Background: an optimization exercise with open tools, aiming at small area. Do not read the settings as production practice.
RTL that was checked went through simulation tests only; none was proved equivalent to the original.
Not every run is shown, and edits may drop behaviour that the tests do not exercise.
Only the layout flow was run in runs 5 to 7; the RTL was not checked for function there.
Power and IR drop assume default switching activity.

### Track usage over the die, run 1

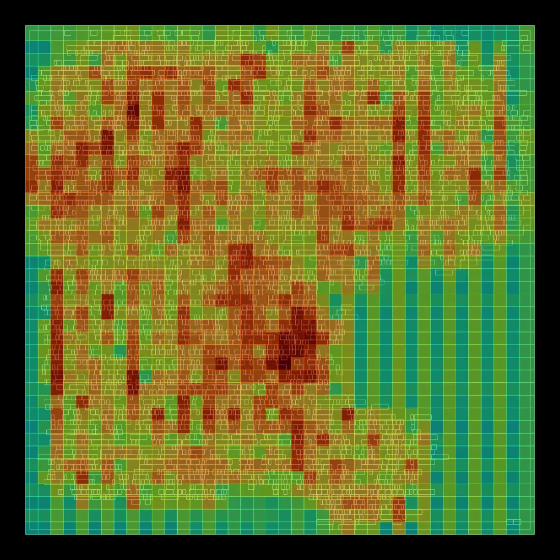
### Local utilization, run 1

Bar = 100 um. The die is cut into 28 by 28 equal tiles; black is low, pale yellow is high, 0 to 100% covered.
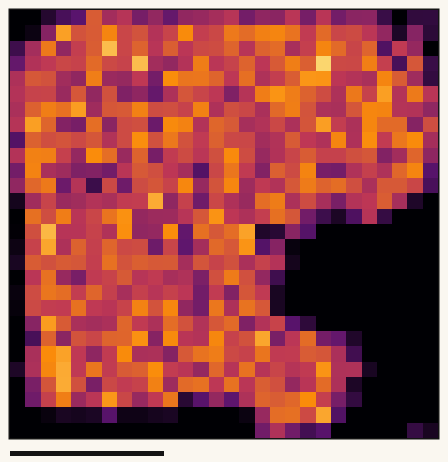
### Hierarchy map of the flops, run 1

Other sequential cells in the stronger grey, the rest of the logic in the fainter grey.
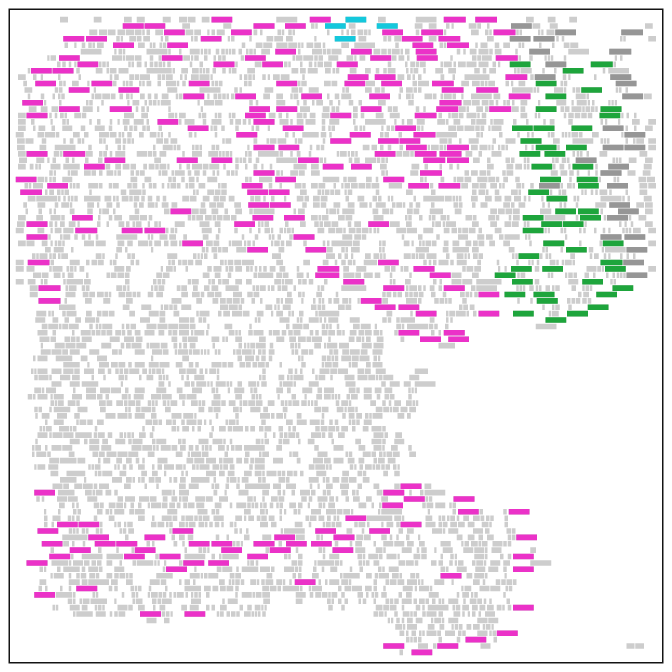
$ cat design/flow/design.v
`timescale 1ns / 1ps
module clock_div  #(
	parameter int COUNT_VAL = 1)(
    input logic clock,
    input logic reset,
    output logic div_clock,
    output logic tick
    );
logic [$clog2(COUNT_VAL):0] count;
localparam COUNT_VAL_n = COUNT_VAL / 2;
assign tick = (count == COUNT_VAL_n - 1) && (div_clock == 1'b0);
always_ff @(posedge clock or posedge reset)
    begin
        if(reset) begin
           count <= 'b0;
           div_clock <= 'b0;
         end
         else if (count == COUNT_VAL_n -1) begin
           count <= 'b0;
           div_clock <= ~div_clock;
         end
         else begin
           count <= count +1;
           div_clock <= div_clock; 
         end
    end
endmodule
`timescale 1ns / 1ps
module vga_controller #( 
    parameter h_actv_pixel = 640,
    parameter h_sync_pulse = 96,
    parameter h_back_porch = 48,
    parameter h_front_porch = 16,
    parameter h_sync_pol = 0,
    parameter v_actv_pixel = 480,
    parameter v_sync_pulse = 2,
    parameter v_back_porch = 33,
    parameter v_front_porch = 10,
    parameter v_sync_pol = 0    
)(
    input logic clk,    
    input logic ce,     
    input logic reset,  
    output logic h_sync,  
    output logic v_sync,  
    output logic [11:0] h_counter_out,  
    output logic [11:0] v_counter_out,  
    output logic disp_enable   
    );
    localparam v_tot_pixel = v_sync_pulse + v_back_porch + v_actv_pixel + v_front_porch;
    localparam h_tot_pixel = h_sync_pulse + h_back_porch + h_actv_pixel + h_front_porch;
    localparam beg_of_v_sync = v_actv_pixel + v_front_porch ;
    localparam end_of_v_sync = v_sync_pulse + v_actv_pixel + v_front_porch -1 ;
    localparam beg_of_h_sync = h_actv_pixel + h_front_porch ;
    localparam end_of_h_sync = h_sync_pulse + h_actv_pixel + h_front_porch -1 ;
    logic [11:0]  v_counter;
    logic [11:0]  h_counter;
    always_ff @(posedge clk or  posedge reset )begin
        if (reset)begin     
            v_counter <= 0;  
            h_counter <= 0;
            h_sync <= ~h_sync_pol;
            v_sync <= ~v_sync_pol;
            h_counter_out <= 0;
            v_counter_out <= 0;
        end
        else if (ce) begin
            h_counter_out <= h_counter;
            v_counter_out <= v_counter;
            if (h_counter < (h_tot_pixel-1))begin
                h_counter <= h_counter + 1 ;
            end
            else begin
                h_counter <= 0;
                if (v_counter < (v_tot_pixel -1))
                    v_counter <= v_counter + 1 ;
                else 
                    v_counter <= 0;
            end
            if(h_counter >= beg_of_h_sync && h_counter <= end_of_h_sync)begin
                h_sync <= h_sync_pol; 
            end           
            else begin
                h_sync <= ~h_sync_pol;
            end
            if (v_counter >= beg_of_v_sync && v_counter <= end_of_v_sync)
                v_sync <= v_sync_pol;
            else
                v_sync <= ~v_sync_pol;
        end
    end 
    always_ff @(posedge clk or  posedge reset)begin
        if(reset)begin
            disp_enable <= 0;
        end
        else if (ce) begin
            if ((v_counter <= v_actv_pixel-1) & (h_counter <= h_actv_pixel-1) )
                disp_enable <= 1;
            else 
                disp_enable <= 0; 
            end
    end
endmodule
`timescale 1ns / 1ps
module line_drawer(
    input logic [11:0] nx0,ny0,nx1,ny1,
    input logic  disp_en,
    input logic [11:0] v_cntr,
    input logic [11:0] h_cntr,
    input logic clk,
    input logic ce,
    input logic rst, 
    input logic Vsync,
    output logic [11:0] y, x
    );
    logic [11:0] x0;
    logic [11:0] y0;
    logic [11:0] x1;
    logic [11:0] y1;
    logic [11:0] n,w;
    logic [11:0] w0,n0,w1,n1;
    localparam logic [1:0] set_drawer = 2'd0;
    localparam logic [1:0] loop_drawer = 2'd1;
    localparam logic [1:0] low_high = 2'd2;
    localparam logic [1:0] reset_state = 2'd3;
    logic [1:0] drw_s;  
    logic [11:0] dw,dn;
    int  D;
    localparam int offset_D = 32'hffff;
    logic [11:0] w_cntr;
    logic low_or_high;   
    logic n_dir ; 
    always_ff @(posedge clk or posedge rst)begin
            if(rst)begin
                x0 <= 12'd2;
                y0 <= 12'd7;
                x1 <= 12'd9;
                y1 <= 12'd2;
                w0 <= 'd0;
                n0 <= 'd0;
                w1 <= 'd0;
                n1 <= 'd0;
                n <= 'd0;
                w <= 'd0;
                dw <= 'd0;
                dn <= 'd0;
                D <= 0;
                n_dir <= 1'b0;
                low_or_high <= 1'b0;
                x <= 12'hfff;
                y <= 12'hfff;
                w_cntr <= 'd0;
                drw_s <= low_high;
            end 
            else if (ce) begin
                case(drw_s) 
                    low_high:begin
                                if(x0 >  x1 && y0 > y1 )begin
                                    if((x0 - x1) > (y0 - y1))begin
                                        low_or_high <= 1'b1 ;
                                    end
                                    else begin
                                        low_or_high <= 1'b0 ;
                                    end
                                end
                                else if(x0 >  x1 && y0 < y1 )begin
                                    if((x0 - x1) > (y1 - y0))begin
                                        low_or_high <= 1'b1 ;
                                    end
                                    else begin
                                        low_or_high <= 1'b0 ;
                                    end
                                end
                                else if(x0 <  x1 && y0 > y1 )begin
                                    if((x1 - x0) > (y0 - y1))begin
                                        low_or_high <= 1'b1 ;
                                    end
                                    else begin
                                        low_or_high <= 1'b0 ;
                                    end
                                end
                                else if(x0 <  x1 && y0 < y1 )begin
                                    if((x1 - x0) > (y1 - y0))begin
                                        low_or_high <= 1'b1 ;
                                    end
                                    else begin
                                        low_or_high <= 1'b0 ;
                                    end
                                end 
                                drw_s <= set_drawer;                                                                                            
                            end
                    set_drawer:begin
                                    if(low_or_high == 1'b1)begin  
                                        if(x0 > x1)begin 
                                            {w0, n0, w1, n1} <= {x1,y1,x0,y0}; 
                                            dw <= x0 - x1;
                                            if(y0 > y1) begin
                                                dn <= y0 - y1;
                                                D <= 2*(y0 - y1) - (x0 - x1) + offset_D; 
                                                n_dir <= 1'b0;  
                                            end
                                            else begin
                                                dn <= y1 - y0;
                                                D <= 2*(y1 - y0) - (x0 - x1) + offset_D; 
                                                n_dir <= 1'b0;  
                                            end
                                            n <= y1;
                                            w <= x1; 
                                            w_cntr <= 'd0;
                                            drw_s <= loop_drawer;
                                        end
                                        else begin
                                            {w0, n0, w1, n1} <= {x0,y0,x1,y1}; 
                                            dw <= x1 - x0;
                                            if(y1 > y0) begin
                                                dn <= y1 - y0;
                                                D <= 2*(y1 - y0) - (x1 - x0) + offset_D;
                                                n_dir <= 1'b1;  
                                            end
                                            else begin
                                                dn <= y0 - y1;
                                                D <= 2*(y0 - y1) - (x1 - x0) + offset_D;
                                                n_dir <= 1'b0;  
                                            end
                                            n <= y0;
                                            w <= x0; 
                                            w_cntr <= 'd0;
                                            drw_s <= loop_drawer;
                                        end
                                    end
                                    else begin     
                                        if(y0 > y1)begin 
                                           {w0, n0, w1, n1} <= {y1,x1,y0,x0}; 
                                           dw <= y0 - y1; 
                                           if(x0 > x1) begin
                                               dn <= x0 - x1;
                                               n_dir <= 1'b0;  
                                               D <= 2*(x0 - x1) - (y0 - y1) + offset_D;
                                           end
                                           else begin
                                               dn <= x1 - x0;
                                               n_dir <= 1'b1;  
                                               D <= 2*(x1 - x0) - (y0 - y1) + offset_D;
                                           end
                                           n <= x0;
                                           w <= y1; 
                                           w_cntr <= 'd0;
                                           drw_s <= loop_drawer;
                                        end
                                        else begin  
                                            {w0, n0, w1, n1} <= {y0,x0,y1,x1}; 
                                            dw <= y1 - y0;
                                            if(x0 > x1) begin
                                              dn <= x0 - x1;
                                              n_dir <= 1'b0;  
                                              D <= 2*(x0 - x1) - (y1 - y0) + offset_D;
                                            end
                                            else begin
                                              dn <= x1 - x0;
                                              n_dir <= 1'b1;  
                                              D <= 2*(x1 - x0) - (y1 - y0) + offset_D;
                                            end
                                            n <= x0;
                                            w <= y0; 
                                            w_cntr <= 'd0;
                                            drw_s <= loop_drawer;
                                        end
                                    end
                                end
                    loop_drawer:begin
                                    if(low_or_high == 1'b1)
                                        {x,y} <= {w,n};
                                    else
                                        {x,y} <= {n,w};
                                    if(  (low_or_high == 1'b1) && (h_cntr +1 == w0 + w_cntr) ||    ((low_or_high == 1'b0) && (v_cntr == w0 + w_cntr && h_cntr > n ) ))begin  
                                        w_cntr <= w_cntr + 1;  
                                        w <= w + 1;
                                        if( D > (12'd0 + offset_D) )begin   
                                            if(n_dir == 1'b0)begin 
                                                n <= n - 1;
                                            end
                                            if(n_dir == 1'b1)begin 
                                                n <= n + 1; 
                                            end
                                            D <= D - 2*dw  + 2*dn;
                                        end
                                        else begin
                                        D <= D + 2*dn;
                                        end
                                    end 
                                    if(((low_or_high == 1'b1) && (w_cntr + w0 == w1)) ||    ((low_or_high == 1'b0) && (w_cntr + w0 == w1+1))) begin  
                                        w_cntr <= 'd0; 
                                        n <= n0;
                                        w <= w0;
                                        drw_s <= set_drawer;   
                                    end
                                end
                endcase        
                if(x0 != nx0 || y0 != ny0 || x1 != nx1 || y1 != ny1)begin
                    {x0, y0, x1, y1} <= {nx0, ny0, nx1, ny1};
                    drw_s <= low_high;
                end
            end
        end
endmodule
`timescale 1ns / 1ps
module drawing_line_top(
    input logic clk,
    input logic rst,
    output logic Hsync,
    output logic Vsync,
    output logic [3:0] vgaRed,
    output logic [3:0] vgaGreen,
    output logic [3:0] vgaBlue,
    input logic [11:0] x0,y0,x1,y1,
    output logic disp_en,
    output logic vga_clk,
    output logic [11:0] v_cntr, h_cntr
    );
    logic  vga_clk_buff;
    logic  vga_ce;
    clock_div#(4) vga_clk_mod(.clock(clk), .reset(rst), .div_clock(vga_clk_buff), .tick(vga_ce) ); 
    logic [11:0] v_cntr_buff, h_cntr_buff;
    logic Hsync_buff, Vsync_buff, disp_en_buff;   
    vga_controller#(
         .h_actv_pixel(50), 
         .h_sync_pulse(2),
         .h_back_porch(1),
         .h_front_porch(3),
         .h_sync_pol(0),
         .v_actv_pixel(60),
         .v_sync_pulse(1),
         .v_back_porch(1),
         .v_front_porch(1),
         .v_sync_pol(0)
    ) vgatxt(.clk(clk), .ce(vga_ce), .reset(rst), .h_sync(Hsync_buff), .v_sync(Vsync_buff), .h_counter_out(h_cntr_buff), .v_counter_out(v_cntr_buff), .disp_enable(disp_en_buff));
    logic [11:0] pix_y,pix_x;  
    line_drawer drw1(.nx0(x0), .nx1(x1),.disp_en(disp_en_buff), .rst(rst), .Vsync(Vsync_buff), .ny0(y0), .ny1(y1), .v_cntr(v_cntr_buff), .h_cntr(h_cntr_buff), .clk(clk), .ce(vga_ce), .y(pix_y), .x(pix_x)); 
    logic [3:0] red_r, green_r, blue_r;  
    assign {vgaRed, vgaGreen, vgaBlue} = {red_r, green_r, blue_r}; 
    always_ff @(posedge clk or posedge rst)begin
        if (rst) begin
            {red_r, green_r, blue_r} <= {4'b0 ,4'b0 , 4'b0};
        end
        else if (vga_ce) begin
            if (( (h_cntr_buff == pix_x && v_cntr_buff == pix_y ))&& disp_en_buff == 1'b1 )begin
                {red_r, green_r, blue_r} <= {4'hf,4'b0,4'b0};
            end  
            else if (disp_en_buff == 1'b1) begin
                {red_r, green_r, blue_r} <= {4'b1111,4'b1111,4'b1111};
            end
            else begin
                {red_r, green_r, blue_r} <= {4'b0 ,4'b0 , 4'b0}; 
            end
        end
    end
    assign vga_clk = vga_clk_buff;
    always_ff @(posedge clk or posedge rst)begin
        if (rst) begin
            v_cntr <= 12'd0;
            h_cntr <= 12'd0;
            Vsync <= 1'b1;
            Hsync <= 1'b1;
            disp_en <= 1'b0;
        end
        else if (vga_ce) begin
            v_cntr <= v_cntr_buff;
            h_cntr <= h_cntr_buff;
            Vsync <= Vsync_buff;
            Hsync <= Hsync_buff;
            disp_en <= disp_en_buff;
        end
    end
endmodule
$ cat design/flow/run.sh
#!/bin/bash
# synth_recipe.tcl (not shown) runs the flow's synth.tcl, then flattens the netlist and writes it again
# the make line also repeats each setting of config.mk as NAME=value (left out here)
make -C /OpenROAD-flow-scripts/flow DESIGN_CONFIG=/design/flow/config.mk WORK_HOME=/design/flow/orfs CLKGATE_MAP_FILE= SYNTH_SCRIPT=/design/flow/synth_recipe.tcl finish
$ cat design/flow/config.mk
export PLATFORM = sky130hd
export DESIGN_NAME = drawing_line_top
export DESIGN_NICKNAME = drawing_line_top
export VERILOG_FILES = /design/flow/design.v
export SDC_FILE = /design/flow/constraint.sdc
export NUM_CORES = 4
export LEC_CHECK = 0
export CAP_MARGIN = 20
export CORE_MARGIN = 2
export CORE_UTILIZATION = 40
export SLEW_MARGIN = 20
$ cat design/flow/constraint.sdc
create_clock -name core_clock -period 10.0 [get_ports {clk}]
set_input_delay 2.0000 -clock core_clock [delete_from_list [all_inputs] [get_ports {clk}]]
set_output_delay 2.0000 -clock core_clock [all_outputs]
set_load 0.01 [all_outputs]
==> results.sh, run 1 <==
export IMPL_run_status="timing/DRC/antenna clean"
export IMPL_min_path_cells=2
export IMPL_post_cts_setup_buffer_count=0
export IMPL_synth_distinct_cells=92
export IMPL_setup_ws_ns=4.040
export IMPL_clock_path_buffers=3
export IMPL_ir_drop_mv=0.1098
export IMPL_yosysMostFrequentCell="nand2_1"
export IMPL_crit_start="drw1.x1[1]"
export IMPL_syn2layout_area_growth_pct=10.52
export IMPL_critPathCaptureType="flop"
export IMPL_numCtsBuffers=38
export IMPL_power_density_mw_per_mm2=172.8
export IMPL_netlist_instances=3803
export IMPL_worstPathMaxFanout=5
export IMPL_nWellTaps=969
export IMPL_clock_tree_root_cell="clkbuf_16"
export IMPL_worstHoldStart="Vsync"
export IMPL_reg2regPathDepth=22
export IMPL_viasPerCell=5.679
export IMPL_internal_power_mw=3.271
export IMPL_synthSimpleGateAreaFrac_pct=18.35
export IMPL_r2r_start="drw1.x1[1]"
export IMPL_sh_seq_area_pct=21.95
export IMPL_largestClassByArea="multi-input gates"
export IMPL_drtAntennaViolNets=0
export IMPL_design_seq_count=288
export IMPL_drtPass1Iterations=6
export IMPL_route_detailed_drc=0
export IMPL_multi_input_area_mm2=0.02108
export IMPL_drive_above_1_share_pct=5.390
export IMPL_ios=90
export IMPL_synth_xor_area_share_pct=9.888
export IMPL_synth_compound_area_share_pct=22.19
export IMPL_wl_met2_um=43350
export IMPL_start_kind="flop"
export IMPL_htree_num_levels=2
export IMPL_nMultiInputCombCells=3099
export IMPL_fillerInstances=7521
export IMPL_die_w_um=277.5
export IMPL_yosysWarnings=4
export IMPL_muxShareOfSynthArea_pct=2.422
export IMPL_pwr_share_comb_pct=52.0
export IMPL_placed_area_mm2=0.03166
export IMPL_slew_limit_headroom_pct=26.46
export IMPL_m1WireLength_um=45470
export IMPL_clock_latency_ns=0.58
export IMPL_multi_input_area_share_pct=63.76
export IMPL_min_to="Vsync"
export IMPL_grt_max_degree=144
export IMPL_power_mw=5.711
export IMPL_path_class="flop to flop"
export IMPL_final_common_cell="nand2_1"
export IMPL_synth_avg_cell_area_um2=7.865
export IMPL_slowest_delay_ns=0.81
export IMPL_met1_usage_pct=35.21
Notes on 'Track usage over the die' above:
fin util: 44.55%
WL/cell: 20.52 um
busiest grt layer: met2
GRT met3 Usage: 3.032%
met2 usage: 39.54%

Notes on 'Local utilization' above:
tiles over 75% full = 4.5%
fullest tile = 91%
nearly empty tiles = 18%
mean over tiles = 41%
emptiest ninth of the die = bottom right
Core Region: 0.07420 mm^2
initial core utilization: 40.32%

Notes on 'Hierarchy map of the flops' above:
vgatxt -> green  # sequential cells 51
drw1 -> magenta  # sequential cells 204
vga_clk_mod -> cyan  # sequential cells 4, where top middle
not coloured = 29

### Placement view, run 1

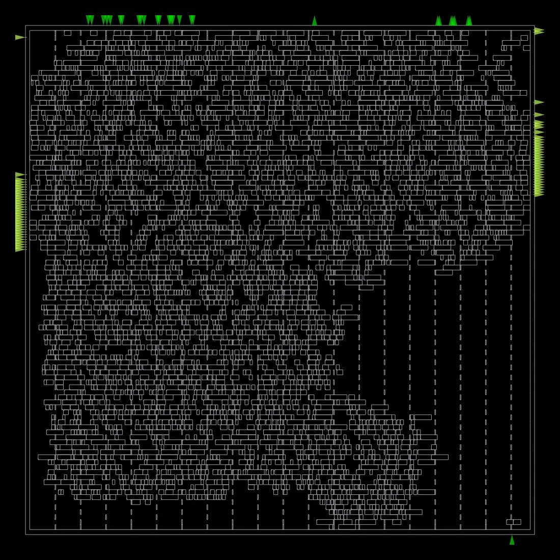

--- run 2 (changed files replaced; the others as in run 1) ---
==> design/flow/design.v <==
`timescale 1ns / 1ps
module clock_div (
    input  logic clock,
    input  logic reset,
    output logic div_clock,
    output logic tick
    );
logic half;
assign tick = half & ~div_clock;
always_ff @(posedge clock or posedge reset)
    if (reset) begin
        half      <= 1'b0;
        div_clock <= 1'b0;
    end
    else begin
        half      <= ~half;
        div_clock <= div_clock ^ half;
    end
endmodule
`timescale 1ns / 1ps
module vga_controller (
    input  logic       clk,
    input  logic       ce,
    input  logic       reset,
    output logic [5:0] h2, v2,    
    output logic [5:0] h1, v1,    
    output logic       h_sync, v_sync, disp_en
    );
    logic f1, f2;    
    logic hw;
    assign hw = (h2 == 6'd55);
    assign h1 = f2 ? (hw ? 6'd0 : h2 + 6'd1) : 6'd0;
    assign v1 = f2 ? (hw ? ((v2 == 6'd62) ? 6'd0 : v2 + 6'd1) : v2) : 6'd0;
    always_ff @(posedge clk or posedge reset)
        if (reset) begin
            h2 <= 6'd0;
            v2 <= 6'd0;
            f1 <= 1'b0;
            f2 <= 1'b0;
        end
        else if (ce) begin
            h2 <= h1;
            v2 <= v1;
            f1 <= 1'b1;
            f2 <= f1;
        end
    assign h_sync  = ~(h2 == 6'd53 || h2 == 6'd54);
    assign v_sync  = ~(v2 == 6'd61);
    assign disp_en = f2 & (h2 < 6'd50) & (v2 < 6'd60);
endmodule
`timescale 1ns / 1ps
module line_drawer (
    input  logic [11:0] nx0, ny0, nx1, ny1,
    input  logic [5:0]  h,       
    input  logic [5:0]  v,       
    input  logic        clk,
    input  logic        ce,
    input  logic        rst,
    output logic [5:0]  px, py
    );
    logic [11:0] x0, y0, x1, y1;
    logic        st_set, st_loop;    
    logic        loh;                
    logic [5:0]  w;
    logic [11:0] n;
    logic [12:0] hd;
    logic        pend;               
    logic [12:0] ddx, ddy;
    logic        sx, sy, ex, ey;
    logic [11:0] adx, ady;
    assign ddx = {1'b0, x1} - {1'b0, x0};
    assign ddy = {1'b0, y1} - {1'b0, y0};
    assign sx  = ddx[12];            
    assign sy  = ddy[12];            
    assign ex  = (x0 == x1);
    assign ey  = (y0 == y1);
    assign adx = sx ? -ddx[11:0] : ddx[11:0];
    assign ady = sy ? -ddy[11:0] : ddy[11:0];
    logic [12:0] u;                  
    assign u = {1'b0, ady} - {1'b0, adx};
    logic [11:0] dw, dn, w0, w1, nst;
    logic        ndir, big, ew;
    assign dw   = loh ? adx : ady;
    assign dn   = loh ? ady : adx;
    assign w0   = loh ? (sx ? x1 : x0) : (sy ? y1 : y0);
    assign w1   = loh ? (sx ? x0 : x1) : (sy ? y0 : y1);
    assign ew   = loh ? ex : ey;
    assign nst  = loh ? (sx ? y1 : y0) : x0;
    assign ndir = loh ? (~sx & ~sy & ~ey) : ~sx;
    assign big  = |w0[11:6];
    logic        at_w1, adv, fin, pos;
    assign at_w1 = big ? ew : (w1[11:6] == 6'd0 && w1[5:0] == w);
    assign adv   = ~big & (loh ? ({1'b0, h} + 7'd1 == {1'b0, w})
                               : (v == w && n[11:6] == 6'd0 && h > n[5:0]));
    assign fin   = loh ? at_w1 : pend;
    assign pos   = ~hd[12];
    logic [12:0] opa, opb, hsum;
    logic        cin;
    always_comb begin
        if (st_set) begin
            opa = {1'b0, dn};
            opb = ~{2'b0, dw[11:1]};
            cin = 1'b0;
        end
        else begin
            opa = hd;
            if (pos) begin
                opb = loh ? u : ~u;    
                cin = ~loh;
            end
            else begin
                opb = {1'b0, dn};
                cin = 1'b0;
            end
        end
    end
    assign hsum = opa + opb + {12'd0, cin};
    logic [5:0] wenc, nenc;
    assign wenc = big ? 6'h3f : w;
    assign nenc = (n[11:6] != 6'd0) ? 6'h3f : n[5:0];
    always_ff @(posedge clk or posedge rst)
        if (rst) begin
            x0      <= 12'd2;
            y0      <= 12'd7;
            x1      <= 12'd9;
            y1      <= 12'd2;
            st_set  <= 1'b0;
            st_loop <= 1'b0;
            loh     <= 1'b0;
            px      <= 6'h3f;
            py      <= 6'h3f;
        end
        else if (ce) begin
            {x0, y0, x1, y1} <= {nx0, ny0, nx1, ny1};
            if (~st_set & ~st_loop) begin
                if (~ex & ~ey)
                    loh <= u[12];
                st_set <= 1'b1;
            end
            if (st_set) begin
                st_set  <= 1'b0;
                st_loop <= 1'b1;
            end
            if (st_loop) begin
                px <= loh ? wenc : nenc;
                py <= loh ? nenc : wenc;
                if (fin) begin
                    st_set  <= 1'b1;
                    st_loop <= 1'b0;
                end
            end
            if (x0 != nx0 || y0 != ny0 || x1 != nx1 || y1 != ny1) begin
                st_set  <= 1'b0;
                st_loop <= 1'b0;
            end
        end
    always_ff @(posedge clk)
        if (ce) begin
            if (st_set) begin
                w    <= w0[5:0];
                n    <= nst;
                hd   <= hsum;
                pend <= 1'b0;
            end
            else if (st_loop & adv) begin
                w    <= w + 6'd1;
                pend <= at_w1;
                hd   <= hsum;
                if (pos)
                    n <= ndir ? n + 12'd1 : n - 12'd1;
            end
        end
endmodule
`timescale 1ns / 1ps
module drawing_line_top(
    input logic clk,
    input logic rst,
    output logic Hsync,
    output logic Vsync,
    output logic [3:0] vgaRed,
    output logic [3:0] vgaGreen,
    output logic [3:0] vgaBlue,
    input logic [11:0] x0,y0,x1,y1,
    output logic disp_en,
    output logic vga_clk,
    output logic [11:0] v_cntr, h_cntr
    );
    logic vga_ce;
    clock_div vga_clk_mod(.clock(clk), .reset(rst), .div_clock(vga_clk), .tick(vga_ce));
    logic [5:0] h2, v2, h1, v1;
    vga_controller vgatxt(.clk(clk), .ce(vga_ce), .reset(rst), .h2(h2), .v2(v2), .h1(h1), .v1(v1),
                          .h_sync(Hsync), .v_sync(Vsync), .disp_en(disp_en));
    assign h_cntr = {6'd0, h2};
    assign v_cntr = {6'd0, v2};
    logic [5:0] px, py;
    line_drawer drw1(.nx0(x0), .ny0(y0), .nx1(x1), .ny1(y1), .h(h1), .v(v1),
                     .clk(clk), .ce(vga_ce), .rst(rst), .px(px), .py(py));
    logic hit;
    always_ff @(posedge clk)
        if (vga_ce)
            hit <= (h1 == px) && (v1 == py);
    assign vgaRed   = {4{disp_en}};
    assign vgaGreen = {4{disp_en & ~hit}};
    assign vgaBlue  = {4{disp_en & ~hit}};
endmodule
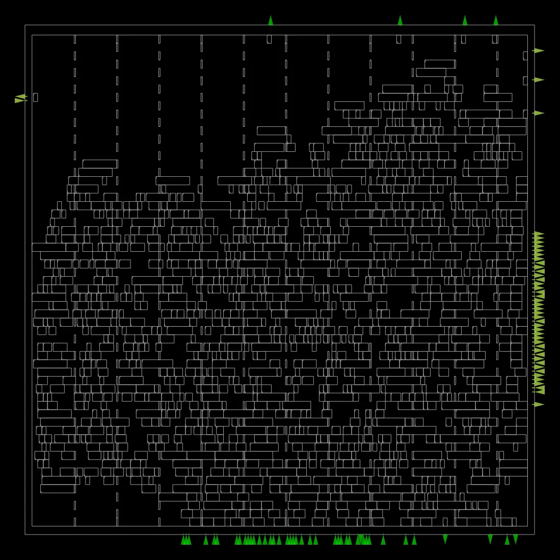
*Placement view, run 2*
Non-Filler Instances: 1,585
sequential cell count: 112

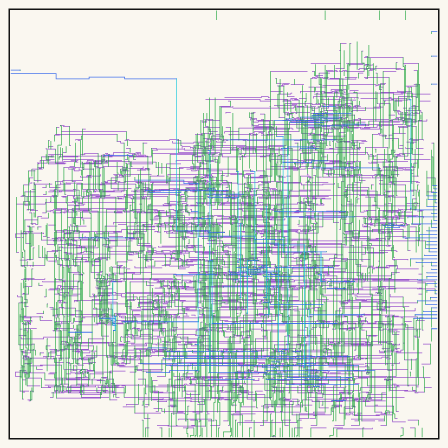
*Wiring by layer, run 2*
metal 1 -> purple  # wire length 13,200 um
metal 2 -> green  # wire length 14,100 um
metal 3 -> blue  # wire length 1,630 um
metal 4 -> cyan  # wire length 730 um

==> run 2 against run 1 <==
Net effect: combinational power is 62% lower; sequential cell count down 176; first-iteration DRC count is 72% lower; power is 64% lower; fmax shrank 7.7%; sequential power down 55%; global-route usage fell by 3.7 points; synthesized area shrank 65%; via count down 68%; routed wire length shrank 70%; critical path type unchanged; critical endpoint is now drw1.hd[12]; largest cell class unchanged; largest power group unchanged.
==> results.sh, run 2 <==
export IMPL_placed_area_mm2=0.01149
export IMPL_syn2layout_area_growth_pct=11.79
export IMPL_muxShareOfSynthArea_pct=6.871
export IMPL_internal_power_mw=1.199
export IMPL_min_path_cells=1
export IMPL_use_met3_pct=3.137
export IMPL_critPathCaptureType="flop"
export IMPL_crit_start="drw1.y0[0]"
export IMPL_drv_slew=0
export IMPL_synthSimpleGateAreaFrac_pct=14.70
export IMPL_met1_usage_pct=28.76
export IMPL_cts_sinks=112
export IMPL_clock_path_buffers=2
export IMPL_gp_congestion=0.9101
export IMPL_route_detailed_drc=0
export IMPL_final_util_pct=45.44
export IMPL_nWellTaps=335
export IMPL_worstHoldStart="vga_clk_mod.half"
export IMPL_synth_compound_area_share_pct=19.69
export IMPL_ir_drop_mv=0.1404
export IMPL_final_common_cell="nand2_1"
export IMPL_multi_input_area_share_pct=59.00
export IMPL_powerClk_mw=0.386
export IMPL_sh_seq_area_pct=25.36
export IMPL_die_w_um=166.5
export IMPL_drive_above_1_share_pct=10.24
export IMPL_netlist_instances=1214
export IMPL_min_period_ns=6.456
export IMPL_ios=90
export IMPL_power_mw=2.072
export IMPL_wl_per_cell_um=18.74
export IMPL_final_setup_viol_count=0
export IMPL_synth_xor_area_share_pct=14.09
export IMPL_hp_class="flop to flop"
export IMPL_clock_latency_ns=0.38
export IMPL_pwr_share_comb_pct=54.4
export IMPL_min_to="vga_clk_mod.half"
export IMPL_m1WireLength_um=13220
export IMPL_use_met2_pct=35.48
export IMPL_mostFrequentLayoutCells="131 x nand2_1, 95 x o21ai_0, 84 x xor2_1"
export IMPL_multi_input_area_mm2=0.006965
export IMPL_post_cts_setup_buffer_count=0
export IMPL_largestClassByArea="multi-input gates"
export IMPL_path_class="flop to flop"
export IMPL_grt_pass1_wl_um=47090
export IMPL_slew_limit_headroom_pct=46.06
export IMPL_run_status="timing/DRC/antenna clean"
export IMPL_drtPass1Iterations=6
export IMPL_fillerInstances=2544
export IMPL_yosysWarnings=4
export IMPL_htree_num_levels=3
export IMPL_dr_total_vias=8831
export IMPL_whs_ns=0.4728
export IMPL_yosysMostFrequentCell="nand2_1"
export IMPL_tns_ns=0
export IMPL_critical_path_slowest_cell="dfstp_2"
export IMPL_grt_busiest_layer="met2"
export IMPL_post_place_ws_ns=3.546
export IMPL_power_density_mw_per_mm2=175.5
export IMPL_grt_max_degree=66
export IMPL_worstPathMaxFanout=25
export IMPL_crit_top_cell="a21oi_1"
export IMPL_inv_count=77
export IMPL_cap_violations=0
export IMPL_r2r_start="drw1.y0[0]"
export IMPL_slowest_delay_ns=0.60
export IMPL_start_kind="flop"
export IMPL_die_area_mm2=0.02772
export IMPL_synth_distinct_cells=80
export IMPL_viasPerCell=5.572
export IMPL_synth_avg_cell_area_um2=8.700
export IMPL_numCtsBuffers=9
export IMPL_nets=1375
export IMPL_reg2regPathDepth=28
export IMPL_start_util_pct=40.64
export IMPL_core_area_mm2=0.02598
export IMPL_setup_ws_ns=3.544
export IMPL_clock_tree_root_cell="clkbuf_16"
export IMPL_yosysTopAreaCell="dfrtp_1"
export IMPL_nMultiInputCombCells=959
export IMPL_die_h_um=166.5
export IMPL_drtAntennaViolNets=0
export IMPL_wl_met2_um=14120
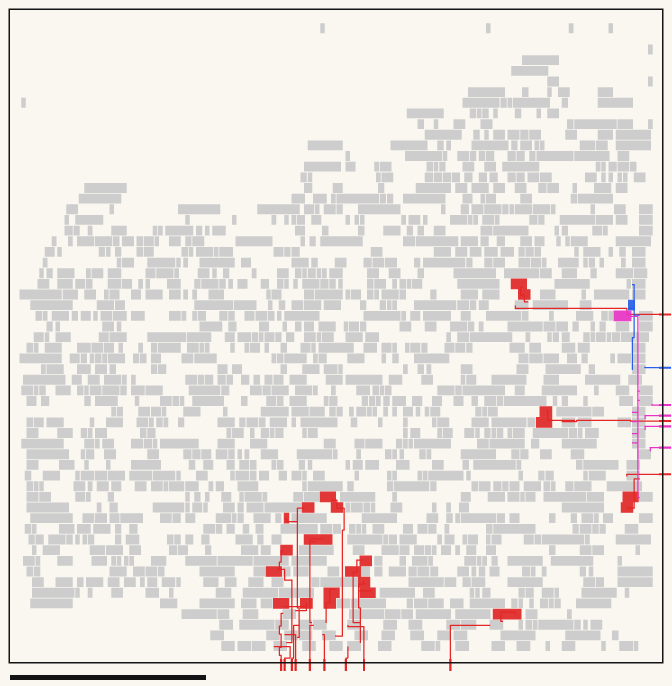
*I/O nets highlighted, run 2*
Bar = 50 um.
x1 -> red  # bits 12, direction input, edge 9 bottom, 3 right, end cells 24, wire 402 um
disp_en -> blue  # bits 1, direction output, edge right, end cells 1, wire 29.5 um
vgaGreen -> magenta  # bits 4, direction output, edge right, end cells 1, wire 70.1 um

### Track usage over the die, run 2

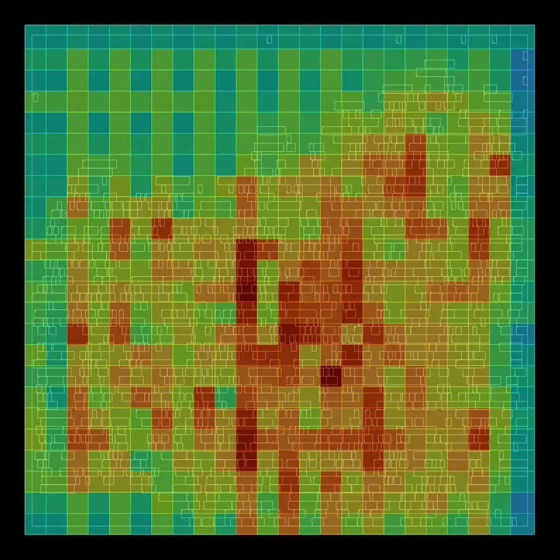

## Run 3: files that changed since run 2, shown whole
==> design/flow/design.v <==
`timescale 1ns / 1ps
module clock_div (
    input  logic clock,
    input  logic reset,
    output logic div_clock,
    output logic tick,
    output logic ph1, ph2, ph3
    );
logic half;
assign tick = half & ~div_clock;
assign ph1  = ~half & div_clock;
assign ph2  = half & div_clock;
assign ph3  = ~half & ~div_clock;
always_ff @(posedge clock or posedge reset)
    if (reset) begin
        half      <= 1'b0;
        div_clock <= 1'b0;
    end
    else begin
        half      <= ~half;
        div_clock <= div_clock ^ half;
    end
endmodule
`timescale 1ns / 1ps
module vga_controller (
    input  logic       clk,
    input  logic       ce,
    input  logic       reset,
    output logic [5:0] h2, v2,    
    output logic [5:0] h1, v1,    
    output logic       h_sync, v_sync, disp_en,
    output logic       started   
    );
    logic [5:0] hc;
    logic       hw, hs;
    assign hw = (hc == 6'd55);
    assign hs = (hc[5:1] == 5'b11111);           
    assign h1 = (hw | (hc == 6'd62)) ? 6'd0 : hc + 6'd1;
    assign v1 = hw ? ((v2 == 6'd62) ? 6'd0 : v2 + 6'd1) : v2;
    assign h2 = hs ? 6'd0 : hc;
    always_ff @(posedge clk or posedge reset)
        if (reset) begin
            hc <= 6'd62;
            v2 <= 6'd0;
        end
        else if (ce) begin
            hc <= (hw | (hc == 6'd63)) ? 6'd0 : hc + 6'd1;
            v2 <= v1;
        end
    assign started = hc != 6'd62;
    assign h_sync  = ~(hc == 6'd53 || hc == 6'd54);
    assign v_sync  = ~(v2 == 6'd61);
    assign disp_en = (hc < 6'd50) & (v2 < 6'd60);
endmodule
`timescale 1ns / 1ps
module line_drawer (
    input  logic [11:0] nx0, ny0, nx1, ny1,
    input  logic [5:0]  h,       
    input  logic [5:0]  v,       
    input  logic        clk,
    input  logic        ce,      
    input  logic        ph1, ph2, ph3,
    input  logic        rst,
    input  logic        started,  
    output logic [5:0]  px, py
    );
    logic [11:0] x0, y0, x1, y1;
    logic        st_set, st_loop;    
    logic        loh;                
    logic [5:0]  w;
    logic [7:0]  n;                  
    logic [13:0] acc;                
    logic [1:0]  mode;               
    logic        pend;               
    logic        chg;
    logic        in_lh;
    assign in_lh = ~st_set & ~st_loop;
    logic        sx, sy, ex, ey;
    assign sx = x0 > x1;
    assign sy = y0 > y1;
    assign ex = x0 == x1;
    assign ey = y0 == y1;
    logic        big;                
    logic        near;               
    logic        lwz;                
    logic [5:0]  lwl;                
    logic        ndir, nlg;
    assign ndir = loh ? (~sx & ~sy) : ~sx;
    assign nlg  = loh ? (sx ^ sy) : sx;
    logic        at_w1, adv, fin, pos;
    assign at_w1 = lwz && lwl == w;
    assign adv   = ~big & (loh ? ({1'b0, h} + 7'd1 == {1'b0, w})
                               : (v == w && near && n[7:6] == 2'd0 && h > n[5:0]));
    assign fin   = loh ? at_w1 : pend;
    assign pos   = ~acc[13];
    logic        aen, bon, axy, lg, sh, inv, cin;
    always_comb begin
        aen = 1'b1; bon = 1'b0; axy = 1'b0; lg = 1'b0; sh = 1'b0; inv = 1'b0; cin = 1'b0;
        if (ce) begin
            if (in_lh) begin                     
                bon = 1'b1; axy = 1'b1;
            end
            else if (st_set) begin               
                aen = 1'b0; bon = 1'b1; axy = ~loh; lg = 1'b1; inv = 1'b1;
            end
            else if (adv & pos) begin            
                bon = 1'b1; axy = ~loh; lg = 1'b1; sh = 1'b1; inv = 1'b1; cin = 1'b1;
            end
        end
        else if (ph1) begin
            if (in_lh) begin                     
                aen = 1'b0; bon = 1'b1; lg = 1'b1;
            end
            else if (mode[1]) begin              
                bon = 1'b1; axy = ~loh; sh = ~mode[0];
            end
        end
        else if (ph2) begin
            if (in_lh) begin                     
                bon = 1'b1; inv = 1'b1; cin = 1'b1;
            end
            else if (mode != 2'd0) begin         
                bon = 1'b1; axy = loh; lg = 1'b1; sh = 1'b1;
            end
        end
        else begin  
            if (in_lh) begin                     
                bon = 1'b1; axy = 1'b1; lg = 1'b1; inv = 1'b1;
            end
            else if (mode != 2'd0) begin         
                bon = 1'b1; axy = loh; sh = 1'b1; inv = 1'b1; cin = 1'b1;
            end
        end
    end
    logic [11:0] pc;
    logic [13:0] opb, sum;
    assign pc  = axy ? ((lg ~^ sy) ? y0 : y1) : ((lg ~^ sx) ? x0 : x1);
    assign opb = (bon ? (sh ? {1'b0, pc, 1'b0} : {2'b0, pc}) : 14'd0) ^ {14{inv}};
    assign sum = (aen ? acc : 14'd0) + opb + {13'd0, cin};
    always_ff @(posedge clk)
        acc <= sum;
    logic [5:0] wenc, nenc;
    assign wenc = big ? 6'h3f : w;
    assign nenc = (near && n[7:6] == 2'd0) ? n[5:0] : 6'h3f;
    always_ff @(posedge clk or posedge rst)
        if (rst) begin
            st_set  <= 1'b0;
            st_loop <= 1'b0;
            loh     <= 1'b0;
            px      <= 6'h3f;
            py      <= 6'h3f;
        end
        else if (ce) begin
            if (in_lh) begin
                if (~started)
                    loh <= 1'b1;
                else if (~ex & ~ey)
                    loh <= ~sum[13];
                st_set <= 1'b1;
            end
            if (st_set) begin
                st_set  <= 1'b0;
                st_loop <= 1'b1;
            end
            if (st_loop) begin
                px <= loh ? wenc : nenc;
                py <= loh ? nenc : wenc;
                if (fin) begin
                    st_set  <= 1'b1;
                    st_loop <= 1'b0;
                end
            end
            if (chg) begin
                st_set  <= 1'b0;
                st_loop <= 1'b0;
            end
        end
    always_ff @(posedge clk)
        if (ce)
            {x0, y0, x1, y1} <= {nx0, ny0, nx1, ny1};
    assign chg = started ? ({x0, y0, x1, y1} != {nx0, ny0, nx1, ny1})
                         : ({nx0, ny0, nx1, ny1} != {12'd2, 12'd7, 12'd9, 12'd2});
    always_ff @(posedge clk)
        if (ce) begin
            mode <= st_set ? 2'd3 : (st_loop & adv) ? (pos ? 2'd2 : 2'd1) : 2'd0;
            if (st_set) begin
                lwz  <= pc[11:6] == 6'd0;
                lwl  <= pc[5:0];
                pend <= 1'b0;
            end
            else if (st_loop & adv) begin
                w    <= w + 6'd1;
                pend <= at_w1;
                if (pos)
                    n <= ndir ? n + 8'd1 : n - 8'd1;
            end
        end
        else if (mode == 2'd3) begin
            if (ph1) begin
                w    <= pc[5:0];
                big  <= pc[11:6] != 6'd0;
            end
            if ((ph2 & nlg) | (ph3 & ~nlg)) begin
                n    <= pc[7:0];
                near <= (pc[11:7] == 5'd0) || (pc[11:6] == 6'h3f);
            end
        end
endmodule
`timescale 1ns / 1ps
module drawing_line_top(
    input logic clk,
    input logic rst,
    output logic Hsync,
    output logic Vsync,
    output logic [3:0] vgaRed,
    output logic [3:0] vgaGreen,
    output logic [3:0] vgaBlue,
    input logic [11:0] x0,y0,x1,y1,
    output logic disp_en,
    output logic vga_clk,
    output logic [11:0] v_cntr, h_cntr
    );
    logic vga_ce, ph1, ph2, ph3;
    clock_div vga_clk_mod(.clock(clk), .reset(rst), .div_clock(vga_clk), .tick(vga_ce),
                          .ph1(ph1), .ph2(ph2), .ph3(ph3));
    logic [5:0] h2, v2, h1, v1;
    logic started;
    vga_controller vgatxt(.clk(clk), .ce(vga_ce), .reset(rst), .h2(h2), .v2(v2), .h1(h1), .v1(v1),
                          .h_sync(Hsync), .v_sync(Vsync), .disp_en(disp_en), .started(started));
    assign h_cntr = {6'd0, h2};
    assign v_cntr = {6'd0, v2};
    logic [5:0] px, py;
    line_drawer drw1(.nx0(x0), .ny0(y0), .nx1(x1), .ny1(y1), .h(h1), .v(v1),
                     .clk(clk), .ce(vga_ce), .ph1(ph1), .ph2(ph2), .ph3(ph3), .rst(rst), .started(started), .px(px), .py(py));
    logic hit;
    always_ff @(posedge clk)
        if (vga_ce)
            hit <= (h1 == px) && (v1 == py);
    assign vgaRed   = {4{disp_en}};
    assign vgaGreen = {4{disp_en & ~hit}};
    assign vgaBlue  = {4{disp_en & ~hit}};
endmodule
==> design/flow/config.mk <==
export PLATFORM = sky130hd
export DESIGN_NAME = drawing_line_top
export DESIGN_NICKNAME = drawing_line_top
export VERILOG_FILES = /design/flow/design.v
export SDC_FILE = /design/flow/constraint.sdc
export NUM_CORES = 4
export LEC_CHECK = 0
export CAP_MARGIN = 20
export CORE_MARGIN = 2
export CORE_UTILIZATION = 60
export CTS_BUF_LIST = sky130_fd_sc_hd__clkbuf_4
export SLEW_MARGIN = 20
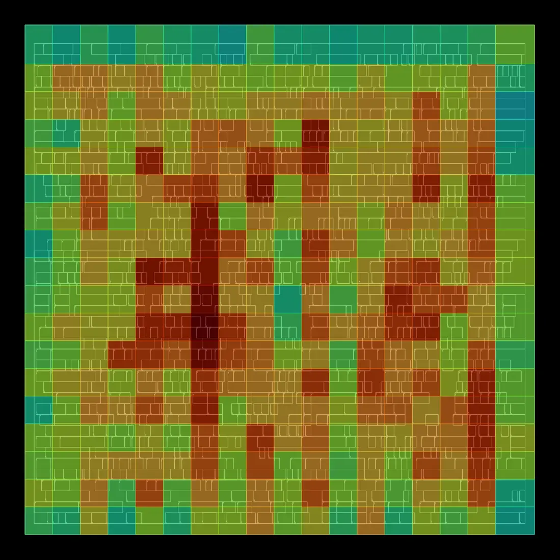
*Track usage over the die, run 3*
total track usage: 28.57%
WL/cell: 18.45 um

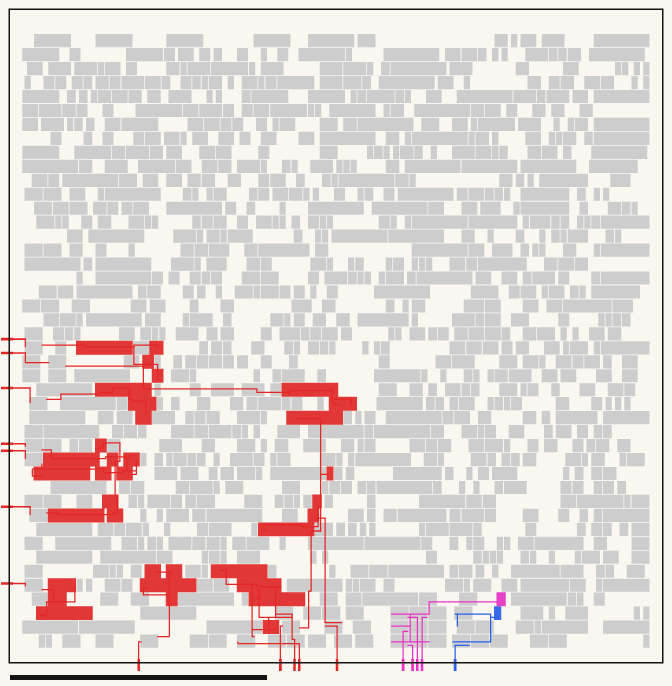
*I/O nets highlighted, run 3*
Bar = 50 um.
disp_en -> blue  # bits 1, direction output, edge bottom, end cells 1, wire 29.1 um
vgaGreen -> magenta  # bits 4, direction output, edge bottom, end cells 1, wire 69.3 um
x1 -> red  # bits 12, direction input, edge 7 left, 5 bottom, end cells 41, wire 487 um
Ports: 90
IO Port Bufs: 77

==> run 3 against run 2 <==
Net effect: power is 39% lower; routed wire length decreased by 24%; largest cell class unchanged; global-route usage rose by 7.2 points; critical path depth did not move; synthesized area fell by 14%; sequential share of layout area increased by 7.1 points; largest power group is now registers; still clean.
==> results.sh, run 3 <==
export IMPL_nWellTaps=184
export IMPL_synth_async_sr_flop_share_pct=24.58
export IMPL_r2r_start="vgatxt.hc[1]"
export IMPL_synth_avg_cell_area_um2=9.218
export IMPL_clock_path_buffers=2
export IMPL_power_density_mw_per_mm2=126.1
export IMPL_critical_path_slowest_cell="mux2i_1"
export IMPL_setup_ws_ns=2.259
export IMPL_slew_limit_headroom_pct=29.50
export IMPL_use_met2_pct=46.65
export IMPL_hp_class="flop to flop"
export IMPL_powerClk_mw=0.343
export IMPL_die_w_um=127.0
export IMPL_min_period_ns=7.741
export IMPL_start_util_pct=62.00
export IMPL_cap_violations=0
export IMPL_ys_ff_latch=118
export IMPL_route_detailed_drc=0
export IMPL_clock_latency_ns=0.55
export IMPL_synth_top_family_by_area="compound AO/OA/AOI/OAI gates"
export IMPL_cts_sinks=118
export IMPL_viasPerCell=6.181
export IMPL_drtAntennaViolNets=0
export IMPL_yosysMostFrequentCell="nor2_1"
export IMPL_multi_input_area_share_pct=52.01
export IMPL_slowest_delay_ns=0.75
export IMPL_synthSimpleGateAreaFrac_pct=16.80
export IMPL_pwr_share_clk_pct=26.9
export IMPL_power_mw=1.273
export IMPL_grt_max_degree=82
export IMPL_final_util_pct=68.92
export IMPL_min_path_cells=2
export IMPL_path_class="flop to flop"
export IMPL_yosysTopAreaCell="edfxtp_1"
export IMPL_met1_usage_pct=37.60
export IMPL_run_status="timing/DRC/antenna clean"
export IMPL_pwr_share_comb_pct=27.5
export IMPL_muxShareOfSynthArea_pct=3.431
export IMPL_min_to="drw1.py[3]"
export IMPL_fin_cells=1228
export IMPL_use_met3_pct=4.941
export IMPL_critPathCapture="drw1.loh"
export IMPL_post_cts_setup_buffer_count=0
export IMPL_nets=1142
export IMPL_netlist_instances=985
export IMPL_r2r_slack_ns=2.26
export IMPL_synth_xor_area_share_pct=8.984
export IMPL_whs_ns=0.4989
export IMPL_crit_top_cell="a21o_1"
export IMPL_postCtsResizedCells=0
export IMPL_clock_tree_root_cell="clkbuf_4"
export IMPL_design_seq_count=118
export IMPL_dr_total_vias=7590
export IMPL_worstHoldStart="drw1.py[3]"
export IMPL_grt_busiest_layer="met2"
export IMPL_grt_pass1_wl_um=36600
export IMPL_internal_power_mw=0.8828
export IMPL_place_hpwl_um=17110
export IMPL_inv_count=68
export IMPL_largestClassByArea="multi-input gates"
export IMPL_fillerInstances=1161
export IMPL_htree_num_levels=4
export IMPL_start_kind="flop"
export IMPL_tns_ns=0
export IMPL_synth_top_area_share_pct=24.80
export IMPL_crit_start="vgatxt.hc[1]"
export IMPL_worstPathMaxFanout=12
export IMPL_drtPass1Iterations=8
export IMPL_yosysWarnings=4
export IMPL_m1WireLength_um=9881
export IMPL_reg2regPathDepth=28
export IMPL_multi_input_area_mm2=0.005249
export IMPL_drv_slew=0
export IMPL_wl_met3_um=1119
export IMPL_mostFrequentLayoutCells="79 x nor2_1, 77 x clkdlybuf4s50_1, 75 x edfxtp_1"
export IMPL_post_place_ws_ns=2.447
export IMPL_nMultiInputCombCells=745
export IMPL_die_h_um=127.0
export IMPL_die_area_mm2=0.01613
export IMPL_final_setup_viol_count=0
export IMPL_wl_met2_um=10870
export IMPL_drive_above_1_share_pct=8.238
export IMPL_ir_drop_mv=0.1481
export IMPL_final_common_cell="nor2_1"
export IMPL_syn_area_mm2=0.009080
export IMPL_synth_distinct_cells=83
export IMPL_placed_area_mm2=0.009816
export IMPL_gp_congestion=0.9509
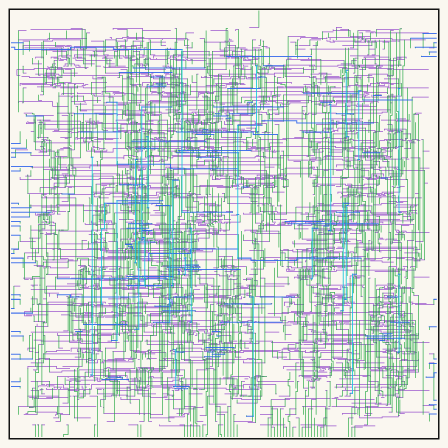
*Wiring by layer, run 3*
metal 2 -> green  # wire length 10,900 um
metal 4 -> cyan  # wire length 786 um
metal 1 -> purple  # wire length 9,880 um
metal 3 -> blue  # wire length 1,120 um

### Local utilization, run 3

Bar = 50 um. The die is cut into 13 by 13 equal tiles; black is low, pale yellow is high, 0 to 100% covered.
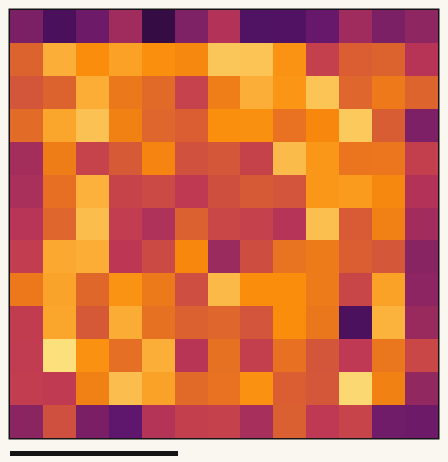

## Run 4: what changed since run 3
--- a/design/flow/config.mk
+++ b/design/flow/config.mk
@@ -7,6 +7,5 @@
 export LEC_CHECK = 0
 export CAP_MARGIN = 20
 export CORE_MARGIN = 2
-export CORE_UTILIZATION = 60
-export CTS_BUF_LIST = sky130_fd_sc_hd__clkbuf_4
+export CORE_UTILIZATION = 40
 export SLEW_MARGIN = 20
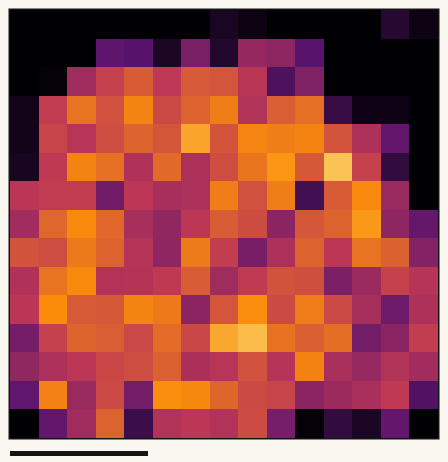
*Local utilization, run 4*
Bar = 50 um. The die is cut into 15 by 15 equal tiles; black is low, pale yellow is high, 0 to 100% covered.
nearly empty tiles = 14%
densest ninth of the die = bottom middle
mean over tiles = 43%
tiles over 75% full = 3.6%

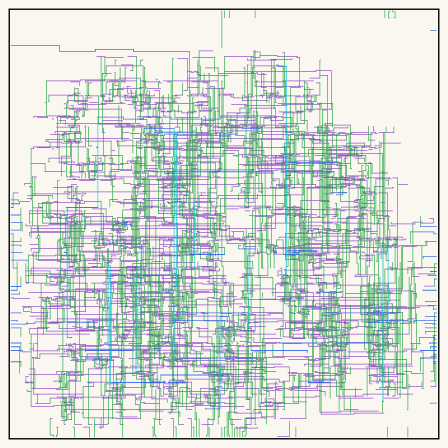
*Wiring by layer, run 4*
metal 4 -> cyan  # wire length 835 um
metal 3 -> blue  # wire length 1,100 um
metal 1 -> purple  # wire length 11,100 um
metal 2 -> green  # wire length 11,700 um

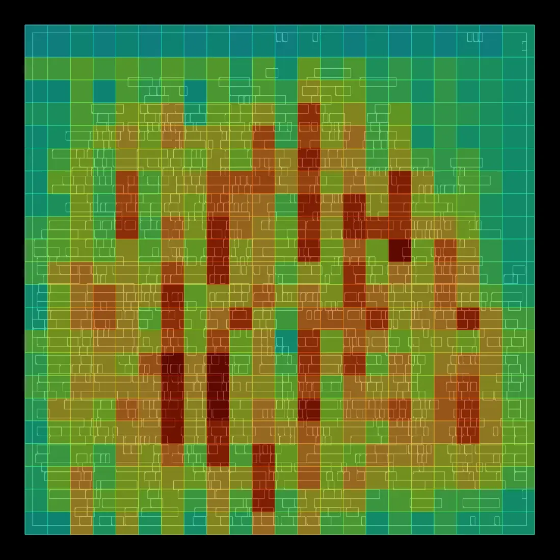
*Track usage over the die, run 4*
WL/cell: 18.58 um
total track usage: 20.95%

==> run 4 against run 3 <==
Net effect: first-iteration DRC count fell by 14%; hold slack got worse by 0.0060 ns; routed wire length rose by 9.1%; highest routed layer unchanged; global-route usage fell by 7.6 points; sequential power barely moved.
==> results.sh, run 4 <==
export IMPL_design_seq_count=118
export IMPL_whs_ns=0.4929
export IMPL_drv_slew=0
export IMPL_wl_met2_um=11700
export IMPL_hp_class="flop to flop"
export IMPL_slew_limit_headroom_pct=30.43
export IMPL_critical_path_slowest_cell="mux2i_1"
export IMPL_synthSimpleGateAreaFrac_pct=16.80
export IMPL_met1_usage_pct=27.23
export IMPL_multi_input_area_share_pct=49.84
export IMPL_fin_cells=1330
export IMPL_worstHoldStart="drw1.py[4]"
export IMPL_min_path_cells=2
export IMPL_die_h_um=154.7
export IMPL_crit_top_cell="a21oi_1"
export IMPL_yosysMostFrequentCell="nor2_1"
export IMPL_synth_avg_cell_area_um2=9.218
export IMPL_r2r_slack_ns=2.10
export IMPL_drtPass1Iterations=5
export IMPL_use_met3_pct=3.614
export IMPL_use_met2_pct=34.40
export IMPL_critPathCapture="drw1.acc[12]"
export IMPL_clock_path_buffers=2
export IMPL_inv_count=68
export IMPL_r2r_start="vgatxt.hc[1]"
export IMPL_grt_pass1_wl_um=39050
export IMPL_nets=1142
export IMPL_mostFrequentLayoutCells="79 x nor2_1, 77 x clkdlybuf4s50_1, 75 x edfxtp_1"
export IMPL_ir_drop_mv=0.09171
export IMPL_cap_violations=0
export IMPL_final_setup_viol_count=0
export IMPL_synth_async_sr_flop_share_pct=24.58
export IMPL_ios=90
export IMPL_portBuffers=77
export IMPL_gp_congestion=0.9174
export IMPL_wl_met3_um=1104
export IMPL_run_status="timing/DRC/antenna clean"
export IMPL_power_mw=1.577
export IMPL_multi_input_area_mm2=0.005261
export IMPL_crit_start="vgatxt.hc[1]"
export IMPL_powerClk_mw=0.640
export IMPL_reg2regPathDepth=30
export IMPL_place_hpwl_um=18320
export IMPL_synthFlopType="edfxtp_1"
export IMPL_clock_latency_ns=0.43
export IMPL_start_kind="flop"
export IMPL_grt_busiest_layer="met2"
export IMPL_yosysTopAreaCell="edfxtp_1"
export IMPL_drtAntennaViolNets=0
export IMPL_synthAdderAreaFrac_pct=8.516
export IMPL_pwr_share_clk_pct=40.6
export IMPL_nWellTaps=285
export IMPL_clock_tree_root_cell="clkbuf_16"
export IMPL_min_to="drw1.py[4]"
export IMPL_final_common_cell="nor2_1"
export IMPL_start_util_pct=40.47
export IMPL_slowest_delay_ns=0.71
export IMPL_ys_ff_latch=118
export IMPL_nMultiInputCombCells=745
export IMPL_route_detailed_drc=0
export IMPL_postCtsResizedCells=0
export IMPL_syn_area_mm2=0.009080
export IMPL_critPathArrivalTime_ns=8.24
export IMPL_path_class="flop to flop"
export IMPL_hold_viol_final=0
export IMPL_synth_distinct_cells=83
export IMPL_netlist_instances=985
export IMPL_largestClassByArea="multi-input gates"
export IMPL_post_place_ws_ns=2.321
export IMPL_final_util_pct=47.06
export IMPL_setup_ws_ns=2.105
export IMPL_grt_max_degree=55
export IMPL_worstPathMaxFanout=12
export IMPL_power_density_mw_per_mm2=149.4
export IMPL_htree_num_levels=4
export IMPL_fillerInstances=2160
export IMPL_die_area_mm2=0.02392
export IMPL_dr_total_vias=7578
export IMPL_cts_sinks=118
export IMPL_placed_area_mm2=0.009942
export IMPL_internal_power_mw=1.149
export IMPL_synth_xor_area_share_pct=8.984
export IMPL_m1WireLength_um=11070
export IMPL_post_cts_setup_buffer_count=0
export IMPL_muxShareOfSynthArea_pct=3.431
export IMPL_tns_ns=0
export IMPL_yosysWarnings=4
### Hierarchy map of the flops, run 4

Other sequential cells in the stronger grey, the rest of the logic in the fainter grey.
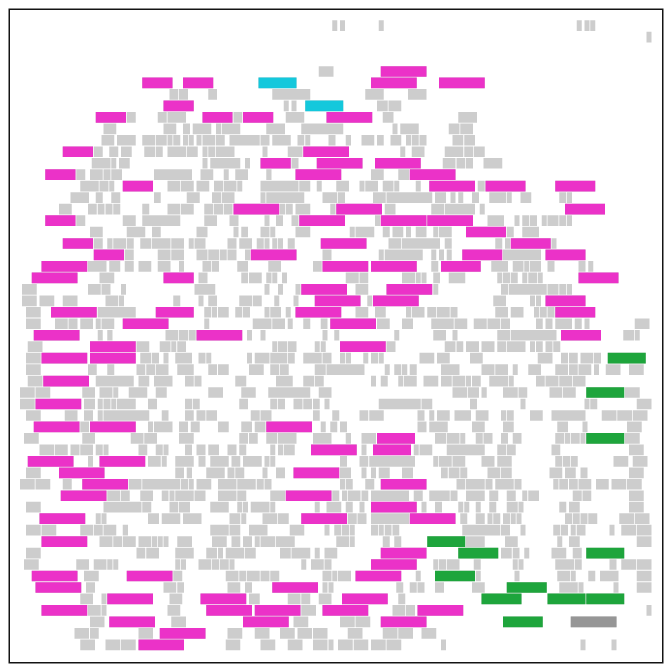

## Run 5: what changed since run 4
--- a/design/flow/design.v
+++ b/design/flow/design.v
@@ -80,17 +80,14 @@
     assign sy = y0 > y1;
     assign ex = x0 == x1;
     assign ey = y0 == y1;
-    logic        big;                
-    logic        near;               
-    logic        lwz;                
     logic [5:0]  lwl;                
     logic        ndir, nlg;
     assign ndir = loh ? (~sx & ~sy) : ~sx;
     assign nlg  = loh ? (sx ^ sy) : sx;
     logic        at_w1, adv, fin, pos;
-    assign at_w1 = lwz && lwl == w;
-    assign adv   = ~big & (loh ? ({1'b0, h} + 7'd1 == {1'b0, w})
-                               : (v == w && near && n[7:6] == 2'd0 && h > n[5:0]));
+    assign at_w1 = lwl == w;
+    assign adv   = loh ? ({1'b0, h} + 7'd1 == {1'b0, w})
+                       : (v == w && n[7:6] == 2'd0 && h > n[5:0]);
     assign fin   = loh ? at_w1 : pend;
     assign pos   = ~acc[13];
     logic        aen, bon, axy, lg, sh, inv, cin;
@@ -140,8 +137,8 @@
     always_ff @(posedge clk)
         acc <= sum;
     logic [5:0] wenc, nenc;
-    assign wenc = big ? 6'h3f : w;
-    assign nenc = (near && n[7:6] == 2'd0) ? n[5:0] : 6'h3f;
+    assign wenc = w;
+    assign nenc = (n[7:6] == 2'd0) ? n[5:0] : 6'h3f;
     always_ff @(posedge clk or posedge rst)
         if (rst) begin
             st_set  <= 1'b0;
@@ -184,8 +181,7 @@
         if (ce) begin
             mode <= st_set ? 2'd3 : (st_loop & adv) ? (pos ? 2'd2 : 2'd1) : 2'd0;
             if (st_set) begin
-                lwz  <= pc[11:6] == 6'd0;
-                lwl  <= pc[5:0];
+                lwl  <= (pc[11:6] == 6'd0) ? pc[5:0] : 6'h3f;
                 pend <= 1'b0;
             end
             else if (st_loop & adv) begin
@@ -197,12 +193,10 @@
         end
         else if (mode == 2'd3) begin
             if (ph1) begin
-                w    <= pc[5:0];
-                big  <= pc[11:6] != 6'd0;
+                w    <= (pc[11:6] == 6'd0) ? pc[5:0] : 6'h3f;
             end
             if ((ph2 & nlg) | (ph3 & ~nlg)) begin
-                n    <= pc[7:0];
-                near <= (pc[11:7] == 5'd0) || (pc[11:6] == 6'h3f);
+                n    <= ((pc[11:7] == 5'd0) || (pc[11:6] == 6'h3f)) ? pc[7:0] : 8'd128;
             end
         end
 endmodule
==> design/flow/flow/run.sh (new file) <==
#!/bin/bash
# Standard layout, with the smallest buffer on the ports.
export BUFFER_PORTS_ARGS="-buffer_cell sky130_fd_sc_hd__buf_1"
bash standard.sh > standard.log 2>&1
==> design/flow/standard.sh (new file) <==
#!/bin/bash
# synth_recipe.tcl (not shown) runs the flow's synth.tcl, then flattens the netlist and writes it again
# the make line also repeats each setting of config.mk as NAME=value (left out here)
make -C /OpenROAD-flow-scripts/flow DESIGN_CONFIG=/design/flow/config.mk WORK_HOME=/design/flow/orfs CLKGATE_MAP_FILE= SYNTH_SCRIPT=/design/flow/synth_recipe.tcl "${@:-finish}"
--- a/design/flow/config.mk
+++ b/design/flow/config.mk
@@ -7,5 +7,6 @@
 export LEC_CHECK = 0
 export CAP_MARGIN = 20
 export CORE_MARGIN = 2
-export CORE_UTILIZATION = 40
+export CORE_UTILIZATION = 60
+export CTS_BUF_LIST = sky130_fd_sc_hd__clkbuf_8
 export SLEW_MARGIN = 20
removed: design/flow/run.sh
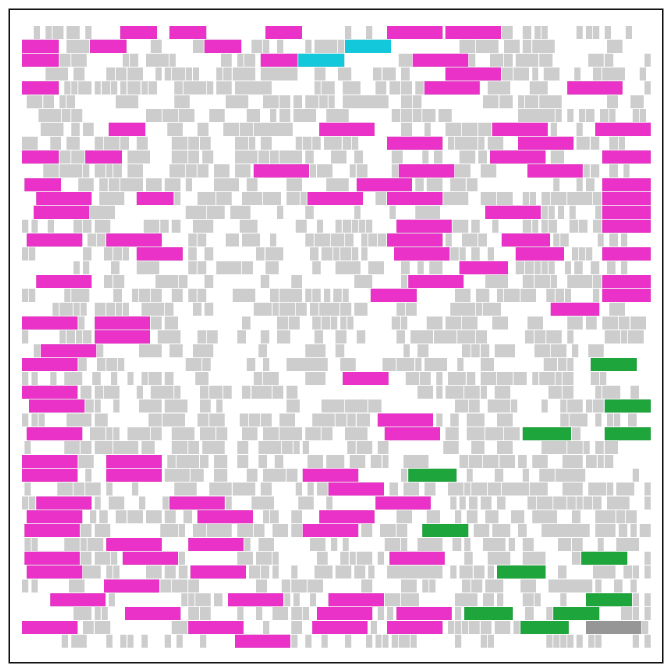
*Hierarchy map of the flops, run 5*
Other sequential cells in the stronger grey, the rest of the logic in the fainter grey.
drw1 -> magenta  # sequential cells 100, where all over the die
vgatxt -> green  # sequential cells 12, where bottom right
vga_clk_mod -> cyan  # sequential cells 2
not coloured = 1
fin util: 65.25%
Non-Filler Instances: 1,280

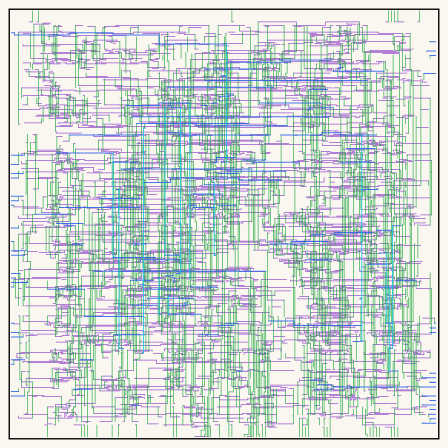
*Wiring by layer, run 5*
metal 4 -> cyan  # wire length 511 um
metal 1 -> purple  # wire length 10,900 um
metal 2 -> green  # wire length 11,300 um
metal 3 -> blue  # wire length 1,230 um

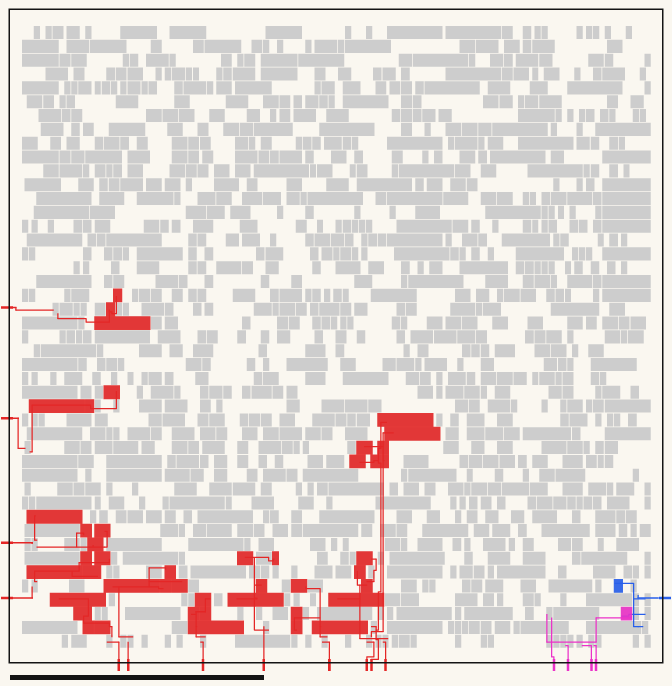
*I/O nets highlighted, run 5*
Bar = 50 um.
vgaGreen -> magenta  # bits 4, direction output, edge bottom, end cells 1, wire 47.3 um
disp_en -> blue  # bits 1, direction output, edge right, end cells 1, wire 25.7 um
x1 -> red  # bits 12, direction input, edge 8 bottom, 4 left, end cells 45, wire 425 um

==> run 5 against run 4 <==
Net effect: fmax up 0.62%; power down 14%; clock-buffer cell count down 3; utilization up 18 points; clock skew up 0.00089 ns; routed wire length down 2.9%; sequential share of layout area up 1.2 points; first-iteration DRC count up 60%; largest cell class unchanged; still clean on timing, DRC and antenna; register-to-register slack better by 0.05 ns; synthesized cell count up 5.0%; sequential cell count down 3.
==> results.sh, run 5 <==
export IMPL_worstHoldStart="drw1.py[0]"
export IMPL_inv_count=74
export IMPL_htree_num_levels=4
export IMPL_gp_congestion=0.9579
export IMPL_multi_input_area_mm2=0.005464
export IMPL_synthFlopType="edfxtp_1"
export IMPL_nWellTaps=188
export IMPL_design_seq_count=115
export IMPL_cap_violations=0
export IMPL_clock_tree_root_cell="clkbuf_8"
export IMPL_start_util_pct=61.10
export IMPL_setup_ws_ns=2.153
export IMPL_post_cts_setup_buffer_count=0
export IMPL_ys_ff_latch=115
export IMPL_route_detailed_drc=0
export IMPL_whs_ns=0.4871
export IMPL_synthSimpleGateAreaFrac_pct=19.46
export IMPL_path_class="flop to flop"
export IMPL_slowest_delay_ns=0.65
export IMPL_critPathCapture="drw1.loh"
export IMPL_wl_met2_um=11300
export IMPL_synthAdderAreaFrac_pct=8.329
export IMPL_final_setup_viol_count=0
export IMPL_synth_distinct_cells=95
export IMPL_yosysMostFrequentCell="nor2_1"
export IMPL_start_kind="flop"
export IMPL_nMultiInputCombCells=786
export IMPL_pwr_share_clk_pct=30.6
export IMPL_multi_input_area_share_pct=55.29
export IMPL_r2r_start="vgatxt.hc[1]"
export IMPL_netlist_instances=1034
export IMPL_ios=90
export IMPL_drv_slew=0
export IMPL_min_to="drw1.py[0]"
export IMPL_power_density_mw_per_mm2=137.0
export IMPL_tns_ns=0
export IMPL_reg2regPathDepth=29
export IMPL_grt_total_usage_pct=29.64
export IMPL_grt_pass1_wl_um=37750
export IMPL_clock_latency_ns=0.46
export IMPL_met1_usage_pct=39.96
export IMPL_internal_power_mw=0.9123
export IMPL_min_path_cells=2
export IMPL_final_common_cell="nor2_1"
export IMPL_use_met2_pct=48.62
export IMPL_ir_drop_mv=0.1363
export IMPL_grt_busiest_layer="met2"
export IMPL_critPathArrivalTime_ns=8.19
export IMPL_mostFrequentLayoutCells="82 x nor2_1, 77 x buf_1, 73 x inv_1"
export IMPL_wl_per_cell_um=18.75
export IMPL_placed_area_mm2=0.009509
export IMPL_slew_limit_headroom_pct=30.92
export IMPL_power_mw=1.354
export IMPL_die_h_um=128.2
export IMPL_crit_top_cell="o21ai_0"
export IMPL_yosysWarnings=4
export IMPL_wl_met3_um=1234
export IMPL_portBuffers=77
export IMPL_muxShareOfSynthArea_pct=2.772
export IMPL_run_status="timing/DRC/antenna clean"
export IMPL_synth_xor_area_share_pct=7.666
export IMPL_grt_max_degree=46
export IMPL_drtPass1Iterations=6
export IMPL_largestClassByArea="multi-input gates"
export IMPL_yosysTopAreaCell="edfxtp_1"
export IMPL_die_area_mm2=0.01643
export IMPL_crit_start="vgatxt.hc[1]"
export IMPL_synth_avg_cell_area_um2=8.950
### Placement view, run 5

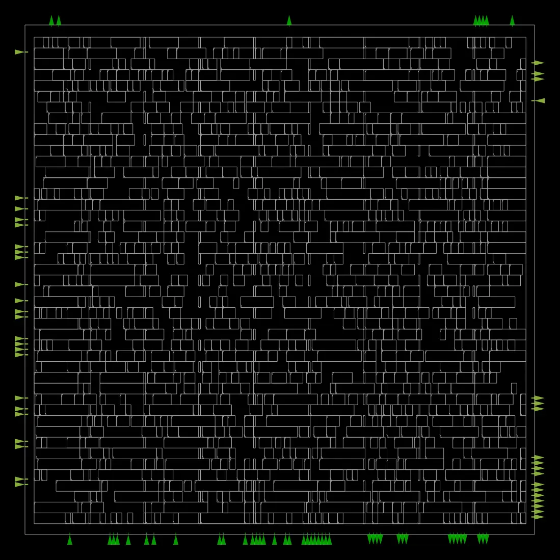

## Run 6: what changed since run 5
--- a/design/flow/config.mk
+++ b/design/flow/config.mk
@@ -8,5 +8,5 @@
 export CAP_MARGIN = 20
 export CORE_MARGIN = 2
 export CORE_UTILIZATION = 60
-export CTS_BUF_LIST = sky130_fd_sc_hd__clkbuf_8
+export CTS_BUF_LIST = sky130_fd_sc_hd__clkbuf_4
 export SLEW_MARGIN = 20
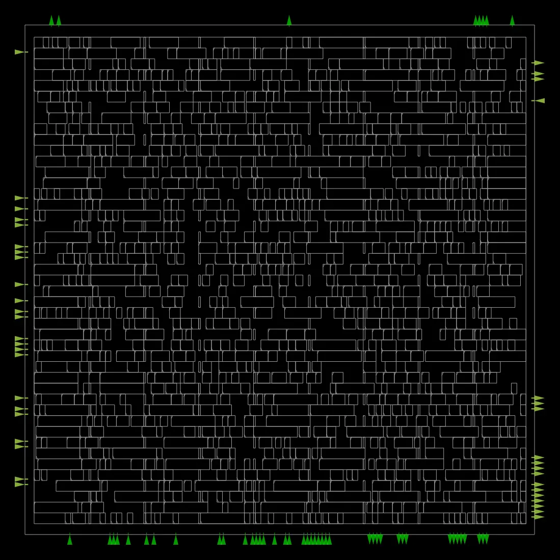
*Placement view, run 6*
# Taps: 188
sequential cell count: 115

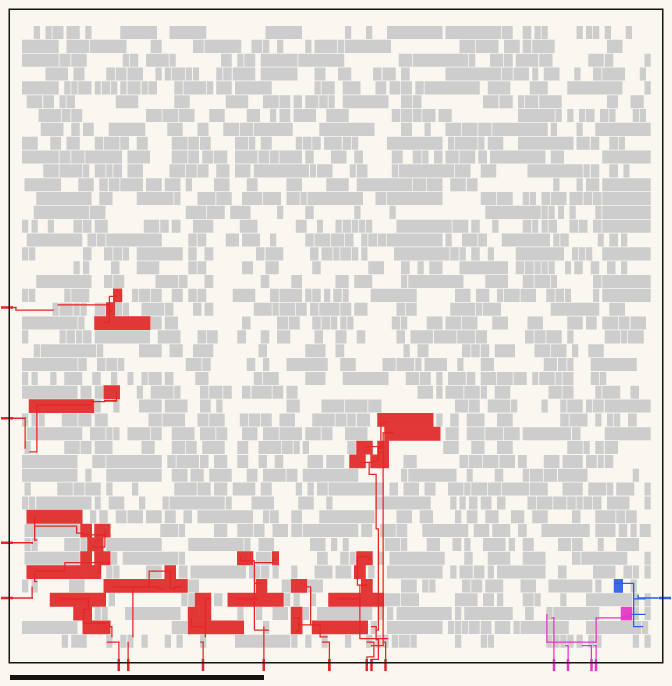
*I/O nets highlighted, run 6*
Bar = 50 um.
x1 -> red  # bits 12, direction input, edge 8 bottom, 4 left, end cells 45, wire 415 um
vgaGreen -> magenta  # bits 4, direction output, edge bottom, end cells 1, wire 47.3 um
disp_en -> blue  # bits 1, direction output, edge right, end cells 1, wire 25.7 um

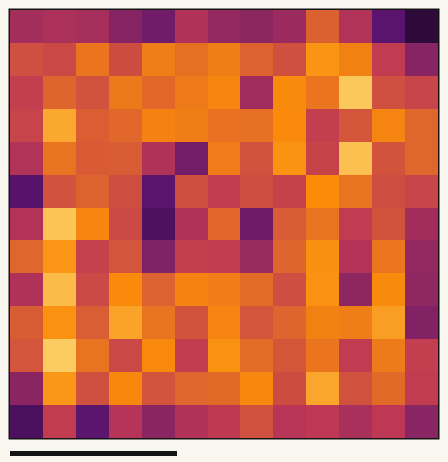
*Local utilization, run 6*
Bar = 50 um. The die is cut into 13 by 13 equal tiles; black is low, pale yellow is high, 0 to 100% covered.
mean over tiles = 58%
fullest tile = 89%
tiles over 75% full = 10%
Core Region: 0.01515 mm^2
initial core utilization: 61.10%

==> run 6 against run 5 <==
Net effect: still clean; fmax decreased by 0.13%; clock power fell by 21%; power fell by 6.4%; sequential power hardly changed; register-to-register slack hardly changed; highest routed layer unchanged.
==> results.sh, run 6 <==
export IMPL_run_status="timing/DRC/antenna clean"
export IMPL_clock_tree_root_cell="clkbuf_4"
export IMPL_min_period_ns=7.857
export IMPL_worstHoldStart="drw1.py[0]"
export IMPL_cts_sinks=115
export IMPL_portBuffers=77
export IMPL_synth_area_leaders="edfxtp_1 23%, ha_1 7.6%, xnor2_1 5.7%, dfstp_2 4.8%, a21oi_1 3.8%"
export IMPL_seqPwrFrac_pct=45.4
export IMPL_multi_input_area_share_pct=55.89
export IMPL_met1_usage_pct=39.99
export IMPL_synthSimpleGateAreaFrac_pct=19.46
export IMPL_synth_compound_area_share_pct=20.13
export IMPL_critPathArrivalTime_ns=8.30
export IMPL_start_kind="flop"
export IMPL_min_to="drw1.py[0]"
export IMPL_cts_tree="yes"
export IMPL_tns_ns=0
export IMPL_gp_congestion=0.9579
export IMPL_synth_distinct_cells=95
export IMPL_rows=45
export IMPL_drtPass1Iterations=5
export IMPL_synth_edf_count=72
export IMPL_route_detailed_drc=0
export IMPL_htree_num_levels=4
export IMPL_internal_power_mw=0.8393
export IMPL_whs_ns=0.4927
export IMPL_synthFlopType="edfxtp_1"
export IMPL_nMultiInputCombCells=786
export IMPL_fin_cells=1280
export IMPL_grt_busiest_layer="met2"
export IMPL_inv_count=74
export IMPL_powerClk_mw=0.328
export IMPL_viasPerCell=6.166
export IMPL_min_path_cells=2
export IMPL_r2r_start="vgatxt.hc[1]"
export IMPL_worst_path_stages=29
export IMPL_crit_top_cell="o21ai_0"
export IMPL_ys_seq_area_share_pct=34.46
export IMPL_cap_violations=0
export IMPL_mostFrequentLayoutCells="82 x nor2_1, 77 x buf_1, 73 x inv_1"
export IMPL_multi_input_area_mm2=0.005464
export IMPL_clock_latency_ns=0.55
export IMPL_yosysTopAreaCell="edfxtp_1"
export IMPL_synthAdderAreaFrac_pct=8.329
export IMPL_muxShareOfSynthArea_pct=2.772
export IMPL_synth_avg_cell_area_um2=8.950
export IMPL_yosysWarnings=4
export IMPL_p_leak_nw=3.788
export IMPL_cts_hold_buffers_added=0
export IMPL_required_ns=10.44
export IMPL_largestClassByArea="multi-input gates"
export IMPL_pwr_share_comb_pct=28.8
export IMPL_final_util_pct=64.55
export IMPL_drv_slew=0
export IMPL_use_met2_pct=48.15
export IMPL_yosysMostFrequentCell="nor2_1"
export IMPL_netlist_instances=1034
export IMPL_wl_met2_um=11270
export IMPL_setup_ws_ns=2.143
export IMPL_gr_total_overflow=0
export IMPL_reg2regPathDepth=29
export IMPL_crit_start="vgatxt.hc[1]"
export IMPL_slew_limit_headroom_pct=30.20
export IMPL_m1WireLength_um=10910
export IMPL_dr_total_vias=7893
export IMPL_path_delay_family="compound AO/OA/AOI/OAI gates"
export IMPL_wl_per_cell_um=18.64
export IMPL_ys_ff_latch=115
export IMPL_power_sequential_mw=0.576
export IMPL_grt_total_usage_pct=29.58
export IMPL_ios=90
export IMPL_slowest_delay_ns=0.65
export IMPL_largest_register_ffs=14
export IMPL_die_area_mm2=0.01643
export IMPL_syn_area_mm2=0.009254
export IMPL_final_setup_viol_count=0
export IMPL_synth_xor_area_share_pct=7.666
export IMPL_postCtsResizedCells=0
export IMPL_top_register="drw1.acc"
export IMPL_pwr_share_clk_pct=25.9
export IMPL_power_density_mw_per_mm2=129.7
export IMPL_grt_max_degree=46
export IMPL_ir_drop_mv=0.1396
export IMPL_die_h_um=128.2
export IMPL_critPathCapture="drw1.loh"
export IMPL_placed_area_mm2=0.009509
export IMPL_powerComb_mw=0.365
export IMPL_clock_path_buffers=2
export IMPL_path_class="flop to flop"
export IMPL_drive_above_1_share_pct=8.150
export IMPL_synth_common_cells="82 x nor2_1, 73 x inv_1, 72 x edfxtp_1"
export IMPL_wl_met3_um=1182
export IMPL_post_cts_setup_buffer_count=0
export IMPL_power_mw=1.268
export IMPL_grt_pass1_wl_um=37660
export IMPL_final_common_cell="nor2_1"
### Wiring by layer, run 6

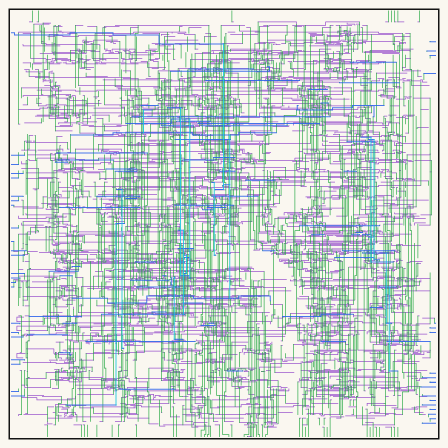

## Run 7: files that changed since run 6, shown whole
==> design/flow/design.v <==
`timescale 1ns / 1ps
module clock_div (
    input  logic clock,
    input  logic reset,
    output logic div_clock,
    output logic tick,
    output logic ph1, ph2, ph3
    );
logic half;
assign tick = half & ~div_clock;
assign ph1  = ~half & div_clock;
assign ph2  = half & div_clock;
assign ph3  = ~half & ~div_clock;
always_ff @(posedge clock or posedge reset)
    if (reset) begin
        half      <= 1'b0;
        div_clock <= 1'b0;
    end
    else begin
        half      <= ~half;
        div_clock <= div_clock ^ half;
    end
endmodule
`timescale 1ns / 1ps
module vga_controller (
    input  logic       clk,
    input  logic       ce,
    input  logic       reset,
    output logic [5:0] h2, v2,    
    output logic [5:0] h1, v1,    
    output logic       h_sync, v_sync, disp_en,
    output logic       started   
    );
    logic [5:0] hc;
    logic       hw, hs;
    assign hw = (hc == 6'd55);
    assign hs = (hc[5:1] == 5'b11111);           
    assign h1 = (hw | (hc == 6'd62)) ? 6'd0 : hc + 6'd1;
    assign v1 = hw ? ((v2 == 6'd62) ? 6'd0 : v2 + 6'd1) : v2;
    assign h2 = hs ? 6'd0 : hc;
    always_ff @(posedge clk or posedge reset)
        if (reset) begin
            hc <= 6'd62;
            v2 <= 6'd0;
        end
        else if (ce) begin
            hc <= (hw | (hc == 6'd63)) ? 6'd0 : hc + 6'd1;
            v2 <= v1;
        end
    assign started = hc != 6'd62;
    assign h_sync  = ~(hc == 6'd53 || hc == 6'd54);
    assign v_sync  = ~(v2 == 6'd61);
    assign disp_en = (hc < 6'd50) & (v2 < 6'd60);
endmodule
`timescale 1ns / 1ps
module line_drawer (
    input  logic [11:0] nx0, ny0, nx1, ny1,
    input  logic [5:0]  h,       
    input  logic [5:0]  v,       
    input  logic        clk,
    input  logic        ce,      
    input  logic        ph1, ph2, ph3,
    input  logic        rst,
    input  logic        started,  
    output logic [5:0]  px, py
    );
    logic [11:0] x0, y0, x1, y1;
    logic        st_set, st_loop;    
    logic        loh;                
    logic [5:0]  w;
    logic [7:0]  n;                  
    logic [13:0] acc;                
    logic [1:0]  mode;               
    logic        pend;               
    logic        chg;
    logic        in_lh;
    assign in_lh = ~st_set & ~st_loop;
    logic        sx, ex, sy, ey;
    assign sx = x0 > x1;
    assign ex = x0 == x1;
    logic [5:0]  lwl;                
    logic        ndir;
    assign ndir = loh ? (~sx & ~sy) : ~sx;
    logic        at_w1, adv, fin, pos;
    assign at_w1 = lwl == w;
    assign adv   = loh ? ({1'b0, h} + 7'd1 == {1'b0, w})
                       : (v == w && n[7:6] == 2'd0 && h > n[5:0]);
    assign fin   = loh ? at_w1 : pend;
    assign pos   = ~acc[13];
    logic [11:0] pc;
    logic        isx, lg, syu, wrole;
    assign pc    = ce ? x0 : ph1 ? y1 : ph2 ? y0 : x1;
    assign isx   = ce | ph3;
    assign syu   = (in_lh & ph3) ? acc[13] : sy;    
    assign lg    = ce ? sx : ph3 ? ~sx : ph2 ? syu : ~syu;   
    assign wrole = isx == loh;                      
    logic        aen, bon, sh, inv, cin;
    logic        ini, stp, sgn;
    always_comb begin
        ini = 1'b0; stp = 1'b0; sgn = 1'b0;
        if (ce) begin
            ini = st_set;
            stp = st_loop & adv;
            sgn = pos;
        end
        else begin
            ini = mode == 2'd3;
            stp = mode == 2'd2 || mode == 2'd1;
            sgn = mode == 2'd2;
        end
        aen = 1'b1; bon = 1'b0; sh = 1'b0; inv = 1'b0; cin = 1'b0;
        if (in_lh) begin
            bon = 1'b1;
            if (ph1)
                aen = 1'b0;
            else if (ph2) begin
                inv = 1'b1; cin = 1'b1;
            end
            else begin
                inv = lg ^ syu; cin = ~lg & ~syu;
            end
        end
        else if (ini | stp) begin
            aen = ~(ce & ini);
            bon = ~(stp & ~sgn & wrole);
            sh  = stp | ~wrole;
            inv = wrole ? lg : ~lg;
            cin = inv & ~(ini & wrole);
        end
    end
    logic [13:0] opb, sum;
    assign opb = (bon ? (sh ? {1'b0, pc, 1'b0} : {2'b0, pc}) : 14'd0) ^ {14{inv}};
    assign sum = (aen ? acc : 14'd0) + opb + {13'd0, cin};
    always_ff @(posedge clk)
        acc <= sum;
    logic        cap_w, cap_l, cap_n;
    assign cap_w = ini & wrole & ~lg;
    assign cap_l = ini & wrole & lg;
    assign cap_n = ini & (ce ? ~loh : ph1 ? (loh & sx) : ph2 ? (loh & ~sx) : 1'b0);
    logic [5:0] wenc, nenc;
    assign wenc = w;
    assign nenc = (n[7:6] == 2'd0) ? n[5:0] : 6'h3f;
    always_ff @(posedge clk or posedge rst)
        if (rst) begin
            st_set  <= 1'b0;
            st_loop <= 1'b0;
            loh     <= 1'b0;
            sy      <= 1'b1;
            px      <= 6'h3f;
            py      <= 6'h3f;
        end
        else begin
          if (in_lh & ph3 & started)
            sy <= acc[13];
          if (ce) begin
            if (in_lh) begin
                if (~started)
                    loh <= 1'b1;
                else if (~ex & ~ey)
                    loh <= sum[13] ^ sy;
                st_set <= 1'b1;
            end
            if (st_set) begin
                st_set  <= 1'b0;
                st_loop <= 1'b1;
            end
            if (st_loop) begin
                px <= loh ? wenc : nenc;
                py <= loh ? nenc : wenc;
                if (fin) begin
                    st_set  <= 1'b1;
                    st_loop <= 1'b0;
                end
            end
            if (chg) begin
                st_set  <= 1'b0;
                st_loop <= 1'b0;
            end
          end
        end
    always_ff @(posedge clk)
        if (ce)
            {x0, y0, x1, y1} <= {nx0, ny0, nx1, ny1};
    assign chg = started ? ({x0, y0, x1, y1} != {nx0, ny0, nx1, ny1})
                         : ({nx0, ny0, nx1, ny1} != {12'd2, 12'd7, 12'd9, 12'd2});
    always_ff @(posedge clk) begin
        if (ce) begin
            mode <= st_set ? 2'd3 : (st_loop & adv) ? (pos ? 2'd2 : 2'd1) : 2'd0;
            if (st_set)
                pend <= 1'b0;
            else if (st_loop & adv) begin
                w    <= w + 6'd1;
                pend <= at_w1;
                if (pos)
                    n <= ndir ? n + 8'd1 : n - 8'd1;
            end
        end
        if (in_lh & ph3)
            ey <= acc == 14'd0;
        if (cap_w)
            w   <= (pc[11:6] == 6'd0) ? pc[5:0] : 6'h3f;
        if (cap_l)
            lwl <= (pc[11:6] == 6'd0) ? pc[5:0] : 6'h3f;
        if (cap_n)
            n   <= ((pc[11:7] == 5'd0) || (pc[11:6] == 6'h3f)) ? pc[7:0] : 8'd128;
    end
endmodule
`timescale 1ns / 1ps
module drawing_line_top(
    input logic clk,
    input logic rst,
    output logic Hsync,
    output logic Vsync,
    output logic [3:0] vgaRed,
    output logic [3:0] vgaGreen,
    output logic [3:0] vgaBlue,
    input logic [11:0] x0,y0,x1,y1,
    output logic disp_en,
    output logic vga_clk,
    output logic [11:0] v_cntr, h_cntr
    );
    logic vga_ce, ph1, ph2, ph3;
    clock_div vga_clk_mod(.clock(clk), .reset(rst), .div_clock(vga_clk), .tick(vga_ce),
                          .ph1(ph1), .ph2(ph2), .ph3(ph3));
    logic [5:0] h2, v2, h1, v1;
    logic started;
    vga_controller vgatxt(.clk(clk), .ce(vga_ce), .reset(rst), .h2(h2), .v2(v2), .h1(h1), .v1(v1),
                          .h_sync(Hsync), .v_sync(Vsync), .disp_en(disp_en), .started(started));
    assign h_cntr = {6'd0, h2};
    assign v_cntr = {6'd0, v2};
    logic [5:0] px, py;
    line_drawer drw1(.nx0(x0), .ny0(y0), .nx1(x1), .ny1(y1), .h(h1), .v(v1),
                     .clk(clk), .ce(vga_ce), .ph1(ph1), .ph2(ph2), .ph3(ph3), .rst(rst), .started(started), .px(px), .py(py));
    logic hit;
    always_ff @(posedge clk)
        if (vga_ce)
            hit <= (h1 == px) && (v1 == py);
    assign vgaRed   = {4{disp_en}};
    assign vgaGreen = {4{disp_en & ~hit}};
    assign vgaBlue  = {4{disp_en & ~hit}};
endmodule
==> design/flow/config.mk <==
export PLATFORM = sky130hd
export DESIGN_NAME = drawing_line_top
export DESIGN_NICKNAME = drawing_line_top
export VERILOG_FILES = /design/flow/design.v
export SDC_FILE = /design/flow/constraint.sdc
export NUM_CORES = 4
export LEC_CHECK = 0
export CAP_MARGIN = 20
export CORE_MARGIN = 2
export CORE_UTILIZATION = 60
export CTS_BUF_LIST = sky130_fd_sc_hd__clkbuf_8
export SLEW_MARGIN = 20
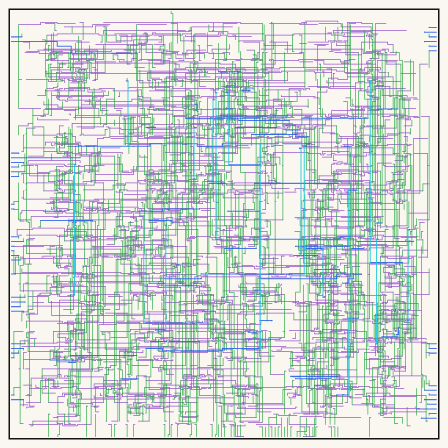
*Wiring by layer, run 7*
metal 1 -> purple  # wire length 9,980 um
metal 2 -> green  # wire length 10,200 um
metal 3 -> blue  # wire length 876 um
metal 4 -> cyan  # wire length 614 um
WL/cell: 17.67 um
total track usage: 28.12%

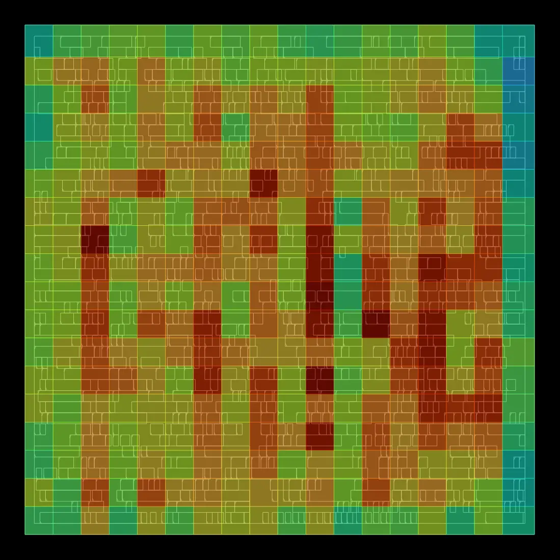
*Track usage over the die, run 7*
met2 usage: 46.07%
GRT met3 Usage: 4.878%
met1 GRT Util: 37.40%
fin util: 65.61%

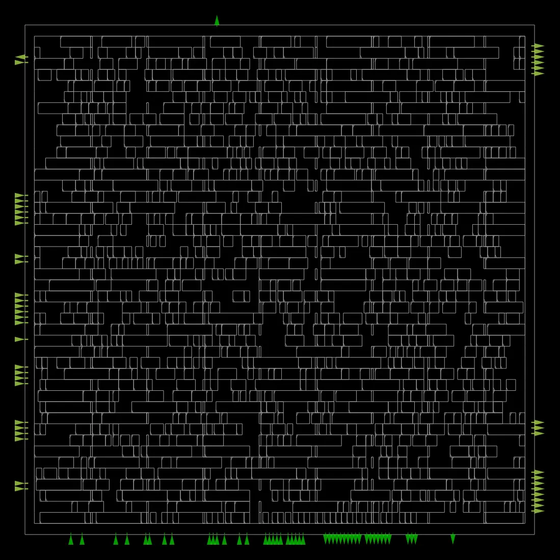
*Placement view, run 7*
Non-Filler Instances: 1,228
row cnt: 44

==> run 7 against run 6 <==
Net effect: combinational power down 19%; fmax up 20%; register-to-register slack gained 1.3 ns; die area is 4.7% lower; routed wire length decreased by 9.1%; clock skew shrank 0.014 ns.
==> results.sh, run 7 <==
export IMPL_drive_above_1_share_pct=7.471
export IMPL_required_ns=10.34
export IMPL_nMultiInputCombCells=756
export IMPL_min_to="drw1.py[1]"
export IMPL_clock_tree_root_cell="clkbuf_8"
export IMPL_ys_seq_area_share_pct=36.85
export IMPL_pwr_share_comb_pct=22.5
export IMPL_ir_drop_mv=0.1086
export IMPL_run_status="timing/DRC/antenna clean"
export IMPL_die_h_um=125.2
export IMPL_synth_compound_area_share_pct=18.64
export IMPL_syn_area_mm2=0.008807
export IMPL_portBuffers=77
export IMPL_drtPass1Iterations=6
export IMPL_grt_busiest_layer="met2"
export IMPL_final_setup_viol_count=0
export IMPL_synth_distinct_cells=78
export IMPL_slowest_delay_ns=0.61
export IMPL_cts_hold_buffers_added=0
export IMPL_path_delay_family="compound AO/OA/AOI/OAI gates"
export IMPL_clock_latency_ns=0.46
export IMPL_crit_top_cell="ha_1"
export IMPL_post_cts_setup_buffer_count=0
export IMPL_cts_sinks=117
export IMPL_htree_num_levels=4
export IMPL_wl_met3_um=875
export IMPL_mostFrequentLayoutCells="103 x nor2_1, 80 x nand2_1, 77 x buf_1"
export IMPL_synth_xor_area_share_pct=9.689
export IMPL_whs_ns=0.4901
export IMPL_synth_edf_count=73
export IMPL_start_kind="flop"
export IMPL_power_mw=1.306
export IMPL_viasPerCell=6.006
export IMPL_crit_start="vgatxt.hc[1]"
export IMPL_synth_avg_cell_area_um2=8.932
export IMPL_largestClassByArea="multi-input gates"
export IMPL_min_path_cells=2
export IMPL_reg2regPathDepth=25
export IMPL_pwr_share_clk_pct=34.2
export IMPL_clock_path_buffers=2
export IMPL_path_class="flop to flop"
export IMPL_ios=90
export IMPL_synthAdderAreaFrac_pct=7.359
export IMPL_yosysMostFrequentCell="nor2_1"
export IMPL_top_register="drw1.acc"
export IMPL_critPathArrivalTime_ns=6.90
export IMPL_netlist_instances=986
export IMPL_ys_ff_latch=117
export IMPL_r2r_start="vgatxt.hc[1]"
export IMPL_cts_tree="yes"
export IMPL_p_leak_nw=3.681
export IMPL_postCtsResizedCells=0
export IMPL_gp_congestion=0.8845
export IMPL_synth_area_leaders="edfxtp_1 25%, ha_1 6.7%, xnor2_1 5.7%, dfstp_2 5.4%, nor2_1 4.4%"
export IMPL_start_util_pct=61.06
export IMPL_yosysWarnings=4
export IMPL_m1WireLength_um=9975
export IMPL_synthFlopType="edfxtp_1"
export IMPL_drv_slew=0
export IMPL_internal_power_mw=0.9028
export IMPL_tns_ns=0
export IMPL_design_seq_count=117
export IMPL_power_sequential_mw=0.566
export IMPL_largest_register_ffs=14
export IMPL_synth_common_cells="104 x nor2_1, 80 x nand2_1, 73 x edfxtp_1"
export IMPL_slew_limit_headroom_pct=30.48
export IMPL_critPathCapture="drw1.loh"
export IMPL_worstHoldStart="drw1.py[1]"
export IMPL_grt_pass1_wl_um=35160
export IMPL_powerComb_mw=0.294
export IMPL_gr_total_overflow=0
export IMPL_wl_met2_um=10230
export IMPL_final_common_cell="nor2_1"
export IMPL_powerClk_mw=0.446
export IMPL_synthSimpleGateAreaFrac_pct=18.24
### Local utilization, run 7

Bar = 50 um. The die is cut into 13 by 13 equal tiles; black is low, pale yellow is high, 0 to 100% covered.
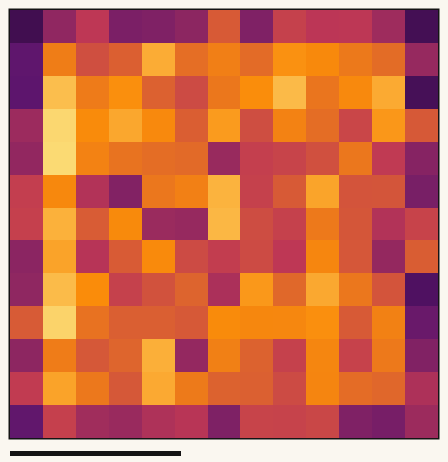

## Run 8: what changed since run 7
--- a/design/flow/design.v
+++ b/design/flow/design.v
@@ -146,8 +146,7 @@
             st_loop <= 1'b0;
             loh     <= 1'b0;
             sy      <= 1'b1;
-            px      <= 6'h3f;
-            py      <= 6'h3f;
+            py[5:2] <= 4'hf;                 
         end
         else begin
           if (in_lh & ph3 & started)
@@ -165,8 +164,7 @@
                 st_loop <= 1'b1;
             end
             if (st_loop) begin
-                px <= loh ? wenc : nenc;
-                py <= loh ? nenc : wenc;
+                py[5:2] <= loh ? nenc[5:2] : wenc[5:2];
                 if (fin) begin
                     st_set  <= 1'b1;
                     st_loop <= 1'b0;
@@ -184,6 +182,10 @@
     assign chg = started ? ({x0, y0, x1, y1} != {nx0, ny0, nx1, ny1})
                          : ({nx0, ny0, nx1, ny1} != {12'd2, 12'd7, 12'd9, 12'd2});
     always_ff @(posedge clk) begin
+        if (ce & st_loop) begin
+            px      <= loh ? wenc : nenc;
+            py[1:0] <= loh ? nenc[1:0] : wenc[1:0];
+        end
         if (ce) begin
             mode <= st_set ? 2'd3 : (st_loop & adv) ? (pos ? 2'd2 : 2'd1) : 2'd0;
             if (st_set)
--- a/design/flow/config.mk
+++ b/design/flow/config.mk
@@ -9,4 +9,6 @@
 export CORE_MARGIN = 2
 export CORE_UTILIZATION = 60
 export CTS_BUF_LIST = sky130_fd_sc_hd__clkbuf_8
+export CTS_CLUSTER_DIAMETER = 100
+export CTS_CLUSTER_SIZE = 30
 export SLEW_MARGIN = 20
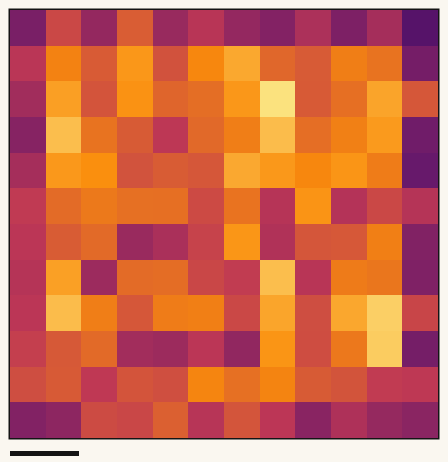
*Local utilization, run 8*
Bar = 20 um. The die is cut into 12 by 12 equal tiles; black is low, pale yellow is high, 0 to 100% covered.
mean over tiles = 59%
fullest tile = 94%
tiles over 75% full = 17%

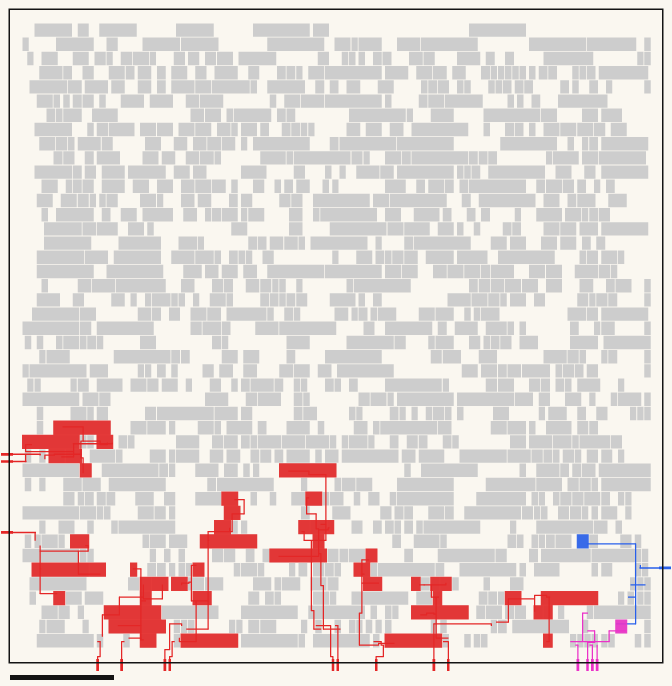
*I/O nets highlighted, run 8*
Bar = 20 um.
vgaGreen -> magenta  # bits 4, direction output, edge bottom, end cells 1, wire 36.9 um
disp_en -> blue  # bits 1, direction output, edge right, end cells 1, wire 36.7 um
x1 -> red  # bits 12, direction input, edge 9 bottom, 3 left, end cells 46, wire 447 um

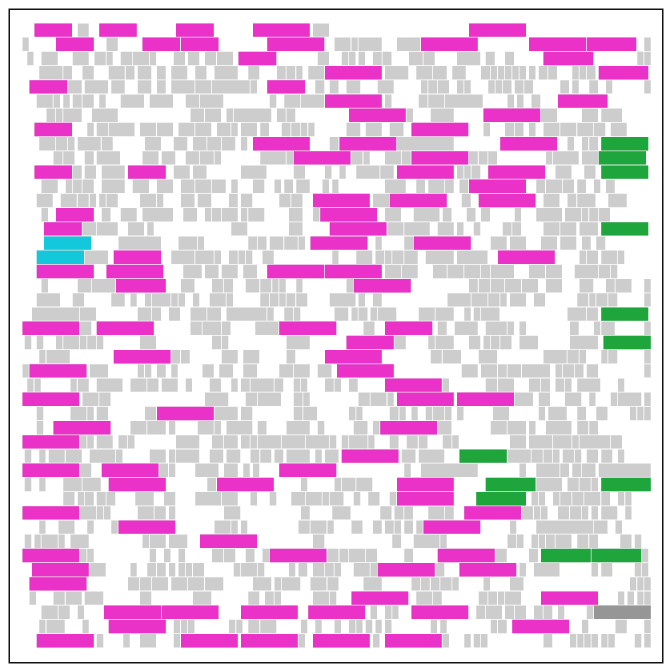
*Hierarchy map of the flops, run 8*
Other sequential cells in the stronger grey, the rest of the logic in the fainter grey.
vgatxt -> green  # sequential cells 12
vga_clk_mod -> cyan  # sequential cells 2
drw1 -> magenta  # sequential cells 102, where all over the die
not coloured = 1

==> run 8 against run 7 <==
Net effect: sequential power is 3% higher; synthesized cell count is 2.5% lower; worst setup slack worse by 0.91 ns; die area is 0.41% lower; global-route usage is 1.1 points higher; hold slack hardly changed; power is 1.6% higher; clock skew is 0.0033 ns higher; utilization is 0.14 points lower; register-to-register slack worse by 0.91 ns; critical path type unchanged; largest cell class unchanged; largest power group unchanged; highest routed layer unchanged.
==> results.sh, run 8 <==
export IMPL_yosysWarnings=4
export IMPL_powerComb_mw=0.307
export IMPL_ys_ff_latch=117
export IMPL_fin_cells=1205
export IMPL_place_hpwl_um=16520
export IMPL_worstHoldStart="drw1.py[2]"
export IMPL_min_path_cells=2
export IMPL_powerClk_mw=0.438
export IMPL_m1WireLength_um=9493
export IMPL_min_to="drw1.py[2]"
export IMPL_numCtsBuffers=17
export IMPL_synth_common_cells="81 x edfxtp_1, 76 x nand2_1, 74 x nor2_1"
export IMPL_ir_drop_mv=0.1288
export IMPL_slew_limit_headroom_pct=41.65
export IMPL_final_setup_viol_count=0
export IMPL_syn_area_mm2=0.008770
export IMPL_synth_distinct_cells=78
export IMPL_postCtsResizedCells=0
export IMPL_ys_seq_area_share_pct=37.35
export IMPL_power_mw=1.327
export IMPL_wl_met2_um=10870
export IMPL_pwr_share_comb_pct=23.1
export IMPL_wl_per_cell_um=18.47
export IMPL_pwr_share_clk_pct=33.0
export IMPL_slowest_delay_ns=0.63
export IMPL_path_class="flop to flop"
export IMPL_ios=90
export IMPL_run_status="timing/DRC/antenna clean"
export IMPL_reg2regPathDepth=27
export IMPL_clock_latency_ns=0.45
export IMPL_netlist_instances=961
export IMPL_r2r_slack_ns=2.53
export IMPL_use_met2_pct=49.76
export IMPL_largest_register_ffs=14
export IMPL_rows=44
export IMPL_power_sequential_mw=0.582
export IMPL_grt_pass1_wl_um=36780
export IMPL_design_seq_count=117
export IMPL_critPathCapture="drw1.loh"
export IMPL_drtPass1Iterations=7
export IMPL_portBuffers=77
export IMPL_top_register="drw1.acc"
export IMPL_antenna_cells=0
export IMPL_synth_area_leaders="edfxtp_1 28%, ha_1 6.7%, xnor2_1 6.7%, a21oi_1 3.5%, dfrtp_1 3.4%"
export IMPL_mostFrequentLayoutCells="81 x edfxtp_1, 77 x buf_1, 76 x nand2_1"
export IMPL_cts_tree="yes"
export IMPL_sw_frac_of_total_pct=29.53
export IMPL_drive_above_1_share_pct=6.758
export IMPL_start_kind="flop"
export IMPL_die_h_um=124.9
export IMPL_cap_violations=0
export IMPL_start_util_pct=60.80
export IMPL_met1_usage_pct=37.30
export IMPL_synthSimpleGateAreaFrac_pct=17.05
export IMPL_wl_met3_um=1274
export IMPL_gr_total_overflow=0
export IMPL_synth_compound_area_share_pct=18.85
export IMPL_required_ns=10.33
export IMPL_use_met3_pct=5.756
export IMPL_synthFlopType="edfxtp_1"
export IMPL_drv_slew=0
export IMPL_whs_ns=0.4900
export IMPL_clock_path_buffers=2
export IMPL_internal_power_mw=0.9350
export IMPL_nMultiInputCombCells=721
export IMPL_tns_ns=0
export IMPL_yosysMostFrequentCell="edfxtp_1"
export IMPL_synth_xor_area_share_pct=9.730
export IMPL_p_leak_nw=3.691
export IMPL_clock_tree_root_cell="clkbuf_8"
export IMPL_gp_congestion=0.9141
export IMPL_post_place_ws_ns=2.702
export IMPL_htree_num_levels=4
export IMPL_synthAdderAreaFrac_pct=7.390
export IMPL_min_period_ns=7.466
export IMPL_crit_start="vgatxt.hc[1]"
export IMPL_critPathArrivalTime_ns=7.80
export IMPL_synth_avg_cell_area_um2=9.126
export IMPL_max_freq_ghz=0.1339
export IMPL_final_common_cell="edfxtp_1"
export IMPL_grt_busiest_layer="met2"
export IMPL_r2r_start="vgatxt.hc[1]"
export IMPL_largestClassByArea="multi-input gates"
export IMPL_seq_area_mm2=0.003276
export IMPL_route_detailed_drc=0
export IMPL_path_delay_family="compound AO/OA/AOI/OAI gates"
export IMPL_post_cts_setup_buffer_count=0
export IMPL_final_util_pct=65.48
export IMPL_synth_edf_count=81
export IMPL_worst_path_stages=27
export IMPL_cts_sinks=117
export IMPL_viasPerCell=6.106
export IMPL_grt_total_usage_pct=29.26
## Run 9: what changed since run 8
--- a/design/flow/config.mk
+++ b/design/flow/config.mk
@@ -9,6 +9,4 @@
 export CORE_MARGIN = 2
 export CORE_UTILIZATION = 60
 export CTS_BUF_LIST = sky130_fd_sc_hd__clkbuf_8
-export CTS_CLUSTER_DIAMETER = 100
-export CTS_CLUSTER_SIZE = 30
 export SLEW_MARGIN = 20
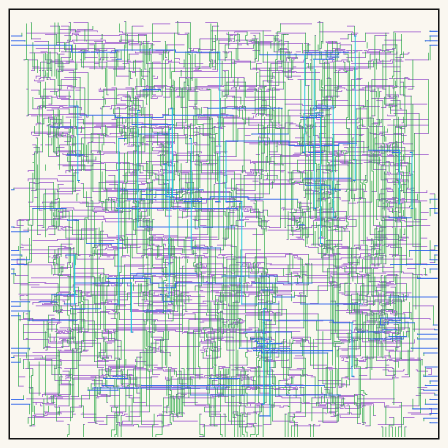
*Wiring by layer, run 9*
metal 4 -> cyan  # wire length 621 um
metal 2 -> green  # wire length 10,900 um
metal 3 -> blue  # wire length 1,270 um
metal 1 -> purple  # wire length 9,490 um

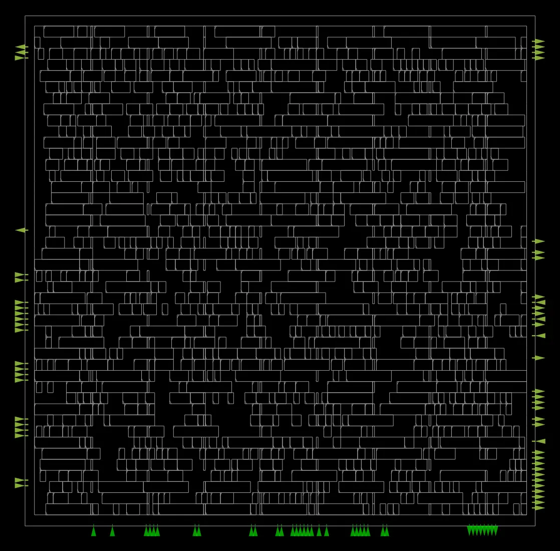
*Placement view, run 9*
Non-Filler Instances: 1,205
Seq/total area: 34.68%
sequential cell count: 117
fillers: 1,203
Core Region: 0.01442 mm^2

==> run 9 against run 8 <==
Net effect: routed wire length stayed put; sequential power hardly changed; critical path type unchanged; utilization stayed put; still clean on timing, DRC and antenna; synthesized area stayed put; first-iteration DRC count stayed put; critical path depth stayed put; largest cell class unchanged; register-to-register slack hardly changed; combinational power hardly changed; power stayed put.
==> results.sh, run 9 <==
export IMPL_cts_tree="yes"
export IMPL_cap_violations=0
export IMPL_synth_common_cells="81 x edfxtp_1, 76 x nand2_1, 74 x nor2_1"
export IMPL_numCtsBuffers=17
export IMPL_post_place_ws_ns=2.702
export IMPL_seq_area_mm2=0.003276
export IMPL_min_period_ns=7.466
export IMPL_powerComb_mw=0.307
export IMPL_gp_congestion=0.9141
export IMPL_yosysMostFrequentCell="edfxtp_1"
export IMPL_clock_tree_root_cell="clkbuf_8"
export IMPL_r2r_slack_ns=2.53
export IMPL_wl_met3_um=1274
export IMPL_p_sw_mw=0.3918
export IMPL_max_freq_ghz=0.1339
export IMPL_synth_edf_count=81
export IMPL_portBuffers=77
export IMPL_final_setup_viol_count=0
export IMPL_slew_limit_headroom_pct=41.65
export IMPL_synthFlopType="edfxtp_1"
export IMPL_synth_xor_area_share_pct=9.730
export IMPL_postCtsResizedCells=0
export IMPL_rows=44
export IMPL_ir_drop_mv=0.1288
export IMPL_path_delay_family="compound AO/OA/AOI/OAI gates"
export IMPL_ys_seq_area_share_pct=37.35
export IMPL_path_class="flop to flop"
export IMPL_clock_path_buffers=2
export IMPL_wl_met2_um=10870
export IMPL_grt_busiest_layer="met2"
export IMPL_worst_path_stages=27
export IMPL_netlist_instances=961
export IMPL_tns_ns=0
export IMPL_viasPerCell=6.106
export IMPL_reg2regPathDepth=27
export IMPL_post_cts_setup_buffer_count=0
export IMPL_mostFrequentLayoutCells="81 x edfxtp_1, 77 x buf_1, 76 x nand2_1"
export IMPL_gr_total_overflow=0
export IMPL_drtPass1Iterations=7
export IMPL_run_status="timing/DRC/antenna clean"
export IMPL_antenna_cells=0
export IMPL_pwr_share_clk_pct=33.0
export IMPL_clock_latency_ns=0.45
export IMPL_slowest_delay_ns=0.63
export IMPL_power_mw=1.327
export IMPL_r2r_start="vgatxt.hc[1]"
export IMPL_start_util_pct=60.80
export IMPL_powerClk_mw=0.438
export IMPL_synth_avg_cell_area_um2=9.126
export IMPL_m1WireLength_um=9493
export IMPL_min_path_cells=2
export IMPL_top_register="drw1.acc"
export IMPL_largest_register_ffs=14
export IMPL_sw_frac_of_total_pct=29.53
export IMPL_largestClassByArea="multi-input gates"
export IMPL_critPathArrivalTime_ns=7.80
export IMPL_hp_class="flop to flop"
export IMPL_synthSimpleGateAreaFrac_pct=17.05
export IMPL_worstHoldStart="drw1.py[2]"
export IMPL_min_to="drw1.py[2]"
export IMPL_synth_distinct_cells=78
export IMPL_place_hpwl_um=16520
export IMPL_syn_area_mm2=0.008770
export IMPL_power_sequential_mw=0.582
export IMPL_required_ns=10.33
export IMPL_p_leak_nw=3.691
export IMPL_ys_ff_latch=117
export IMPL_drv_slew=0
export IMPL_synthAdderAreaFrac_pct=7.390
export IMPL_htree_num_levels=4
export IMPL_cts_sinks=117
export IMPL_yosysWarnings=4
export IMPL_final_util_pct=65.48
export IMPL_use_met3_pct=5.756
export IMPL_start_kind="flop"
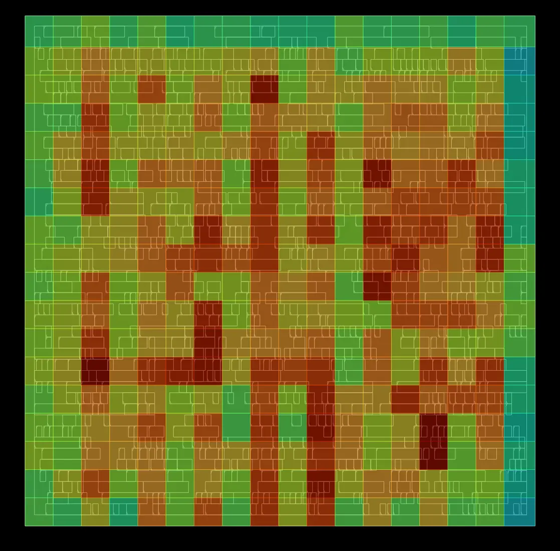
*Track usage over the die, run 9*
WL/cell: 18.47 um
met2 usage: 49.76%
total track usage: 29.26%
met1 GRT Util: 37.30%

## Run 10: what changed since run 9
--- a/design/flow/config.mk
+++ b/design/flow/config.mk
@@ -5,8 +5,8 @@
 export SDC_FILE = /design/flow/constraint.sdc
 export NUM_CORES = 4
 export LEC_CHECK = 0
-export CAP_MARGIN = 20
+export CAP_MARGIN = 0
 export CORE_MARGIN = 2
 export CORE_UTILIZATION = 60
 export CTS_BUF_LIST = sky130_fd_sc_hd__clkbuf_8
-export SLEW_MARGIN = 20
+export SLEW_MARGIN = 0
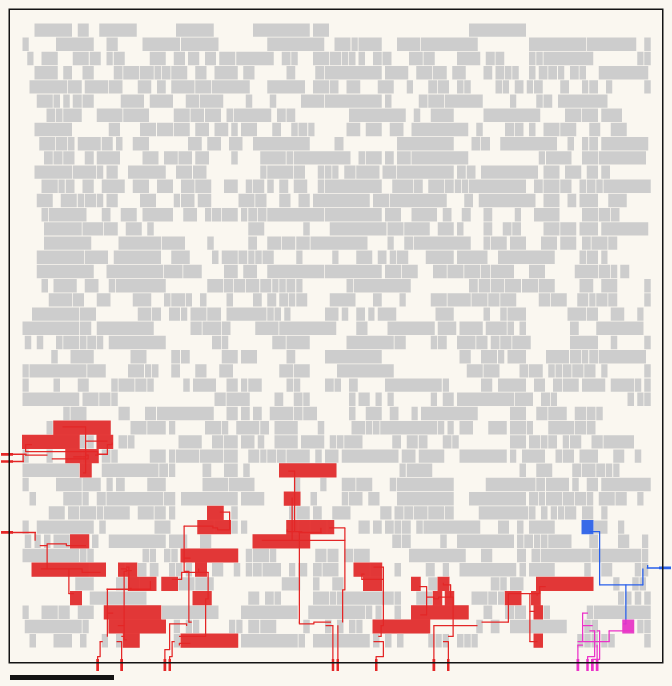
*I/O nets highlighted, run 10*
Bar = 20 um.
vgaGreen -> magenta  # bits 4, direction output, edge bottom, end cells 1, wire 42.9 um
disp_en -> blue  # bits 1, direction output, edge right, end cells 1, wire 34.4 um
x1 -> red  # bits 12, direction input, edge 9 bottom, 3 left, end cells 46, wire 442 um

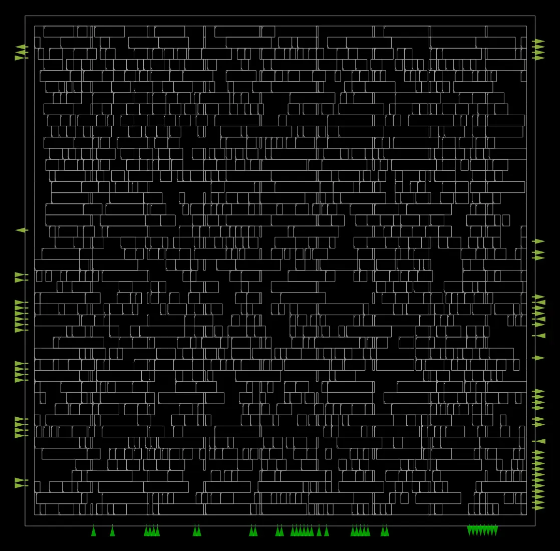
*Placement view, run 10*
Non-Filler Instances: 1,203
fillers: 1,185
# Taps: 184

==> run 10 against run 9 <==
Net effect: synthesized cell count stayed put; routed wire length down 0.58%; power is 2.2% lower; clock skew increased by 0.0022 ns; largest cell class unchanged; largest power group unchanged.
==> results.sh, run 10 <==
export IMPL_run_status="timing/DRC/antenna clean"
export IMPL_largestClassByArea="multi-input gates"
export IMPL_grt_total_usage_pct=28.75
export IMPL_ir_drop_mv=0.1225
export IMPL_m1WireLength_um=9606
export IMPL_wl_met3_um=1111
export IMPL_yosysMostFrequentCell="edfxtp_1"
export IMPL_synthAdderAreaFrac_pct=7.390
export IMPL_grt_busiest_layer="met2"
export IMPL_min_to="drw1.py[2]"
export IMPL_viasPerCell=6.129
export IMPL_netlist_instances=961
export IMPL_max_freq_ghz=0.1339
export IMPL_drtPass1Iterations=5
export IMPL_slowest_delay_ns=0.64
export IMPL_power_sequential_mw=0.582
export IMPL_gr_total_overflow=0
export IMPL_core_area_mm2=0.01442
export IMPL_top_register="drw1.acc"
export IMPL_use_met3_pct=4.639
export IMPL_design_seq_count=117
export IMPL_largest_register_ffs=14
export IMPL_p_leak_nw=3.663
export IMPL_power_mw=1.298
export IMPL_p_sw_mw=0.3888
export IMPL_worstHoldStart="drw1.py[2]"
export IMPL_synth_xor_area_share_pct=9.730
export IMPL_seq_area_mm2=0.003276
export IMPL_place_hpwl_um=16520
export IMPL_postCtsResizedCells=0
export IMPL_mostFrequentLayoutCells="81 x edfxtp_1, 77 x buf_1, 76 x nand2_1"
export IMPL_reg2regPathDepth=27
export IMPL_wl_per_cell_um=18.40
export IMPL_clock_tree_root_cell="clkbuf_8"
export IMPL_rows=44
export IMPL_syn_area_mm2=0.008770
export IMPL_clock_path_buffers=2
export IMPL_synth_distinct_cells=78
export IMPL_tns_ns=0
export IMPL_r2r_start="vgatxt.hc[1]"
export IMPL_synth_edf_count=81
export IMPL_min_path_cells=2
export IMPL_wl_met2_um=10910
export IMPL_slew_limit_headroom_pct=21.86
export IMPL_use_met2_pct=49.60
export IMPL_critPathArrivalTime_ns=7.79
export IMPL_cap_violations=0
export IMPL_path_class="flop to flop"
export IMPL_drv_slew=0
export IMPL_final_util_pct=65.08
export IMPL_final_setup_viol_count=0
export IMPL_ys_ff_latch=117
export IMPL_met1_usage_pct=36.77
export IMPL_cts_tree="yes"
export IMPL_post_cts_setup_buffer_count=0
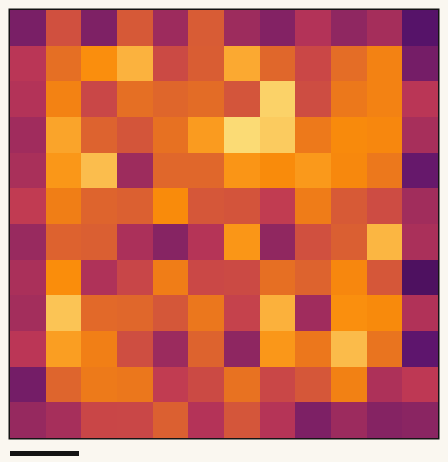
*Local utilization, run 10*
Bar = 20 um. The die is cut into 12 by 12 equal tiles; black is low, pale yellow is high, 0 to 100% covered.
mean over tiles = 59%
tiles over 75% full = 15%
fullest tile = 92%

### Hierarchy map of the flops, run 10

Other sequential cells in the stronger grey, the rest of the logic in the fainter grey.
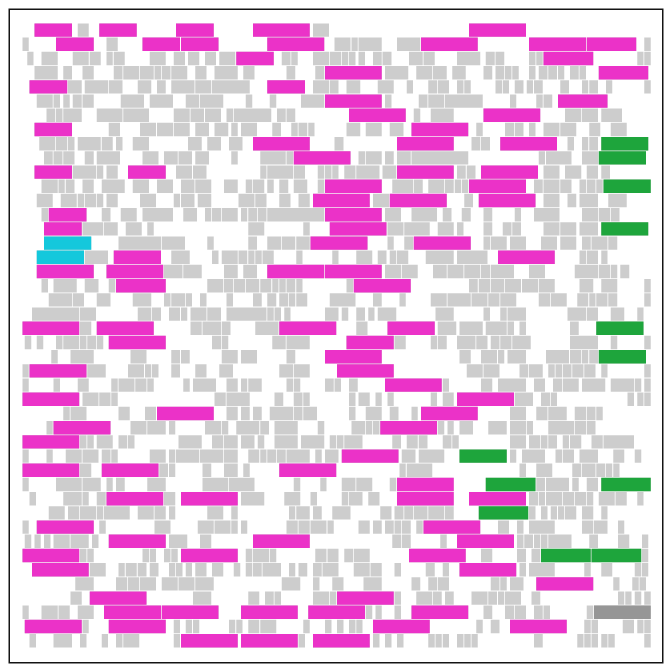

## Run 11: what changed since run 10
==> design/flow/flow/run.sh (replaced) <==
#!/bin/bash
# Standard layout, with the smallest buffer on the ports and no dummy clock loads.
export BUFFER_PORTS_ARGS="-buffer_cell sky130_fd_sc_hd__buf_1"
export CTS_ARGS="-sink_clustering_enable -repair_clock_nets -buf_list sky130_fd_sc_hd__clkbuf_8 -dont_use_dummy_load"
bash standard.sh > standard.log 2>&1
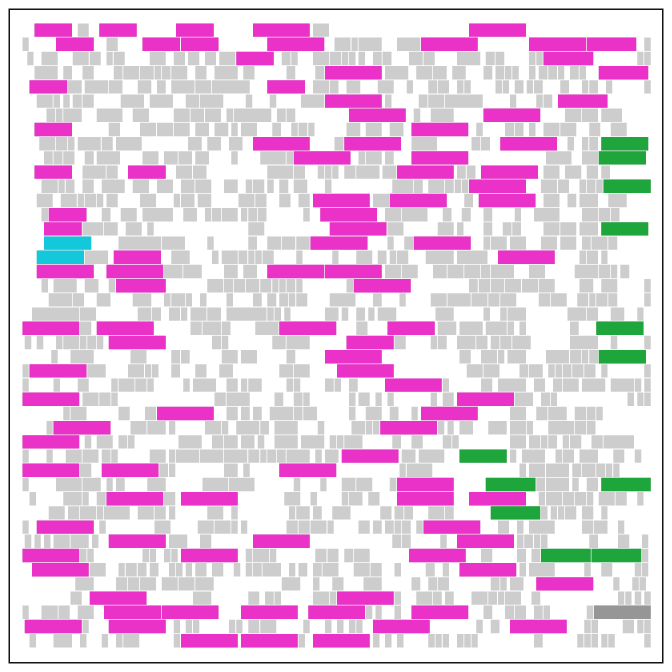
*Hierarchy map of the flops, run 11*
Other sequential cells in the stronger grey, the rest of the logic in the fainter grey.
vga_clk_mod -> cyan  # sequential cells 2
vgatxt -> green  # sequential cells 12
drw1 -> magenta  # sequential cells 102, where all over the die
not coloured = 1

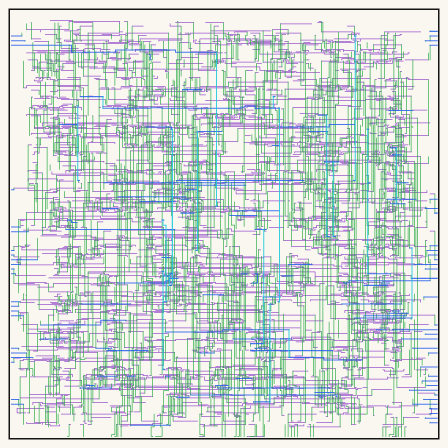
*Wiring by layer, run 11*
metal 2 -> green  # wire length 10,800 um
metal 3 -> blue  # wire length 1,060 um
metal 4 -> cyan  # wire length 514 um
metal 1 -> purple  # wire length 9,590 um

==> run 11 against run 10 <==
Net effect: still clean; global-route usage fell by 0.12 points; final area down 1.3%; combinational power is essentially flat; worst setup slack gained 0.018 ns; critical path depth did not move; fmax grew 0.24%.
==> results.sh, run 11 <==
export IMPL_postCtsResizedCells=0
export IMPL_largest_register_ffs=14
export IMPL_min_path_cells=2
export IMPL_critPathArrivalTime_ns=7.77
export IMPL_power_mw=1.205
export IMPL_antenna_found_initial=0
export IMPL_reg2regPathDepth=27
export IMPL_synthAdderAreaFrac_pct=7.390
export IMPL_core_area_mm2=0.01442
export IMPL_met1_usage_pct=36.35
export IMPL_synth_top_family_by_area="compound AO/OA/AOI/OAI gates"
export IMPL_synth_xor_area_share_pct=9.730
export IMPL_grt_total_usage_pct=28.63
export IMPL_synthFlopType="edfxtp_1"
export IMPL_drtAntennaViolNets=0
export IMPL_rows=44
export IMPL_gr_total_overflow=0
export IMPL_design_seq_count=117
export IMPL_gp_congestion=0.9141
export IMPL_syn_area_mm2=0.008770
export IMPL_cap_violations=0
export IMPL_drtPass1Iterations=5
export IMPL_mostFrequentLayoutCells="81 x edfxtp_1, 77 x buf_1, 76 x nand2_1"
export IMPL_seq_area_mm2=0.003276
export IMPL_post_cts_setup_buffer_count=0
export IMPL_portBuffers=77
export IMPL_cts_tree="yes"
export IMPL_grt_busiest_layer="met2"
export IMPL_netlist_instances=961
export IMPL_final_setup_viol_count=0
export IMPL_tns_ns=0
export IMPL_worstHoldStart="drw1.py[2]"
export IMPL_ys_ff_latch=117
export IMPL_largestClassByArea="multi-input gates"
export IMPL_r2r_start="vgatxt.hc[1]"
export IMPL_routed_top_layer="met4"
export IMPL_slew_limit_headroom_pct=17.73
export IMPL_run_status="timing/DRC/antenna clean"
export IMPL_numCtsBuffers=17
export IMPL_grt_max_degree=80
export IMPL_powerComb_mw=0.304
export IMPL_synth_edf_count=81
export IMPL_top_register="drw1.acc"
export IMPL_wl_met2_um=10820
export IMPL_placed_area_mm2=0.009027
export IMPL_dr_total_vias=7294
export IMPL_path_class="flop to flop"
export IMPL_use_met2_pct=49.60
export IMPL_slowest_delay_ns=0.65
export IMPL_setup_ws_ns=2.552
export IMPL_place_hpwl_um=16520
export IMPL_max_freq_ghz=0.1343
export IMPL_power_density_mw_per_mm2=130.1
export IMPL_fillerInstances=1204
export IMPL_p_leak_nw=3.594
export IMPL_wl_per_cell_um=18.50
export IMPL_clock_path_buffers=2
export IMPL_power_sequential_mw=0.583
export IMPL_synth_distinct_cells=78
export IMPL_drv_slew=0
export IMPL_viasPerCell=6.140
export IMPL_clock_tree_root_cell="clkbuf_8"
export IMPL_min_to="drw1.py[2]"
export IMPL_p_sw_mw=0.3599
export IMPL_pwr_share_clk_pct=26.4
export IMPL_fin_cells=1188
export IMPL_sw_frac_of_total_pct=29.87
export IMPL_m1WireLength_um=9588
export IMPL_use_met3_pct=4.983
export IMPL_final_util_pct=64.21
export IMPL_nWellTaps=184
export IMPL_yosysMostFrequentCell="edfxtp_1"
export IMPL_drive_above_1_share_pct=5.777
export IMPL_wl_met3_um=1063
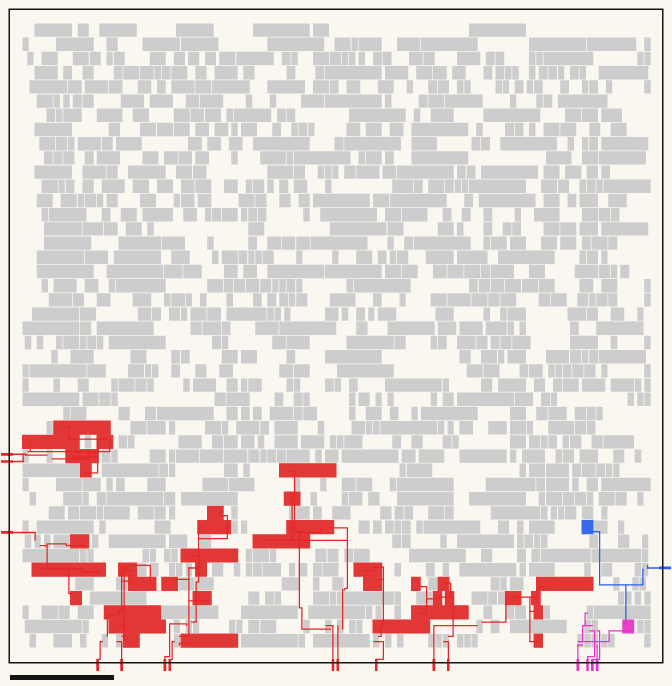
*I/O nets highlighted, run 11*
Bar = 20 um.
x1 -> red  # bits 12, direction input, edge 9 bottom, 3 left, end cells 46, wire 442 um
disp_en -> blue  # bits 1, direction output, edge right, end cells 1, wire 34.4 um
vgaGreen -> magenta  # bits 4, direction output, edge bottom, end cells 1, wire 42.4 um


==> screenshots <==
Track usage over the die.
image #1
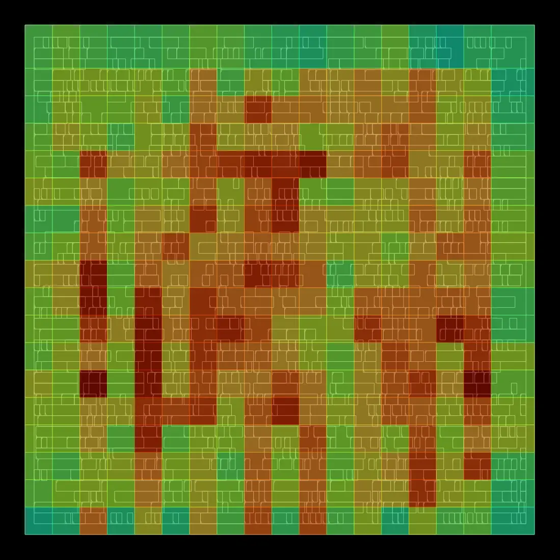
image #2
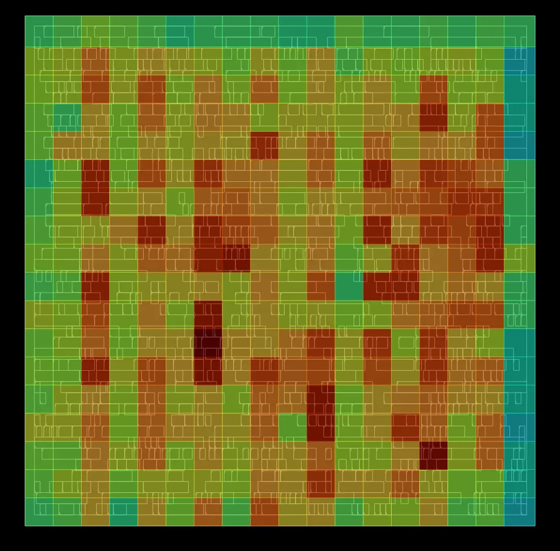
run 10: image #2
run 6: image #1


==> notes/layouts.md <==
Pictures saved along the way, in no particular order.

I/O nets highlighted.
picture 1
Bar = 100 um.
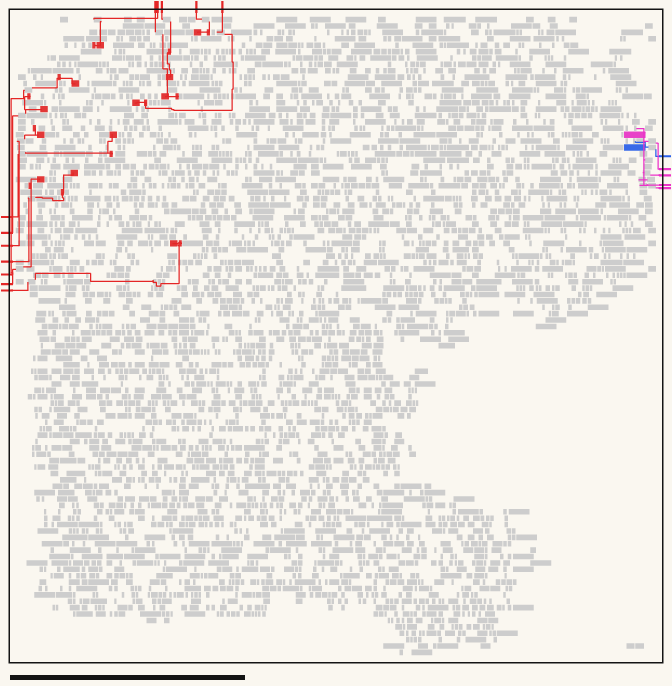
picture 2
Bar = 50 um.
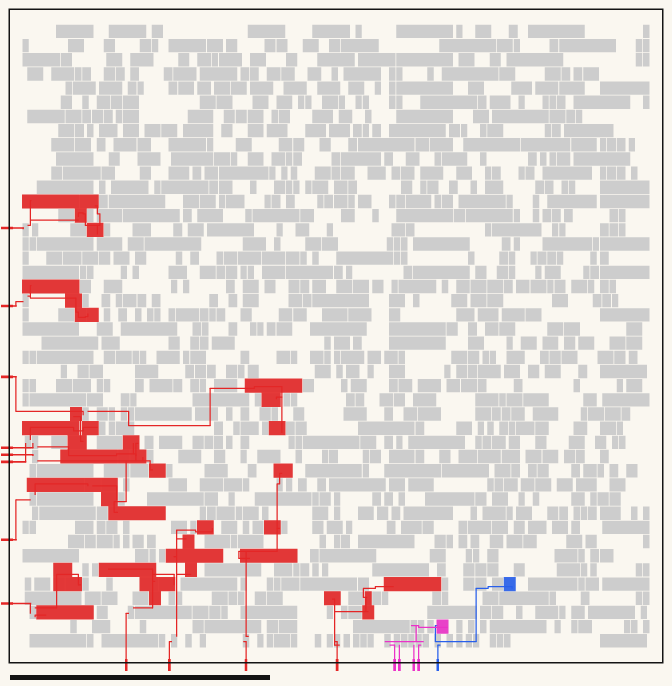
picture 3
Bar = 50 um.
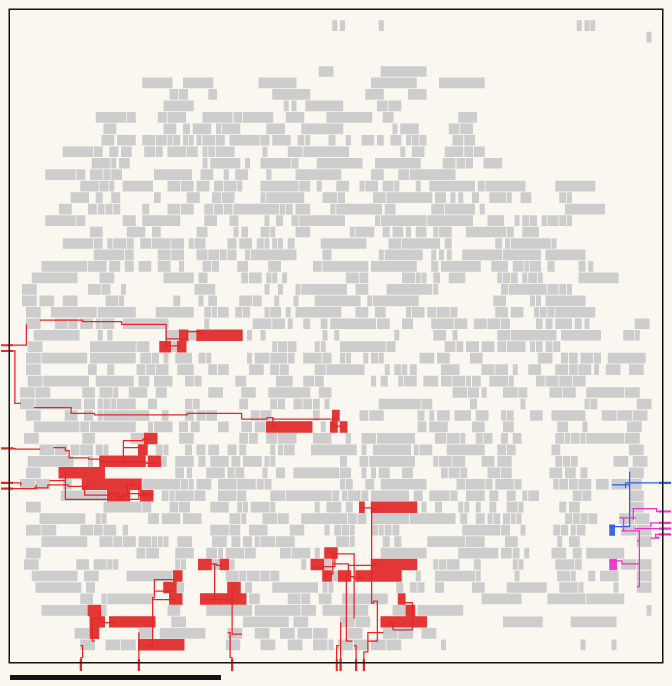
Picture 2 is run 7.
Picture 3 is run 4.
Picture 1 is run 1.
Of these, most cells: picture 1
Of these, largest die: picture 1

Key to picture 2:
vgaGreen -> magenta  # bits 4, direction output, edge bottom, end cells 1, wire 30.6 um
x1 -> red  # bits 12, direction input, edge 8 left, 4 bottom, end cells 44, wire 442 um
disp_en -> blue  # bits 1, direction output, edge bottom, end cells 1, wire 32.5 um

[port drivers added, routing unchanged]
In the flow no input, the clock included, has a driving cell. The finished layouts below were timed again as built, in two steps.
Step 1 assumes that a clkbuf_16 drives the clock port and a buf_2 every other input.
Step 2, shift: input delay + t, output delay - t, t = (earliest + latest rising clock arrival at the registers) / 2. This alone moves slack from input paths to output paths.
a / b / c = no drivers / after step 1 / after step 2; a / b = the first two.
run	shift t [ns]	slack for setup (ns)	worst setup path after step 2
run 1	0.631	4.040 / 4.040 / 4.040	register to register
run 2	0.418	3.544 / 3.544 / 3.544	register to register
run 3	0.579	2.259 / 2.259 / 2.259	register to register
run 4	0.470	2.105 / 2.105 / 2.105	register to register
run 5	0.488	2.153 / 2.153 / 2.153	register to register
run 6	0.577	2.143 / 2.143 / 2.143	register to register
run 7	0.491	3.445 / 3.445 / 3.445	register to register
run 8	0.481	2.534 / 2.534 / 2.534	register to register
run 9	0.481	2.534 / 2.534 / 2.534	register to register
run 10	0.475	2.534 / 2.534 / 2.534	register to register
run 11	0.468	2.552 / 2.552 / 2.552	register to register
After both steps setup and hold are still met in every run listed.
